Background: an optimization exercise with open tools, aiming at small area. Do not read the settings as production practice. RTL that was checked went through simulation tests only; none was proved equivalent to the original. Some runs may be left out. An edit can pass the tests and still lose a function that they never use. No functional check of the RTL was part of run 1. No activity file was given, so power comes from the tool's default toggle rates.

==> flow/design.v <==
module eight_bit_exponential_decay_lookup (
  input wire [7:0] din,
  output wire [7:0] dout
);
  assign dout[0] = (din[7] ? (din[6] ? (din[5] ? (din[4] ? (din[3] ? (din[2] ? (din[1] ? (din[0] ? 1'b0 : 1'b1) : 1'b1) : 1'b1) : 1'b1) : 1'b1) : (din[4] ? (din[3] ? (din[2] ? (din[1] ? (din[0] ? 1'b1 : 1'b0) : 1'b0) : 1'b0) : 1'b0) : (din[3] ? (din[2] ? 1'b0 : 1'b1) : 1'b1))) : (din[5] ? (din[4] ? (din[3] ? (din[2] ? (din[1] ? (din[0] ? 1'b1 : 1'b0) : 1'b0) : 1'b0) : (din[2] ? (din[1] ? 1'b0 : (din[0] ? 1'b0 : 1'b1)) : 1'b1)) : (din[3] ? (din[2] ? (din[1] ? 1'b1 : (din[0] ? 1'b1 : 1'b0)) : 1'b0) : (din[2] ? (din[1] ? 1'b0 : 1'b1) : 1'b1))) : (din[4] ? (din[3] ? (din[2] ? (din[1] ? (din[0] ? 1'b1 : 1'b0) : 1'b0) : (din[1] ? 1'b0 : 1'b1)) : (din[2] ? (din[1] ? 1'b1 : (din[0] ? 1'b1 : 1'b0)) : (din[1] ? 1'b0 : (din[0] ? 1'b0 : 1'b1)))) : (din[3] ? (din[2] ? (din[1] ? 1'b1 : (din[0] ? 1'b1 : 1'b0)) : (din[1] ? 1'b0 : (din[0] ? 1'b0 : 1'b1))) : (din[2] ? (din[1] ? 1'b1 : 1'b0) : (din[1] ? (din[0] ? 1'b0 : 1'b1) : 1'b1)))))) : (din[6] ? (din[5] ? (din[4] ? (din[3] ? (din[2] ? (din[1] ? 1'b0 : (din[0] ? 1'b0 : 1'b1)) : (din[1] ? 1'b1 : 1'b0)) : (din[2] ? (din[1] ? 1'b1 : (din[0] ? 1'b1 : 1'b0)) : (din[1] ? (din[0] ? 1'b0 : 1'b1) : (din[0] ? 1'b1 : 1'b0)))) : (din[3] ? (din[2] ? (din[1] ? (din[0] ? 1'b0 : 1'b1) : (din[0] ? 1'b1 : 1'b0)) : (din[1] ? (din[0] ? 1'b0 : 1'b1) : (din[0] ? 1'b1 : 1'b0))) : (din[2] ? (din[1] ? 1'b1 : 1'b0) : (din[1] ? (din[0] ? 1'b1 : 1'b0) : (din[0] ? 1'b0 : 1'b1))))) : (din[4] ? (din[3] ? (din[2] ? (din[1] ? 1'b0 : (din[0] ? 1'b1 : 1'b0)) : (din[1] ? 1'b1 : (din[0] ? 1'b0 : 1'b1))) : (din[2] ? (din[1] ? (din[0] ? 1'b0 : 1'b1) : 1'b0) : (din[1] ? (din[0] ? 1'b1 : 1'b0) : (din[0] ? 1'b1 : 1'b0)))) : (din[3] ? (din[2] ? (din[1] ? (din[0] ? 1'b1 : 1'b0) : (din[0] ? 1'b1 : 1'b0)) : (din[1] ? (din[0] ? 1'b1 : 1'b0) : 1'b1)) : (din[2] ? (din[1] ? (din[0] ? 1'b0 : 1'b1) : (din[0] ? 1'b0 : 1'b1)) : (din[1] ? (din[0] ? 1'b1 : 1'b0) : 1'b1))))) : (din[5] ? (din[4] ? (din[3] ? (din[2] ? (din[1] ? 1'b0 : (din[0] ? 1'b1 : 1'b0)) : (din[1] ? 1'b0 : 1'b1)) : (din[2] ? 1'b0 : 1'b1)) : (din[3] ? (din[2] ? 1'b1 : (din[1] ? (din[0] ? 1'b1 : 1'b0) : 1'b0)) : (din[2] ? (din[1] ? 1'b1 : (din[0] ? 1'b1 : 1'b0)) : (din[1] ? (din[0] ? 1'b0 : 1'b1) : 1'b0)))) : (din[4] ? (din[3] ? (din[2] ? (din[1] ? (din[0] ? 1'b1 : 1'b0) : (din[0] ? 1'b1 : 1'b0)) : (din[1] ? (din[0] ? 1'b1 : 1'b0) : 1'b1)) : (din[2] ? (din[1] ? (din[0] ? 1'b0 : 1'b1) : (din[0] ? 1'b1 : 1'b0)) : (din[1] ? 1'b0 : (din[0] ? 1'b0 : 1'b1)))) : (din[3] ? (din[2] ? (din[1] ? 1'b1 : 1'b0) : (din[1] ? (din[0] ? 1'b0 : 1'b1) : (din[0] ? 1'b1 : 1'b0))) : (din[2] ? (din[1] ? (din[0] ? 1'b0 : 1'b1) : (din[0] ? 1'b0 : 1'b1)) : (din[1] ? 1'b0 : 1'b1)))))));
  assign dout[1] = (din[7] ? (din[6] ? (din[5] ? 1'b0 : (din[4] ? (din[3] ? (din[2] ? (din[1] ? (din[0] ? 1'b0 : 1'b1) : 1'b1) : 1'b1) : 1'b1) : 1'b1)) : (din[5] ? (din[4] ? (din[3] ? (din[2] ? (din[1] ? (din[0] ? 1'b1 : 1'b0) : 1'b0) : 1'b0) : 1'b0) : (din[3] ? (din[2] ? (din[1] ? 1'b0 : (din[0] ? 1'b0 : 1'b1)) : 1'b1) : 1'b1)) : (din[4] ? (din[3] ? (din[2] ? (din[1] ? (din[0] ? 1'b1 : 1'b0) : 1'b0) : 1'b0) : (din[2] ? (din[1] ? 1'b0 : (din[0] ? 1'b0 : 1'b1)) : 1'b1)) : (din[3] ? (din[2] ? (din[1] ? 1'b1 : (din[0] ? 1'b1 : 1'b0)) : 1'b0) : (din[2] ? (din[1] ? 1'b0 : 1'b1) : 1'b1))))) : (din[6] ? (din[5] ? (din[4] ? (din[3] ? (din[2] ? 1'b0 : (din[1] ? 1'b0 : 1'b1)) : (din[2] ? (din[1] ? 1'b1 : (din[0] ? 1'b1 : 1'b0)) : (din[1] ? 1'b0 : (din[0] ? 1'b0 : 1'b1)))) : (din[3] ? (din[2] ? (din[1] ? 1'b1 : (din[0] ? 1'b1 : 1'b0)) : (din[1] ? 1'b0 : (din[0] ? 1'b0 : 1'b1))) : (din[2] ? (din[1] ? 1'b1 : 1'b0) : (din[1] ? (din[0] ? 1'b0 : 1'b1) : 1'b1)))) : (din[4] ? (din[3] ? (din[2] ? (din[1] ? 1'b0 : (din[0] ? 1'b0 : 1'b1)) : (din[1] ? 1'b1 : 1'b0)) : (din[2] ? (din[1] ? 1'b1 : 1'b0) : (din[1] ? (din[0] ? 1'b0 : 1'b1) : (din[0] ? 1'b1 : 1'b0)))) : (din[3] ? (din[2] ? (din[1] ? (din[0] ? 1'b0 : 1'b1) : (din[0] ? 1'b1 : 1'b0)) : (din[1] ? (din[0] ? 1'b0 : 1'b1) : (din[0] ? 1'b1 : 1'b0))) : (din[2] ? (din[1] ? 1'b1 : 1'b0) : (din[1] ? (din[0] ? 1'b1 : 1'b0) : (din[0] ? 1'b0 : 1'b1)))))) : (din[5] ? (din[4] ? (din[3] ? (din[2] ? (din[1] ? (din[0] ? 1'b0 : 1'b1) : (din[0] ? 1'b1 : 1'b0)) : (din[1] ? (din[0] ? 1'b1 : 1'b0) : (din[0] ? 1'b0 : 1'b1))) : (din[2] ? (din[1] ? (din[0] ? 1'b0 : 1'b1) : (din[0] ? 1'b0 : 1'b1)) : (din[1] ? (din[0] ? 1'b1 : 1'b0) : (din[0] ? 1'b1 : 1'b0)))) : (din[3] ? (din[2] ? (din[1] ? (din[0] ? 1'b1 : 1'b0) : (din[0] ? 1'b1 : 1'b0)) : (din[1] ? 1'b1 : (din[0] ? 1'b0 : 1'b1))) : (din[2] ? (din[1] ? (din[0] ? 1'b0 : 1'b1) : 1'b0) : (din[1] ? (din[0] ? 1'b1 : 1'b0) : (din[0] ? 1'b0 : 1'b1))))) : (din[4] ? (din[3] ? (din[2] ? (din[1] ? 1'b0 : 1'b1) : (din[1] ? 1'b0 : 1'b1)) : (din[2] ? (din[1] ? (din[0] ? 1'b1 : 1'b0) : 1'b0) : (din[1] ? 1'b0 : (din[0] ? 1'b0 : 1'b1)))) : (din[3] ? (din[2] ? (din[1] ? 1'b1 : 1'b0) : (din[1] ? 1'b0 : (din[0] ? 1'b0 : 1'b1))) : (din[2] ? (din[1] ? 1'b1 : 1'b0) : (din[1] ? (din[0] ? 1'b1 : 1'b0) : (din[0] ? 1'b0 : 1'b1))))))));
  assign dout[2] = (din[7] ? (din[6] ? 1'b0 : (din[5] ? (din[4] ? (din[3] ? (din[2] ? (din[1] ? (din[0] ? 1'b0 : 1'b1) : 1'b1) : 1'b1) : 1'b1) : 1'b1) : (din[4] ? (din[3] ? (din[2] ? (din[1] ? (din[0] ? 1'b1 : 1'b0) : 1'b0) : 1'b0) : 1'b0) : (din[3] ? (din[2] ? (din[1] ? 1'b0 : (din[0] ? 1'b0 : 1'b1)) : 1'b1) : 1'b1)))) : (din[6] ? (din[5] ? (din[4] ? (din[3] ? 1'b0 : (din[2] ? (din[1] ? 1'b0 : (din[0] ? 1'b0 : 1'b1)) : 1'b1)) : (din[3] ? (din[2] ? (din[1] ? 1'b1 : (din[0] ? 1'b1 : 1'b0)) : 1'b0) : (din[2] ? (din[1] ? 1'b0 : 1'b1) : 1'b1))) : (din[4] ? (din[3] ? (din[2] ? 1'b0 : (din[1] ? 1'b0 : 1'b1)) : (din[2] ? (din[1] ? 1'b1 : 1'b0) : (din[1] ? 1'b0 : (din[0] ? 1'b0 : 1'b1)))) : (din[3] ? (din[2] ? (din[1] ? 1'b1 : (din[0] ? 1'b1 : 1'b0)) : (din[1] ? 1'b0 : (din[0] ? 1'b0 : 1'b1))) : (din[2] ? (din[1] ? 1'b1 : 1'b0) : (din[1] ? (din[0] ? 1'b0 : 1'b1) : 1'b1))))) : (din[5] ? (din[4] ? (din[3] ? (din[2] ? (din[1] ? 1'b0 : (din[0] ? 1'b0 : 1'b1)) : (din[1] ? (din[0] ? 1'b1 : 1'b0) : 1'b0)) : (din[2] ? (din[1] ? 1'b1 : 1'b0) : (din[1] ? (din[0] ? 1'b0 : 1'b1) : (din[0] ? 1'b1 : 1'b0)))) : (din[3] ? (din[2] ? (din[1] ? (din[0] ? 1'b0 : 1'b1) : (din[0] ? 1'b1 : 1'b0)) : (din[1] ? (din[0] ? 1'b0 : 1'b1) : 1'b0)) : (din[2] ? (din[1] ? 1'b1 : (din[0] ? 1'b0 : 1'b1)) : (din[1] ? (din[0] ? 1'b1 : 1'b0) : 1'b1)))) : (din[4] ? (din[3] ? (din[2] ? (din[1] ? (din[0] ? 1'b0 : 1'b1) : (din[0] ? 1'b1 : 1'b0)) : (din[1] ? (din[0] ? 1'b1 : 1'b0) : (din[0] ? 1'b0 : 1'b1))) : (din[2] ? (din[1] ? (din[0] ? 1'b0 : 1'b1) : (din[0] ? 1'b0 : 1'b1)) : (din[1] ? (din[0] ? 1'b0 : 1'b1) : 1'b0))) : (din[3] ? (din[2] ? (din[1] ? (din[0] ? 1'b1 : 1'b0) : (din[0] ? 1'b0 : 1'b1)) : (din[1] ? (din[0] ? 1'b0 : 1'b1) : (din[0] ? 1'b0 : 1'b1))) : (din[2] ? (din[1] ? (din[0] ? 1'b0 : 1'b1) : (din[0] ? 1'b1 : 1'b0)) : (din[1] ? 1'b1 : (din[0] ? 1'b0 : 1'b1))))))));
  assign dout[3] = (din[7] ? (din[6] ? 1'b0 : (din[5] ? 1'b0 : (din[4] ? (din[3] ? (din[2] ? (din[1] ? (din[0] ? 1'b0 : 1'b1) : 1'b1) : 1'b1) : 1'b1) : 1'b1))) : (din[6] ? (din[5] ? (din[4] ? 1'b0 : (din[3] ? (din[2] ? (din[1] ? 1'b0 : (din[0] ? 1'b0 : 1'b1)) : 1'b1) : 1'b1)) : (din[4] ? (din[3] ? 1'b0 : (din[2] ? (din[1] ? 1'b0 : 1'b1) : 1'b1)) : (din[3] ? (din[2] ? (din[1] ? 1'b1 : (din[0] ? 1'b1 : 1'b0)) : 1'b0) : (din[2] ? (din[1] ? 1'b0 : 1'b1) : 1'b1)))) : (din[5] ? (din[4] ? (din[3] ? (din[2] ? 1'b0 : (din[1] ? (din[0] ? 1'b0 : 1'b1) : 1'b1)) : (din[2] ? (din[1] ? 1'b1 : 1'b0) : (din[1] ? 1'b0 : (din[0] ? 1'b0 : 1'b1)))) : (din[3] ? (din[2] ? (din[1] ? 1'b1 : (din[0] ? 1'b1 : 1'b0)) : (din[1] ? 1'b0 : 1'b1)) : (din[2] ? (din[1] ? 1'b1 : 1'b0) : (din[1] ? (din[0] ? 1'b0 : 1'b1) : 1'b1)))) : (din[4] ? (din[3] ? (din[2] ? (din[1] ? 1'b0 : (din[0] ? 1'b0 : 1'b1)) : (din[1] ? (din[0] ? 1'b1 : 1'b0) : 1'b0)) : (din[2] ? (din[1] ? 1'b1 : 1'b0) : (din[1] ? 1'b1 : 1'b0))) : (din[3] ? (din[2] ? (din[1] ? (din[0] ? 1'b0 : 1'b1) : 1'b0) : (din[1] ? 1'b1 : 1'b0)) : (din[2] ? (din[1] ? 1'b1 : (din[0] ? 1'b0 : 1'b1)) : (din[1] ? (din[0] ? 1'b1 : 1'b0) : 1'b1)))))));
  assign dout[4] = (din[7] ? 1'b0 : (din[6] ? (din[5] ? 1'b1 : (din[4] ? 1'b0 : (din[3] ? (din[2] ? (din[1] ? 1'b0 : (din[0] ? 1'b0 : 1'b1)) : 1'b1) : 1'b1))) : (din[5] ? (din[4] ? (din[3] ? 1'b0 : (din[2] ? (din[1] ? 1'b0 : 1'b1) : 1'b1)) : (din[3] ? (din[2] ? (din[1] ? 1'b1 : (din[0] ? 1'b1 : 1'b0)) : 1'b0) : (din[2] ? (din[1] ? 1'b0 : 1'b1) : 1'b1))) : (din[4] ? (din[3] ? (din[2] ? 1'b0 : (din[1] ? (din[0] ? 1'b0 : 1'b1) : 1'b1)) : (din[2] ? (din[1] ? 1'b1 : 1'b0) : (din[1] ? 1'b0 : 1'b1))) : (din[3] ? (din[2] ? (din[1] ? 1'b1 : 1'b0) : (din[1] ? 1'b0 : 1'b1)) : (din[2] ? (din[1] ? 1'b1 : 1'b0) : (din[1] ? (din[0] ? 1'b0 : 1'b1) : 1'b1)))))));
  assign dout[5] = (din[7] ? 1'b0 : (din[6] ? (din[5] ? 1'b0 : 1'b1) : (din[5] ? (din[4] ? 1'b0 : (din[3] ? (din[2] ? (din[1] ? 1'b0 : (din[0] ? 1'b0 : 1'b1)) : 1'b1) : 1'b1)) : (din[4] ? (din[3] ? 1'b0 : (din[2] ? (din[1] ? 1'b0 : 1'b1) : 1'b1)) : (din[3] ? (din[2] ? (din[1] ? 1'b1 : 1'b0) : 1'b0) : (din[2] ? (din[1] ? 1'b0 : 1'b1) : 1'b1))))));
  assign dout[6] = (din[7] ? 1'b0 : (din[6] ? 1'b0 : (din[5] ? 1'b1 : (din[4] ? 1'b0 : (din[3] ? (din[2] ? (din[1] ? 1'b0 : 1'b1) : 1'b1) : 1'b1)))));
  assign dout[7] = (din[7] ? 1'b0 : (din[6] ? 1'b0 : (din[5] ? 1'b0 : 1'b1)));
endmodule
module ADSR_envelope (
  input clk,
  input rst,
  input gate,
  input [3:0] a,
  input [3:0] d,
  input [3:0] s,
  input [3:0] r,
  output active,
  output reg [7:0] amplitude);
  localparam OFF     = 3'd0;
  localparam ATTACK  = 3'd1;
  localparam DECAY   = 3'd2;
  localparam SUSTAIN = 3'd3;
  localparam RELEASE = 3'd4;
  reg [2:0]  state;
  reg [26:0] accumulator;
  reg        prev_gate;
  reg [7:0]  dectmp;
  reg [7:0]  reltmp;
  wire st_off = (state == OFF);
  wire st_a   = (state == ATTACK);
  wire st_d   = (state == DECAY);
  wire st_r   = (state == RELEASE);
  assign active = !st_off;
  wire overflow = accumulator[26];
  wire rise = gate & ~prev_gate;
  wire [3:0]  rate = st_a ? a : (st_d ? d : r);
  wire [4:0]  incsel = {st_a, rate};
  wire [16:0] inc;    
  wire acc_add = (st_a | st_d | (st_r & ~gate)) & ~overflow;
  wire [16:0] acc_lo;    
  wire        c9;        
  wire [7:0] gg = accumulator[16:9] & inc[16:9];
  wire [7:0] tt = accumulator[16:9] | inc[16:9];
  wire       g9_16 = gg[7] | tt[7] & (gg[6] | tt[6] & (gg[5] | tt[5] & (gg[4] |
                     tt[4] & (gg[3] | tt[3] & (gg[2] | tt[2] & (gg[1] | tt[1] & gg[0]))))));
  wire       c17 = g9_16 | (&tt) & c9;
  wire [9:0] ones;
  assign ones[0] = 1'b1;
  genvar gk;
  generate for (gk = 0; gk < 9; gk = gk + 1) begin : g_ones
    assign ones[gk+1] = ones[gk] & accumulator[17+gk];
  end endgenerate
  wire [9:0] cy = {10{c17}} & ones;
  wire [26:0] acc_sum = {cy[9], accumulator[25:17] ^ cy[8:0], acc_lo[16:0]};
  wire [7:0] e;
  eight_bit_exponential_decay_lookup exp_lookup(.din(accumulator[25:18]), .dout(e));
  wire [3:0]  u   = s ^ {4{st_d}};
  wire [31:0] pp;
  genvar gi, gj;
  generate for (gi = 0; gi < 8; gi = gi + 1) begin : g_pp
    for (gj = 0; gj < 4; gj = gj + 1) begin : g_ppj
      assign pp[gi*4+gj] = e[gi] & u[gj];
    end
  end endgenerate
  wire [7:0] de  = e & {8{st_d}};
  wire       dnz = st_d & (|e[3:0]);
  wire [3:0] ds  = s & {4{st_d}};
  wire [7:0] g;
  assign inc[0] = (incsel[4] ? (incsel[3] ? (incsel[2] ? (incsel[1] ? (incsel[0] ? 1'b0 : 1'b1) : 1'b0) : (incsel[1] ? (incsel[0] ? 1'b1 : 1'b0) : (incsel[0] ? 1'b0 : 1'b1))) : (incsel[2] ? 1'b0 : (incsel[1] ? (incsel[0] ? 1'b0 : 1'b1) : 1'b0))) : (incsel[3] ? (incsel[2] ? (incsel[1] ? (incsel[0] ? 1'b0 : 1'b1) : (incsel[0] ? 1'b1 : 1'b0)) : 1'b0) : (incsel[2] ? (incsel[1] ? 1'b1 : 1'b0) : (incsel[1] ? (incsel[0] ? 1'b0 : 1'b1) : 1'b0))));
  assign inc[1] = (incsel[4] ? (incsel[3] ? (incsel[2] ? 1'b1 : (incsel[1] ? (incsel[0] ? 1'b1 : 1'b0) : 1'b0)) : (incsel[2] ? (incsel[1] ? 1'b0 : (incsel[0] ? 1'b1 : 1'b0)) : (incsel[1] ? (incsel[0] ? 1'b1 : 1'b0) : 1'b1))) : (incsel[3] ? (incsel[2] ? (incsel[1] ? (incsel[0] ? 1'b1 : 1'b0) : 1'b1) : (incsel[1] ? (incsel[0] ? 1'b1 : 1'b0) : 1'b0)) : (incsel[2] ? (incsel[1] ? 1'b0 : (incsel[0] ? 1'b1 : 1'b0)) : (incsel[1] ? 1'b1 : (incsel[0] ? 1'b1 : 1'b0)))));
  assign inc[2] = (incsel[4] ? (incsel[3] ? (incsel[2] ? (incsel[1] ? 1'b1 : (incsel[0] ? 1'b0 : 1'b1)) : (incsel[1] ? (incsel[0] ? 1'b0 : 1'b1) : (incsel[0] ? 1'b0 : 1'b1))) : (incsel[2] ? (incsel[1] ? (incsel[0] ? 1'b1 : 1'b0) : (incsel[0] ? 1'b1 : 1'b0)) : (incsel[1] ? 1'b1 : 1'b0))) : (incsel[3] ? (incsel[2] ? (incsel[1] ? (incsel[0] ? 1'b0 : 1'b1) : 1'b0) : (incsel[1] ? 1'b1 : (incsel[0] ? 1'b0 : 1'b1))) : (incsel[2] ? (incsel[1] ? (incsel[0] ? 1'b0 : 1'b1) : 1'b0) : (incsel[1] ? (incsel[0] ? 1'b0 : 1'b1) : (incsel[0] ? 1'b1 : 1'b0)))));
  assign inc[3] = (incsel[4] ? (incsel[3] ? (incsel[2] ? (incsel[1] ? (incsel[0] ? 1'b1 : 1'b0) : 1'b0) : (incsel[1] ? (incsel[0] ? 1'b0 : 1'b1) : 1'b1)) : (incsel[2] ? (incsel[1] ? 1'b0 : (incsel[0] ? 1'b0 : 1'b1)) : (incsel[1] ? (incsel[0] ? 1'b1 : 1'b0) : 1'b1))) : (incsel[3] ? (incsel[2] ? (incsel[1] ? 1'b1 : (incsel[0] ? 1'b1 : 1'b0)) : (incsel[1] ? 1'b0 : (incsel[0] ? 1'b1 : 1'b0))) : (incsel[2] ? (incsel[1] ? 1'b0 : (incsel[0] ? 1'b0 : 1'b1)) : (incsel[1] ? (incsel[0] ? 1'b1 : 1'b0) : 1'b1))));
  assign inc[4] = (incsel[4] ? (incsel[3] ? (incsel[2] ? (incsel[1] ? (incsel[0] ? 1'b0 : 1'b1) : 1'b1) : (incsel[1] ? (incsel[0] ? 1'b1 : 1'b0) : 1'b1)) : (incsel[2] ? (incsel[1] ? (incsel[0] ? 1'b0 : 1'b1) : (incsel[0] ? 1'b0 : 1'b1)) : (incsel[1] ? (incsel[0] ? 1'b0 : 1'b1) : 1'b0))) : (incsel[3] ? (incsel[2] ? 1'b1 : (incsel[1] ? 1'b0 : (incsel[0] ? 1'b0 : 1'b1))) : (incsel[2] ? 1'b0 : (incsel[1] ? (incsel[0] ? 1'b1 : 1'b0) : (incsel[0] ? 1'b0 : 1'b1)))));
  assign inc[5] = (incsel[4] ? (incsel[3] ? (incsel[2] ? (incsel[1] ? (incsel[0] ? 1'b1 : 1'b0) : (incsel[0] ? 1'b0 : 1'b1)) : (incsel[1] ? (incsel[0] ? 1'b0 : 1'b1) : 1'b0)) : (incsel[2] ? (incsel[1] ? 1'b0 : (incsel[0] ? 1'b0 : 1'b1)) : (incsel[1] ? 1'b0 : 1'b1))) : (incsel[3] ? (incsel[2] ? (incsel[1] ? (incsel[0] ? 1'b1 : 1'b0) : 1'b0) : (incsel[1] ? (incsel[0] ? 1'b0 : 1'b1) : (incsel[0] ? 1'b0 : 1'b1))) : (incsel[2] ? (incsel[1] ? 1'b0 : (incsel[0] ? 1'b0 : 1'b1)) : (incsel[1] ? 1'b0 : (incsel[0] ? 1'b0 : 1'b1)))));
  assign inc[6] = (incsel[4] ? (incsel[3] ? (incsel[2] ? (incsel[1] ? 1'b0 : 1'b1) : (incsel[1] ? 1'b1 : (incsel[0] ? 1'b1 : 1'b0))) : (incsel[2] ? (incsel[1] ? 1'b1 : 1'b0) : (incsel[1] ? (incsel[0] ? 1'b0 : 1'b1) : 1'b0))) : (incsel[3] ? (incsel[2] ? (incsel[1] ? (incsel[0] ? 1'b0 : 1'b1) : (incsel[0] ? 1'b0 : 1'b1)) : (incsel[1] ? (incsel[0] ? 1'b1 : 1'b0) : (incsel[0] ? 1'b1 : 1'b0))) : (incsel[2] ? (incsel[1] ? 1'b1 : (incsel[0] ? 1'b0 : 1'b1)) : (incsel[1] ? 1'b1 : 1'b0))));
  assign inc[7] = (incsel[4] ? (incsel[3] ? (incsel[2] ? (incsel[1] ? (incsel[0] ? 1'b1 : 1'b0) : (incsel[0] ? 1'b1 : 1'b0)) : 1'b1) : (incsel[2] ? (incsel[1] ? 1'b0 : 1'b1) : (incsel[1] ? (incsel[0] ? 1'b1 : 1'b0) : 1'b1))) : (incsel[3] ? (incsel[2] ? (incsel[1] ? 1'b0 : 1'b1) : (incsel[1] ? (incsel[0] ? 1'b0 : 1'b1) : 1'b0)) : (incsel[2] ? 1'b1 : (incsel[1] ? 1'b1 : (incsel[0] ? 1'b1 : 1'b0)))));
  assign inc[8] = (incsel[4] ? (incsel[3] ? (incsel[2] ? (incsel[1] ? (incsel[0] ? 1'b0 : 1'b1) : 1'b1) : (incsel[1] ? 1'b0 : (incsel[0] ? 1'b1 : 1'b0))) : (incsel[2] ? (incsel[1] ? 1'b0 : 1'b1) : (incsel[1] ? 1'b1 : 1'b0))) : (incsel[3] ? (incsel[2] ? (incsel[1] ? 1'b0 : (incsel[0] ? 1'b0 : 1'b1)) : (incsel[1] ? (incsel[0] ? 1'b0 : 1'b1) : (incsel[0] ? 1'b1 : 1'b0))) : (incsel[2] ? (incsel[1] ? 1'b0 : (incsel[0] ? 1'b0 : 1'b1)) : (incsel[1] ? 1'b1 : (incsel[0] ? 1'b1 : 1'b0)))));
  assign inc[9] = (incsel[4] ? (incsel[3] ? (incsel[2] ? 1'b0 : (incsel[1] ? 1'b1 : (incsel[0] ? 1'b0 : 1'b1))) : (incsel[2] ? (incsel[1] ? 1'b0 : (incsel[0] ? 1'b0 : 1'b1)) : (incsel[1] ? (incsel[0] ? 1'b1 : 1'b0) : 1'b1))) : (incsel[3] ? (incsel[2] ? 1'b0 : 1'b1) : (incsel[2] ? (incsel[1] ? 1'b1 : (incsel[0] ? 1'b0 : 1'b1)) : (incsel[1] ? (incsel[0] ? 1'b1 : 1'b0) : 1'b1))));
  assign inc[10] = (incsel[4] ? (incsel[3] ? (incsel[2] ? (incsel[1] ? 1'b0 : (incsel[0] ? 1'b0 : 1'b1)) : (incsel[1] ? (incsel[0] ? 1'b1 : 1'b0) : 1'b1)) : (incsel[2] ? (incsel[1] ? (incsel[0] ? 1'b1 : 1'b0) : (incsel[0] ? 1'b0 : 1'b1)) : (incsel[1] ? (incsel[0] ? 1'b0 : 1'b1) : 1'b0))) : (incsel[3] ? (incsel[2] ? 1'b0 : (incsel[1] ? 1'b0 : (incsel[0] ? 1'b1 : 1'b0))) : (incsel[2] ? (incsel[1] ? (incsel[0] ? 1'b1 : 1'b0) : (incsel[0] ? 1'b0 : 1'b1)) : (incsel[1] ? 1'b0 : (incsel[0] ? 1'b0 : 1'b1)))));
  assign inc[11] = (incsel[4] ? (incsel[3] ? (incsel[2] ? 1'b0 : (incsel[1] ? (incsel[0] ? 1'b0 : 1'b1) : 1'b0)) : (incsel[2] ? (incsel[1] ? 1'b0 : (incsel[0] ? 1'b0 : 1'b1)) : (incsel[1] ? 1'b0 : 1'b1))) : (incsel[3] ? 1'b0 : (incsel[2] ? (incsel[1] ? (incsel[0] ? 1'b0 : 1'b1) : (incsel[0] ? 1'b0 : 1'b1)) : (incsel[1] ? (incsel[0] ? 1'b1 : 1'b0) : (incsel[0] ? 1'b0 : 1'b1)))));
  assign inc[12] = (incsel[4] ? (incsel[3] ? (incsel[2] ? 1'b0 : (incsel[1] ? 1'b0 : 1'b1)) : (incsel[2] ? (incsel[1] ? (incsel[0] ? 1'b0 : 1'b1) : 1'b0) : (incsel[1] ? (incsel[0] ? 1'b0 : 1'b1) : 1'b0))) : (incsel[3] ? (incsel[2] ? 1'b0 : (incsel[1] ? 1'b0 : (incsel[0] ? 1'b0 : 1'b1))) : (incsel[2] ? (incsel[1] ? 1'b1 : 1'b0) : (incsel[1] ? (incsel[0] ? 1'b0 : 1'b1) : 1'b0))));
  assign inc[13] = (incsel[4] ? (incsel[3] ? (incsel[2] ? 1'b0 : (incsel[1] ? 1'b0 : (incsel[0] ? 1'b0 : 1'b1))) : (incsel[2] ? (incsel[1] ? 1'b0 : (incsel[0] ? 1'b1 : 1'b0)) : (incsel[1] ? (incsel[0] ? 1'b1 : 1'b0) : 1'b1))) : (incsel[3] ? 1'b0 : (incsel[2] ? (incsel[1] ? 1'b0 : 1'b1) : (incsel[1] ? (incsel[0] ? 1'b0 : 1'b1) : (incsel[0] ? 1'b1 : 1'b0)))));
  assign inc[14] = (incsel[4] ? (incsel[3] ? 1'b0 : (incsel[2] ? (incsel[1] ? 1'b1 : (incsel[0] ? 1'b1 : 1'b0)) : (incsel[1] ? 1'b1 : 1'b0))) : (incsel[3] ? 1'b0 : (incsel[2] ? 1'b0 : (incsel[1] ? 1'b1 : (incsel[0] ? 1'b1 : 1'b0)))));
  assign inc[15] = (incsel[4] ? (incsel[3] ? 1'b0 : (incsel[2] ? (incsel[1] ? 1'b0 : (incsel[0] ? 1'b0 : 1'b1)) : (incsel[1] ? (incsel[0] ? 1'b1 : 1'b0) : 1'b1))) : (incsel[3] ? 1'b0 : (incsel[2] ? 1'b0 : (incsel[1] ? 1'b0 : 1'b1))));
  assign inc[16] = (incsel[4] ? (incsel[3] ? 1'b0 : (incsel[2] ? 1'b0 : (incsel[1] ? (incsel[0] ? 1'b0 : 1'b1) : 1'b0))) : (incsel[3] ? 1'b0 : (incsel[2] ? 1'b0 : (incsel[1] ? 1'b0 : (incsel[0] ? 1'b0 : 1'b1)))));
  wire ac_1;
  wire ac_2;
  wire ac_3;
  wire ac_4;
  wire ac_5;
  wire ac_6;
  wire ac_7;
  wire ac_8;
  wire ac_9;
  wire ac_10;
  wire ac_11;
  wire ac_12;
  wire ac_13;
  wire ac_14;
  wire ac_15;
  wire ac_16;
  wire ac_17;
  wire ac_18;
  wire ac_19;
  wire ac_20;
  wire ac_21;
  wire ac_22;
  wire ac_23;
  wire ac_24;
  wire ac_25;
  wire ac_26;
  wire ac_27;
  wire ac_28;
  wire ac_29;
  wire ac_30;
  wire ac_31;
  wire ac_32;
  wire ac_33;
  wire ac_34;
  assign ac_1 = accumulator[0] ^ inc[0];
  assign ac_2 = accumulator[0] & inc[0];
  assign ac_3 = accumulator[1] ^ inc[1] ^ ac_2;
  assign ac_4 = (accumulator[1] & inc[1]) | (accumulator[1] & ac_2) | (inc[1] & ac_2);
  assign ac_5 = accumulator[2] ^ inc[2] ^ ac_4;
  assign ac_6 = (accumulator[2] & inc[2]) | (accumulator[2] & ac_4) | (inc[2] & ac_4);
  assign ac_7 = accumulator[3] ^ inc[3] ^ ac_6;
  assign ac_8 = (accumulator[3] & inc[3]) | (accumulator[3] & ac_6) | (inc[3] & ac_6);
  assign ac_9 = accumulator[4] ^ inc[4] ^ ac_8;
  assign ac_10 = (accumulator[4] & inc[4]) | (accumulator[4] & ac_8) | (inc[4] & ac_8);
  assign ac_11 = accumulator[5] ^ inc[5] ^ ac_10;
  assign ac_12 = (accumulator[5] & inc[5]) | (accumulator[5] & ac_10) | (inc[5] & ac_10);
  assign ac_13 = accumulator[6] ^ inc[6] ^ ac_12;
  assign ac_14 = (accumulator[6] & inc[6]) | (accumulator[6] & ac_12) | (inc[6] & ac_12);
  assign ac_15 = accumulator[7] ^ inc[7] ^ ac_14;
  assign ac_16 = (accumulator[7] & inc[7]) | (accumulator[7] & ac_14) | (inc[7] & ac_14);
  assign ac_17 = accumulator[8] ^ inc[8] ^ ac_16;
  assign ac_18 = (accumulator[8] & inc[8]) | (accumulator[8] & ac_16) | (inc[8] & ac_16);
  assign ac_19 = accumulator[9] ^ inc[9] ^ c9;
  assign ac_20 = (accumulator[9] & inc[9]) | (accumulator[9] & c9) | (inc[9] & c9);
  assign ac_21 = accumulator[10] ^ inc[10] ^ ac_20;
  assign ac_22 = (accumulator[10] & inc[10]) | (accumulator[10] & ac_20) | (inc[10] & ac_20);
  assign ac_23 = accumulator[11] ^ inc[11] ^ ac_22;
  assign ac_24 = (accumulator[11] & inc[11]) | (accumulator[11] & ac_22) | (inc[11] & ac_22);
  assign ac_25 = accumulator[12] ^ inc[12] ^ ac_24;
  assign ac_26 = (accumulator[12] & inc[12]) | (accumulator[12] & ac_24) | (inc[12] & ac_24);
  assign ac_27 = accumulator[13] ^ inc[13] ^ ac_26;
  assign ac_28 = (accumulator[13] & inc[13]) | (accumulator[13] & ac_26) | (inc[13] & ac_26);
  assign ac_29 = accumulator[14] ^ inc[14] ^ ac_28;
  assign ac_30 = (accumulator[14] & inc[14]) | (accumulator[14] & ac_28) | (inc[14] & ac_28);
  assign ac_31 = accumulator[15] ^ inc[15] ^ ac_30;
  assign ac_32 = (accumulator[15] & inc[15]) | (accumulator[15] & ac_30) | (inc[15] & ac_30);
  assign ac_33 = accumulator[16] ^ inc[16] ^ ac_32;
  assign ac_34 = (accumulator[16] & inc[16]) | (accumulator[16] & ac_32) | (inc[16] & ac_32);
  assign c9 = ac_18;
  assign acc_lo = {ac_33, ac_31, ac_29, ac_27, ac_25, ac_23, ac_21, ac_19, ac_17, ac_15, ac_13, ac_11, ac_9, ac_7, ac_5, ac_3, ac_1};
  wire mu_1;
  wire mu_2;
  wire mu_3;
  wire mu_4;
  wire mu_5;
  wire mu_6;
  wire mu_7;
  wire mu_8;
  wire mu_9;
  wire mu_10;
  wire mu_11;
  wire mu_12;
  wire mu_13;
  wire mu_14;
  wire mu_15;
  wire mu_16;
  wire mu_17;
  wire mu_18;
  wire mu_19;
  wire mu_20;
  wire mu_21;
  wire mu_22;
  wire mu_23;
  wire mu_24;
  wire mu_25;
  wire mu_26;
  wire mu_27;
  wire mu_28;
  wire mu_29;
  wire mu_30;
  wire mu_31;
  wire mu_32;
  wire mu_33;
  wire mu_34;
  wire mu_35;
  wire mu_36;
  wire mu_37;
  wire mu_38;
  wire mu_39;
  wire mu_40;
  wire mu_41;
  wire mu_42;
  wire mu_43;
  wire mu_44;
  wire mu_45;
  wire mu_46;
  wire mu_47;
  wire mu_48;
  wire mu_49;
  wire mu_50;
  wire mu_51;
  wire mu_52;
  wire mu_53;
  wire mu_54;
  wire mu_55;
  wire mu_56;
  wire mu_57;
  wire mu_58;
  wire mu_59;
  wire mu_60;
  wire mu_61;
  wire mu_62;
  wire mu_63;
  wire mu_64;
  wire mu_65;
  wire mu_66;
  wire mu_67;
  wire mu_68;
  wire mu_69;
  wire mu_70;
  wire mu_71;
  wire mu_72;
  wire mu_73;
  wire mu_74;
  wire mu_75;
  wire mu_76;
  wire mu_77;
  wire mu_78;
  wire mu_79;
  wire mu_80;
  wire mu_81;
  wire mu_82;
  wire mu_83;
  wire mu_84;
  wire mu_85;
  wire mu_86;
  wire mu_87;
  wire mu_88;
  wire mu_89;
  wire mu_90;
  wire mu_91;
  wire mu_92;
  wire mu_93;
  wire mu_94;
  wire mu_95;
  wire mu_96;
  assign mu_1 = pp[0] ^ de[0] ^ ~de[4];
  assign mu_2 = (pp[0] & de[0]) | (pp[0] & ~de[4]) | (de[0] & ~de[4]);
  assign mu_3 = pp[1] ^ pp[4] ^ de[1];
  assign mu_4 = (pp[1] & pp[4]) | (pp[1] & de[1]) | (pp[4] & de[1]);
  assign mu_5 = pp[2] ^ pp[5] ^ pp[8];
  assign mu_6 = (pp[2] & pp[5]) | (pp[2] & pp[8]) | (pp[5] & pp[8]);
  assign mu_7 = pp[3] ^ pp[6] ^ pp[9];
  assign mu_8 = (pp[3] & pp[6]) | (pp[3] & pp[9]) | (pp[6] & pp[9]);
  assign mu_9 = pp[12] ^ de[3] ^ ~de[7];
  assign mu_10 = (pp[12] & de[3]) | (pp[12] & ~de[7]) | (de[3] & ~de[7]);
  assign mu_11 = pp[7] ^ pp[10] ^ pp[13];
  assign mu_12 = (pp[7] & pp[10]) | (pp[7] & pp[13]) | (pp[10] & pp[13]);
  assign mu_13 = ~(pp[16] ^ de[4]);
  assign mu_14 = pp[16] | de[4];
  assign mu_15 = pp[11] ^ pp[14] ^ pp[17];
  assign mu_16 = (pp[11] & pp[14]) | (pp[11] & pp[17]) | (pp[14] & pp[17]);
  assign mu_17 = ~(pp[20] ^ de[5]);
  assign mu_18 = pp[20] | de[5];
  assign mu_19 = pp[15] ^ pp[18] ^ pp[21];
  assign mu_20 = (pp[15] & pp[18]) | (pp[15] & pp[21]) | (pp[18] & pp[21]);
  assign mu_21 = ~(pp[24] ^ de[6]);
  assign mu_22 = pp[24] | de[6];
  assign mu_23 = pp[19] ^ pp[22] ^ pp[25];
  assign mu_24 = (pp[19] & pp[22]) | (pp[19] & pp[25]) | (pp[22] & pp[25]);
  assign mu_25 = ~(pp[28] ^ de[7]);
  assign mu_26 = pp[28] | de[7];
  assign mu_27 = pp[23] ^ pp[26] ^ pp[29];
  assign mu_28 = (pp[23] & pp[26]) | (pp[23] & pp[29]) | (pp[26] & pp[29]);
  assign mu_29 = pp[27] ^ pp[30] ^ ds[1];
  assign mu_30 = (pp[27] & pp[30]) | (pp[27] & ds[1]) | (pp[30] & ds[1]);
  assign mu_31 = ~(pp[31] ^ ds[2]);
  assign mu_32 = pp[31] | ds[2];
  assign mu_33 = ~de[5] ^ mu_2 ^ mu_3;
  assign mu_34 = (~de[5] & mu_2) | (~de[5] & mu_3) | (mu_2 & mu_3);
  assign mu_35 = de[2] ^ ~de[6] ^ mu_4;
  assign mu_36 = (de[2] & ~de[6]) | (de[2] & mu_4) | (~de[6] & mu_4);
  assign mu_37 = mu_6 ^ mu_7 ^ mu_9;
  assign mu_38 = (mu_6 & mu_7) | (mu_6 & mu_9) | (mu_7 & mu_9);
  assign mu_39 = mu_8 ^ mu_10 ^ mu_11;
  assign mu_40 = (mu_8 & mu_10) | (mu_8 & mu_11) | (mu_10 & mu_11);
  assign mu_41 = mu_12 ^ mu_14 ^ mu_15;
  assign mu_42 = (mu_12 & mu_14) | (mu_12 & mu_15) | (mu_14 & mu_15);
  assign mu_43 = mu_16 ^ mu_18 ^ mu_19;
  assign mu_44 = (mu_16 & mu_18) | (mu_16 & mu_19) | (mu_18 & mu_19);
  assign mu_45 = mu_20 ^ mu_22 ^ mu_23;
  assign mu_46 = (mu_20 & mu_22) | (mu_20 & mu_23) | (mu_22 & mu_23);
  assign mu_47 = ~(ds[0] ^ mu_24);
  assign mu_48 = ds[0] | mu_24;
  assign mu_49 = ~(mu_29 ^ mu_28);
  assign mu_50 = mu_29 | mu_28;
  assign mu_51 = ~(ds[3] ^ mu_32);
  assign mu_52 = ds[3] | mu_32;
  assign mu_53 = mu_5 ^ mu_34 ^ mu_35;
  assign mu_54 = (mu_5 & mu_34) | (mu_5 & mu_35) | (mu_34 & mu_35);
  assign mu_55 = mu_13 ^ mu_38 ^ mu_39;
  assign mu_56 = (mu_13 & mu_38) | (mu_13 & mu_39) | (mu_38 & mu_39);
  assign mu_57 = mu_17 ^ mu_40 ^ mu_41;
  assign mu_58 = (mu_17 & mu_40) | (mu_17 & mu_41) | (mu_40 & mu_41);
  assign mu_59 = mu_21 ^ mu_42 ^ mu_43;
  assign mu_60 = (mu_21 & mu_42) | (mu_21 & mu_43) | (mu_42 & mu_43);
  assign mu_61 = mu_25 ^ mu_44 ^ mu_45;
  assign mu_62 = (mu_25 & mu_44) | (mu_25 & mu_45) | (mu_44 & mu_45);
  assign mu_63 = mu_26 ^ mu_27 ^ mu_46;
  assign mu_64 = (mu_26 & mu_27) | (mu_26 & mu_46) | (mu_27 & mu_46);
  assign mu_65 = mu_30 ^ mu_31 ^ mu_50;
  assign mu_66 = (mu_30 & mu_31) | (mu_30 & mu_50) | (mu_31 & mu_50);
  assign mu_67 = mu_36 ^ mu_37 ^ mu_54;
  assign mu_68 = (mu_36 & mu_37) | (mu_36 & mu_54) | (mu_37 & mu_54);
  assign mu_69 = mu_47 ^ mu_62 ^ mu_63;
  assign mu_70 = (mu_47 & mu_62) | (mu_47 & mu_63) | (mu_62 & mu_63);
  assign mu_71 = mu_48 ^ mu_49 ^ mu_64;
  assign mu_72 = (mu_48 & mu_49) | (mu_48 & mu_64) | (mu_49 & mu_64);
  assign mu_73 = ~dnz ^ mu_1;
  assign mu_74 = ~dnz & mu_1;
  assign mu_75 = mu_33 ^ mu_74;
  assign mu_76 = mu_33 & mu_74;
  assign mu_77 = mu_53 ^ mu_76;
  assign mu_78 = mu_53 & mu_76;
  assign mu_79 = mu_67 ^ mu_78;
  assign mu_80 = mu_67 & mu_78;
  assign mu_81 = mu_55 ^ mu_68 ^ mu_80;
  assign mu_82 = (mu_55 & mu_68) | (mu_55 & mu_80) | (mu_68 & mu_80);
  assign mu_83 = mu_56 ^ mu_57 ^ mu_82;
  assign mu_84 = (mu_56 & mu_57) | (mu_56 & mu_82) | (mu_57 & mu_82);
  assign mu_85 = mu_58 ^ mu_59 ^ mu_84;
  assign mu_86 = (mu_58 & mu_59) | (mu_58 & mu_84) | (mu_59 & mu_84);
  assign mu_87 = mu_60 ^ mu_61 ^ mu_86;
  assign mu_88 = (mu_60 & mu_61) | (mu_60 & mu_86) | (mu_61 & mu_86);
  assign mu_89 = mu_69 ^ mu_88;
  assign mu_90 = mu_69 & mu_88;
  assign mu_91 = mu_70 ^ mu_71 ^ mu_90;
  assign mu_92 = (mu_70 & mu_71) | (mu_70 & mu_90) | (mu_71 & mu_90);
  assign mu_93 = mu_65 ^ mu_72 ^ mu_92;
  assign mu_94 = (mu_65 & mu_72) | (mu_65 & mu_92) | (mu_72 & mu_92);
  assign mu_95 = mu_51 ^ mu_66 ^ mu_94;
  assign mu_96 = (mu_51 & mu_66) | (mu_51 & mu_94) | (mu_66 & mu_94);
  assign g = {mu_95, mu_93, mu_91, mu_89, mu_87, mu_85, mu_83, mu_81};
  always @(posedge clk) begin
    prev_gate <= gate;
    if (rst) begin
      state <= OFF;
      amplitude <= 8'd0;
      accumulator <= 27'd0;
      dectmp <= 8'd0;
      reltmp <= 8'd0;
    end else begin
      accumulator <= acc_add ? acc_sum : 27'd0;
      dectmp <= (st_d & ~overflow) ? g : 8'd255;
      if (st_r & ~overflow) reltmp <= g;
      if (overflow) begin
        case (state)
          ATTACK:  state <= gate ? DECAY : RELEASE;
          DECAY:   state <= gate ? SUSTAIN : RELEASE;
          default: state <= gate ? ATTACK : OFF;
        endcase
      end else begin
        case (state)
          ATTACK:  amplitude <= accumulator[25:18];
          DECAY:   begin amplitude <= dectmp; if (rise) state <= ATTACK; end
          SUSTAIN: begin amplitude <= {s, 4'b0000}; if (!gate) state <= RELEASE; end
          RELEASE: begin amplitude <= gate ? 8'd0 : reltmp; if (gate) state <= ATTACK; end
          default: begin amplitude <= 8'd0; if (gate) state <= ATTACK; end
        endcase
      end
    end
  end
endmodule
==> flow/flow/run.sh <==
#!/bin/bash
# Own layout flow: the standard synthesis, then an area-oriented re-mapping
# of the combinational logic with ABC (flip-flops, their names and cell types
# untouched; full-adder cells kept). Each candidate netlist must be proven
# equivalent to the standard netlist (yosys equiv_*); the smallest proven one
# is used, else the standard netlist. Then the standard ORFS flow to finish,
# with ports buffered by buf_1 cells.
set -uo pipefail
W=$(pwd)
R=$W/orfs/results/${FLOW_PLATFORM}/ADSR_envelope/base
YOSYS=yosys
[ -x "$FLOW_HOME/../tools/install/yosys/bin/yosys" ] && YOSYS=$FLOW_HOME/../tools/install/yosys/bin/yosys
export LIB=$FLOW_HOME/platforms/${FLOW_PLATFORM}/lib/sky130_fd_sc_hd__tt_025C_1v80.lib
export TOP=$FLOW_TOP
export DONTUSE="$(cat $W/flow/dontuse.txt)"

bash standard.sh synth > synth.log 2>&1 || { echo "standard synth failed"; exit 1; }
cp $R/1_2_yosys.v $W/std_netlist.v

mkdir -p $W/post
n=0
while read -r S; do
  [ -z "$S" ] && continue
  n=$((n+1))
  (
    IN=$W/std_netlist.v OUT=$W/post/cand$n.v KEEP="sky130_fd_sc_hd__fa_1" SCRIPT="$S" \
      timeout 600 $YOSYS -c $W/flow/post.tcl > post$n.log 2>&1 &&
    A=$W/std_netlist.v B=$W/post/cand$n.v timeout 900 $YOSYS -c $W/flow/equiv.tcl > equiv$n.log 2>&1 &&
    echo "$(python3 $W/flow/area.py $W/post/cand$n.v | awk '{print $2}') $n" > $W/post/ok$n
  ) &
done < $W/flow/abc.scripts
wait
best=$(cat $W/post/ok* 2>/dev/null | sort -g | head -1 | awk '{print $2}')
if [ -n "$best" ]; then
  echo "using re-mapped netlist $best: $(cat $W/post/ok$best)"
  cp $W/post/cand$best.v $R/1_2_yosys.v
  rm -f $R/1_synth.odb $R/1_synth.sdc
else
  echo "no re-mapped netlist proven equivalent; using the standard netlist"
fi
bash standard.sh BUFFER_PORTS_ARGS="-buffer_cell sky130_fd_sc_hd__buf_1" finish > finish.log 2>&1 || { echo "finish failed"; tail -30 finish.log; exit 1; }
echo done
==> flow/flow/abc.scripts <==
strash;&get -n;&deepsyn -S 1 -T 60;&put;dch -f;map -a;topo
strash;&get -n;&deepsyn -S 2 -T 60;&put;dch -f;map -a;topo
strash;&get -n;&deepsyn -S 3 -T 60;&put;dch -f;map -a;topo
strash;dch -f;amap;topo
==> flow/flow/area.py <==
import re,sys
import os
lib=open(os.environ['LIB']).read()
A={}
for m in re.finditer(r'cell\s*\(\s*"?(\w+)"?\s*\)\s*\{(.*?)area\s*:\s*([\d.]+)',lib,re.S):
    A[m.group(1)]=float(m.group(3))
from collections import Counter
c=Counter(re.findall(r'^\s*(sky130_fd_sc_hd__\w+)\s',open(sys.argv[1]).read(),re.M))
tot=sum(A[k]*v for k,v in c.items())
print("total %.1f  cells %d"%(tot,sum(c.values())))
if len(sys.argv)>2:
    for k,v in sorted(c.items(),key=lambda kv:-A[kv[0]]*kv[1])[:15]: print("  %-32s %4d %8.1f"%(k,v,A[k]*v))
==> flow/flow/dontuse.txt <==
-dont_use sky130_fd_sc_hd__lpflow_bleeder_1 -dont_use sky130_fd_sc_hd__lpflow_clkbufkapwr_1 -dont_use sky130_fd_sc_hd__lpflow_clkbufkapwr_16 -dont_use sky130_fd_sc_hd__lpflow_clkbufkapwr_2 -dont_use sky130_fd_sc_hd__lpflow_clkbufkapwr_4 -dont_use sky130_fd_sc_hd__lpflow_clkbufkapwr_8 -dont_use sky130_fd_sc_hd__lpflow_clkinvkapwr_1 -dont_use sky130_fd_sc_hd__lpflow_clkinvkapwr_16 -dont_use sky130_fd_sc_hd__lpflow_clkinvkapwr_2 -dont_use sky130_fd_sc_hd__lpflow_clkinvkapwr_4 -dont_use sky130_fd_sc_hd__lpflow_clkinvkapwr_8 -dont_use sky130_fd_sc_hd__lpflow_decapkapwr_12 -dont_use sky130_fd_sc_hd__lpflow_decapkapwr_3 -dont_use sky130_fd_sc_hd__lpflow_decapkapwr_4 -dont_use sky130_fd_sc_hd__lpflow_decapkapwr_6 -dont_use sky130_fd_sc_hd__lpflow_decapkapwr_8 -dont_use sky130_fd_sc_hd__lpflow_inputiso0n_1 -dont_use sky130_fd_sc_hd__lpflow_inputiso0p_1 -dont_use sky130_fd_sc_hd__lpflow_inputiso1n_1 -dont_use sky130_fd_sc_hd__lpflow_inputiso1p_1 -dont_use sky130_fd_sc_hd__lpflow_inputisolatch_1 -dont_use sky130_fd_sc_hd__lpflow_isobufsrc_1 -dont_use sky130_fd_sc_hd__lpflow_isobufsrc_16 -dont_use sky130_fd_sc_hd__lpflow_isobufsrc_2 -dont_use sky130_fd_sc_hd__lpflow_isobufsrc_4 -dont_use sky130_fd_sc_hd__lpflow_isobufsrc_8 -dont_use sky130_fd_sc_hd__lpflow_isobufsrckapwr_16 -dont_use sky130_fd_sc_hd__lpflow_lsbuf_lh_hl_isowell_tap_1 -dont_use sky130_fd_sc_hd__lpflow_lsbuf_lh_hl_isowell_tap_2 -dont_use sky130_fd_sc_hd__lpflow_lsbuf_lh_hl_isowell_tap_4 -dont_use sky130_fd_sc_hd__lpflow_lsbuf_lh_isowell_4 -dont_use sky130_fd_sc_hd__lpflow_lsbuf_lh_isowell_tap_1 -dont_use sky130_fd_sc_hd__lpflow_lsbuf_lh_isowell_tap_2 -dont_use sky130_fd_sc_hd__lpflow_lsbuf_lh_isowell_tap_4 -dont_use sky130_fd_sc_hd__probe_p_8 -dont_use sky130_fd_sc_hd__probec_p_8 
==> flow/flow/equiv.tcl <==
# env: A, B (netlists), TOP
yosys -import
set lib $::env(LIB)
read_liberty -ignore_miss_func $lib
read_verilog $::env(A)
yosys rename $::env(TOP) gold
read_verilog $::env(B)
yosys rename $::env(TOP) gate
flatten
opt_clean
equiv_make gold gate eq
hierarchy -top eq
equiv_simple -seq 1
equiv_induct
equiv_status -assert
==> flow/flow/post.tcl <==
# post-synthesis re-mapping of the combinational logic; flip-flops untouched
# env: IN, OUT, SCRIPT, KEEP (cells kept as boxes besides flip-flops), DONTUSE
yosys -import
set lib $::env(LIB)
read_liberty -ignore_miss_func $lib
read_verilog $::env(IN)
hierarchy -top $::env(TOP)
set keep [concat $::env(KEEP)]
foreach m [concat sky130_fd_sc_hd__dfxtp_1 sky130_fd_sc_hd__dfxtp_2 sky130_fd_sc_hd__dfxtp_4 sky130_fd_sc_hd__conb_1 $keep] {
  catch { setattr -mod -set keep_hierarchy 1 $m }
}
flatten
opt_clean -purge
abc -liberty $lib {*}$::env(DONTUSE) -script "+$::env(SCRIPT)"
opt_clean -purge
hilomap -singleton -hicell sky130_fd_sc_hd__conb_1 HI -locell sky130_fd_sc_hd__conb_1 LO
setattr -mod -unset keep_hierarchy
splitnets
opt_clean -purge
select $::env(TOP)
write_verilog -noattr -nohex -nodec -selected $::env(OUT)
==> flow/standard.sh <==
#!/bin/bash
# synth_recipe.tcl (not shown) runs the flow's synth.tcl, then flattens the netlist and writes it again
# the make line also repeats each setting of config.mk as NAME=value (left out here)
make -C /OpenROAD-flow-scripts/flow DESIGN_CONFIG=/design/flow/config.mk WORK_HOME=/design/flow/orfs CLKGATE_MAP_FILE= SYNTH_SCRIPT=/design/flow/synth_recipe.tcl "${@:-finish}"
==> flow/config.mk <==
export PLATFORM = sky130hd
export DESIGN_NAME = ADSR_envelope
export DESIGN_NICKNAME = ADSR_envelope
export VERILOG_FILES = /design/flow/design.v
export SDC_FILE = /design/flow/constraint.sdc
export NUM_CORES = 4
export LEC_CHECK = 0
export ABC_AREA = 1
export CAP_MARGIN = 20
export CORE_MARGIN = 2
export CORE_UTILIZATION = 60
export CTS_BUF_LIST = sky130_fd_sc_hd__clkbuf_4 sky130_fd_sc_hd__clkbuf_8
export GPL_TIMING_DRIVEN = 0
export SLEW_MARGIN = 20
==> flow/constraint.sdc <==
create_clock -name core_clock -period 10.0 [get_ports {clk}]
set_input_delay 2.0000 -clock core_clock [delete_from_list [all_inputs] [get_ports {clk}]]
set_output_delay 2.0000 -clock core_clock [all_outputs]
set_load 0.01 [all_outputs]
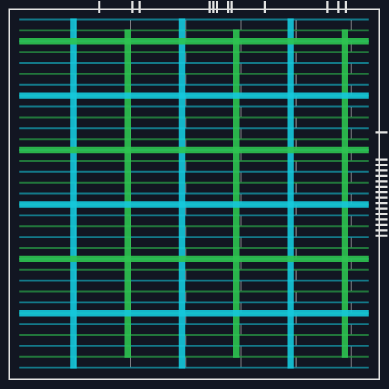
Run 1: supply network
(4 px per um) Pins as bars on the die edge. Tap cells in gray.
| color | net |
|---|---|
| cyan | VSS |
| green | VDD |
signal pins: 28
rows: 32
met5 straps: 6
Die Height: 92.14 um
Die Wd: 92.14 um
worst vdd ir: 0.07437 mV
Core Area: 7607 sq um

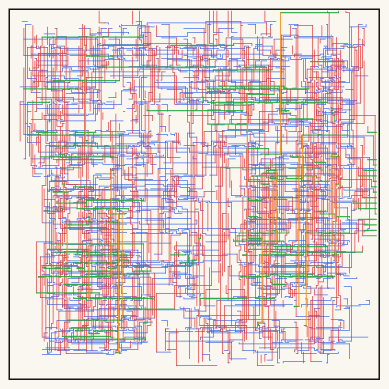
Run 1: metal layers overlaid
(4 px per um)
| color | layer | wire length |
|---|---|---|
| green | metal 3 | 1220 um |
| orange | metal 4 | 489 um |
| red | metal 2 | 6880 um |
| blue | metal 1 | 5490 um |

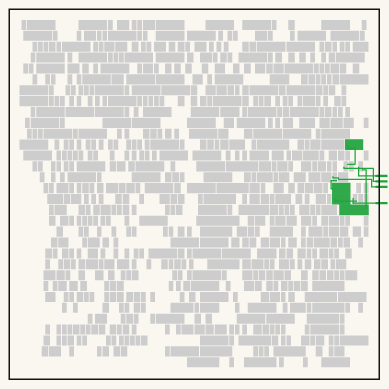
Run 1: port wiring
(4 px per um)
| color | port | bits | direction | end cells | buffers | wire |
|---|---|---|---|---|---|---|
| green | r | 4 | input | 4 | 4 | 67.8 um |

==> flow_summary.ini, run 1 <==
[outcome]
status = complete, no violations

[critical_path]
cp_max_fo = 3
max_stage_delay_ps = 400
worst_setup_path_start_kind = input port
reg2reg_depth = 50
timing.critical_path.mode_cell = fa_2
worstPathRequired_ps = 10220
critPathKind = input port to flip-flop
critPathSlowestCell = fa_2
crit_path_end_kind = flip-flop
arrival_ps = 9960

[finish]
antenna_cells = 0
nNetsFinal = 802
design_area_sq_um = 5445
synthToLayoutAreaGrowth_pct = 16.83

[sta]
setup_violations = 0
finalWorstPathRequiredPeriod_ps = 9742
worstMarginPinSlew_ps = 714.1
final_max_slew_viol_count = 0
post-route-period-util = 0.9742
fmax_ghz = 0.1026
timing_hold_violations_final = 0
layout_setup_ws_ps = 258.0

[global_routing]
grt_max_degree = 18
grt.overflow.total = 0
grt.met2_usage = 0.5668
grt_pass1_vias = 4691
grt_use_met1 = 0.4174
grt_busiest_layer = met2
antenna_found_initial = 0
globalRouteMet3Util = 0.03615
grt_pass1_wl_um = 22000

[min_path]
hold_path_class = flip-flop to flip-flop
whs_path_depth = 2

[pwr]
p_seq_frac = 0.325
power_leakage_nw = 2.058
pwr-share-comb = 0.460
power.density_nw_per_um2 = 131.6
powerComb_mw = 0.330
power.group.top = combinational logic
internal-power_mw = 0.4409

[clocking]
clk_latency_ps = 320
cts-root-buf = clkbuf_8
hold_buffers = 0
clk_pin_slew_worst_paths_ps = 100

[synthesis]
netlist_area_sq_um = 4661
yosysWarnings = 1
syn-num-nets = 741
avgSynthCellArea_sq_um = 6.925

[placement]
post-place-ws_ps = -997.8
gp_congestion = 0.9605
placed_area_sq_um = 4947
portBuffers = 27

[floorplanning]
die-area_sq_um = 8489
start_util = 0.6127
ios = 28
std_cell_rows = 32

[detailed_routing]
drcViolationCount = 0
vias = 4999
wl_per_cell_um = 16.81
wl_um = 14070
run 1: layer usage:
layer | share of wire | up-vias
li1 | - | 2304
met1 | 0.39 | 2347
met2 | 0.49 | 301
met3 | 0.087 | 47
met4 | 0.035 | 0
met5 | 0 | -
run 1: worst max-delay path: cells and delay by family:
kind                       cells  cell delay, ps
buffers and inverters         14            1130
xor gates and xnor gates       2             280
and+or+nand+nor               12            1050
AOI/OAI and AO/OA              5             510
adders and majority gates     15            4950
run 1: layout make-up:
class | instances | area [sq um]
inverter | 134 | 518.0
timing repair buffer | 54 | 307.8
clock buffer | 6 | 76.32
sequential | 55 | 1101
tap | 102 | 127.6
fill | 624 | 2162
multi-input combinational | 484 | 3276
clock inverter | 2 | 38.79
run 1: timing repair:
item,in CTS,in global routing
buffers inserted,17,9
pin swaps,21,26
setup endpoints to repair,12,11
resized for setup,38,28
run 1: placed cells by master (no fill, tap or decap), types with 4 or more instances in the layout:
cell	n
a21oi_1	43
a22oi_1	11
a31oi_1	6
buf_1	27
buf_4	26
clkbuf_8	5
clkinv_1	116
clkinv_2	6
dfxtp_1	55
fa_1	34
fa_2	15
inv_2	10
nand2_1	80
nand3_1	30
nor2_1	126
nor2_2	9
nor2_4	6
nor3_1	14
o211ai_1	4
o21ai_0	46
o22ai_1	5
xor2_1	7
run 1: worst paths after layout:
kind / startpoint / end / slack (ps)
hold reg to reg: dectmp[2]$_SDFF_PP0_ / amplitude[2]$_SDFFE_PP0N_ / 450
hold / removal: dectmp[2]$_SDFF_PP0_ / amplitude[2]$_SDFFE_PP0N_ / 450
setup / recovery: a[2] / accumulator[16]$_SDFF_PP0_ / 260
setup reg to reg: state[0]$_SDFFE_PP0P_ / accumulator[16]$_SDFF_PP0_ / 420
run 1: flip-flops by register name, summed over array words and instances, names as in the netlist:
| register | flops |
|---|---|
| amplitude | 8 |
| state | 3 |
| dectmp | 8 |
| accumulator | 27 |
| prev_gate | 1 |
| reltmp | 8 |
run 1: stage by stage:
step / hold slack, ps / std cells / power, mW / util / TNS (ps)
final: 452.1 / 837 / 0.7166 / 0.7158 / 0
after global routing: 475.6 / 837 / 0.7638 / 0.7158 / -91.37
after CTS: 454.1 / 828 / 0.6904 / 0.6974 / 0
after detailed placement: 429.8 / 803 / 0.5098 / 0.6503 / -4355
after global placement: 425.6 / 802 / 0.4979 / 0.6484 / -4894
after floorplan: 419.0 / 673 / 0.4384 / - / 0
Run 1, met4 routing:
(6 px per um) Supply wires on this layer in gray.
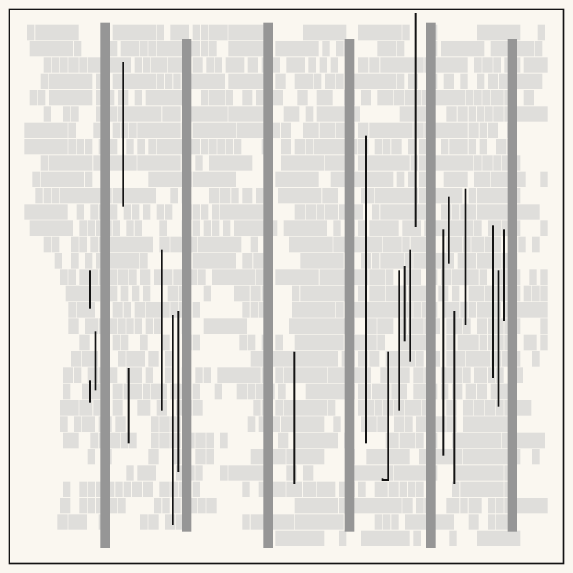

--- run 2: outline of the changes from run 1 ---
flow/design.v: 383 -> 1496 lines; modules unchanged: 0
  eight_bit_exponential_decay_lookup: edited, 13 -> 1103 lines
  ADSR_envelope: edited, 370 -> 393 lines
==> flow/flow/abc.scripts (replaced) <==
strash;&get -n;&deepsyn -S 3 -T 120;&put;dch -f;map -a;topo
strash;&get -n;&deepsyn -S 1 -T 120;&put;dch -f;map -a;topo
strash;&get -n;&deepsyn -S 5 -T 120;&put;dch -f;map -a;topo
strash;dch -f;map -a;topo
--- a/flow/config.mk
+++ b/flow/config.mk
@@ -9,5 +9,5 @@
 export CAP_MARGIN = 20
 export CORE_MARGIN = 2
-export CORE_UTILIZATION = 60
+export CORE_UTILIZATION = 70
 export CTS_BUF_LIST = sky130_fd_sc_hd__clkbuf_4 sky130_fd_sc_hd__clkbuf_8
 export GPL_TIMING_DRIVEN = 0
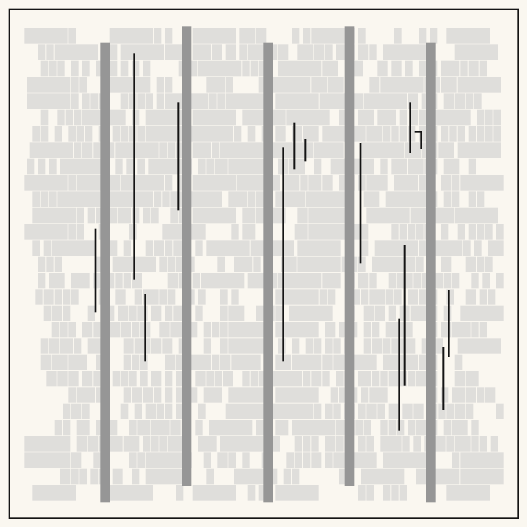
Run 2: met4 routing
(6 px per um) Supply wires on this layer in gray.
share of all routed wire: 1.8%
nets with wire on the layer: 14
longest straight run: 37.4 um
main direction: vertical
wire length on this layer: 220 um
via count: 4552
final wirelength: 11950 um

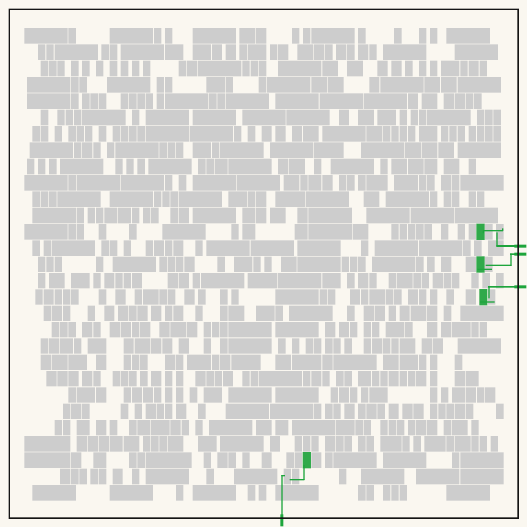
Run 2: port wiring
(6 px per um)
| color | port | bits | direction | end cells | buffers | wire |
|---|---|---|---|---|---|---|
| green | r | 4 | input | 4 | 4 | 38.4 um |
# IOs: 28
PortBufs: 27

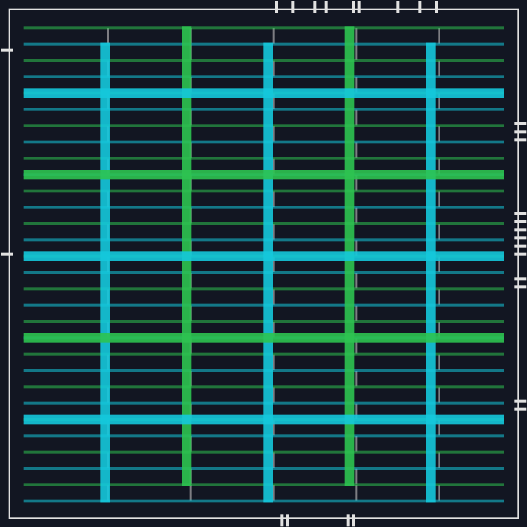
Run 2: supply network
(6 px per um) Pins as bars on the die edge. Tap cells in gray.
| color | net |
|---|---|
| green | VDD |
| cyan | VSS |
tap cells: 77
met1 rails: 30

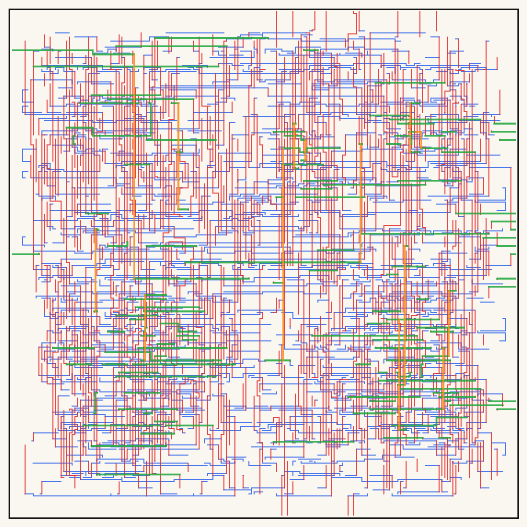
Run 2: metal layers overlaid
(6 px per um)
| color | layer | wire length |
|---|---|---|
| red | metal 2 | 5870 um |
| green | metal 3 | 922 um |
| blue | metal 1 | 4940 um |
| orange | metal 4 | 220 um |

==> run 2 against run 1 <==
Against the previous run:
- critical path depth shrank 15
- combinational power is about 30% lower
- clock skew rose by 4.6 ps
- first-iteration DRC count up 1.3%
- largest power group is now sequential cells
- still clean on timing, DRC and antenna
- clock power down 13%
- synthesized cell count fell by 4.2%
- clock-buffer cell count is 1 lower
- non-clock buffer count is 21 lower
- worst hold slack improved by 13 ps
- via count down 8.9%
- global-route usage grew 1.4 points
- sequential share of layout area grew 2.2 points
==> flow_summary.ini, run 2 <==
[synthesis]
postSynthCellCount = 645
syn-num-nets = 713
netlist_area_sq_um = 4543
avgSynthCellArea_sq_um = 7.044
yosysWarnings = 1

[critical_path]
critPathSlowestCell = fa_1
crit_path_end = accumulator[16]$_SDFF_PP0_
arrival_ps = 9730
critPathKind = input port to flip-flop
startpoint = a[2]
worst_setup_path_start_kind = input port
ff2ff_setup_slack_ps = 610
timing.critical_path.mode_cell = fa_1
reg2reg_depth = 40
worstPathRequired_ps = 10210
max_stage_delay_ps = 460
reg2reg_to = dectmp[7]$_SDFF_PP0_
cp_max_fo = 6
crit_path_end_kind = flip-flop
r2r_start = accumulator[19]$_SDFF_PP0_

[outcome]
status = complete, no violations

[finish]
final_util = 0.7790
nNetsFinal = 753
synthToLayoutAreaGrowth_pct = 8.262
final_common_cell = nor2_1
largest_reg_flops = 27
fill_cells = 484
layout_common_cells = nor2_1 (142), clkinv_1 (120), nand2_1 (81), dfxtp_1 (52), fa_1 (49)
multi_input_area_sq_um = 2989
drive_above_1_share = 0.04227
antenna_cells = 0
regMostFlops = accumulator
regArea_sq_um = 1105

[global_routing]
grt_max_degree = 20
antenna_found_initial = 0
grt_pass1_wl_um = 19980
grt_usage = 0.3401
grt.overflow.total = 0
grt_pass1_vias = 4402

[sta]
whs_ps = 464.9
worstMarginPinSlew_ps = 782.3
timing_hold_violations_final = 0
final_max_slew_viol_count = 0
setup_violations = 0
relSlewSlack = 0.4729
grt_setup_unrepaired = no
post-route-period-util = 0.9515
fmax_ghz = 0.1051
finalWorstPathRequiredPeriod_ps = 9515
fin_worst_skew_ps = 12.09

[pwr]
power_leakage_nw = 1.831
power.density_nw_per_um2 = 121.4
vdd_drop_max_mv = 0.07825

[floorplanning]
die-area_sq_um = 7150
die_w_um = 84.56
die_h_um = 84.56
std_cell_rows = 29
start_util = 0.7196
coreArea_sq_um = 6314

[clocking]
clock_sinks = 55
cts_tree = done
htreeDepth = 2
clk_pin_slew_worst_paths_ps = 110
cts-root-buf = clkbuf_8
hold_buffers = 0
clk_path_buf_depth = 2
clk_latency_ps = 320
cts_buffers = 5

[detailed_routing]
drcViolationCount = 0
drt-initial-drc-count = 383
viasPerCell = 5.966
wl_per_cell_um = 15.66
ant_nets = 0
firstDrtPassIters = 6

[job]
cap_violations = 0

[min_path]
hold_path_class = flip-flop to flip-flop

[placement]
gp_congestion = 1.025
dp_hpwl_um = 9375
==> run 2: critical path: cells and delay by family <==
family	cells	cell delay (ps)
xor gates and xnor gates	2	330
adders and majority gates	15	5500
and+or+nand+nor	6	610
AOI/OAI and AO/OA	3	500
buffers and inverters	7	780
==> run 2: stage by stage <==
| stage | setup slack [ps] | cell area [sq um] | power, mW | instances | setup TNS, ps |
|---|---|---|---|---|---|
| 2_1_floorplan | 738.6 | 4543 | 0.4036 | 645 | 0 |
| 3_3_place_gp | -3.914 | 4741 | 0.4507 | 749 | -3.914 |
| 3_5_place_dp | -88.25 | 4765 | 0.4634 | 751 | -124.9 |
| 4_1_cts | 237.7 | 4861 | 0.5947 | 759 | 0 |
| 5_1_grt | 16.10 | 4918 | 0.6355 | 763 | 0 |
| 6_report | 485.2 | 4918 | 0.5970 | 763 | 0 |
==> run 2: metal layers <==
layer | share of wire | GRT usage | vias up
met5 | 0 | 0 | -
met4 | 0.018 | 0.1082 | 0
met3 | 0.077 | 0.04228 | 31
met2 | 0.49 | 0.5820 | 248
met1 | 0.41 | 0.4517 | 2105
li1 | - | - | 2168
==> run 2: worst min path at each step <==
stage	depth (start not counted)	slack, ps	from	end
final	1	460	prev_gate$_DFF_P_	state[0]$_SDFFE_PP0P_
after detailed placement	1	450	prev_gate$_DFF_P_	state[0]$_SDFFE_PP0P_
after global routing	1	490	prev_gate$_DFF_P_	state[0]$_SDFFE_PP0P_
after floorplan	1	430	prev_gate$_DFF_P_	state[0]$_SDFFE_PP0P_
after CTS	1	470	prev_gate$_DFF_P_	state[0]$_SDFFE_PP0P_
after global placement	2	440	dectmp[2]$_SDFF_PP0_	amplitude[2]$_SDFFE_PP0N_
==> run 2: what timing repair did <==
item,4_1_cts,5_1_grt
resized for setup,0,17
setup endpoints to repair,0,10
setup buffers,0,4
==> run 2: cell type report <==
class                           instances  share of cell area
Inverter                              125             0.09769
Sequential cell                        55              0.2246
Timing Repair Buffer                   33             0.03078
Tap cell                               77             0.01959
Clock buffer                            5             0.01399
Multi-Input combinational cell        465              0.6077
Clock inverter                          3            0.005597
==> run 2: power breakdown <==
group	leakage [nW]	internal, mW	switching (mW)
clock	0.0467	0.0522	0.0817
combinational	1.33	0.0920	0.138
sequential	0.450	0.229	0.00455

[afterwards: timing with drivers on the ports]
The results above use ideal ports. As a check the final layouts listed here were re-extracted and re-timed, cells and wires unchanged.
Step 1 sets driving cells, clkbuf_16 on the clock port and buf_2 on the other inputs (assumed; they add their load-dependent delay and slew).
Step 2 also shifts input and output timing later by t, the mid clock arrival at the registers, as if the neighbouring blocks saw the same clock.
Three values: ideal ports, drivers, drivers and shift; two values: the first two.
| run | t, ns | slack for setup (ns) | worst setup path after step 2 | clock arrival spread, ns |
|---|---|---|---|---|
| run 1 | 0.340 | 0.258 / 0.264 / -0.076 | input to register | 0.007 / 0.007 |
| run 2 | 0.344 | 0.485 / 0.495 / 0.151 | input to register | 0.013 / 0.012 |
With both steps, setup timing fails in run 1, where it was met with ideal ports.
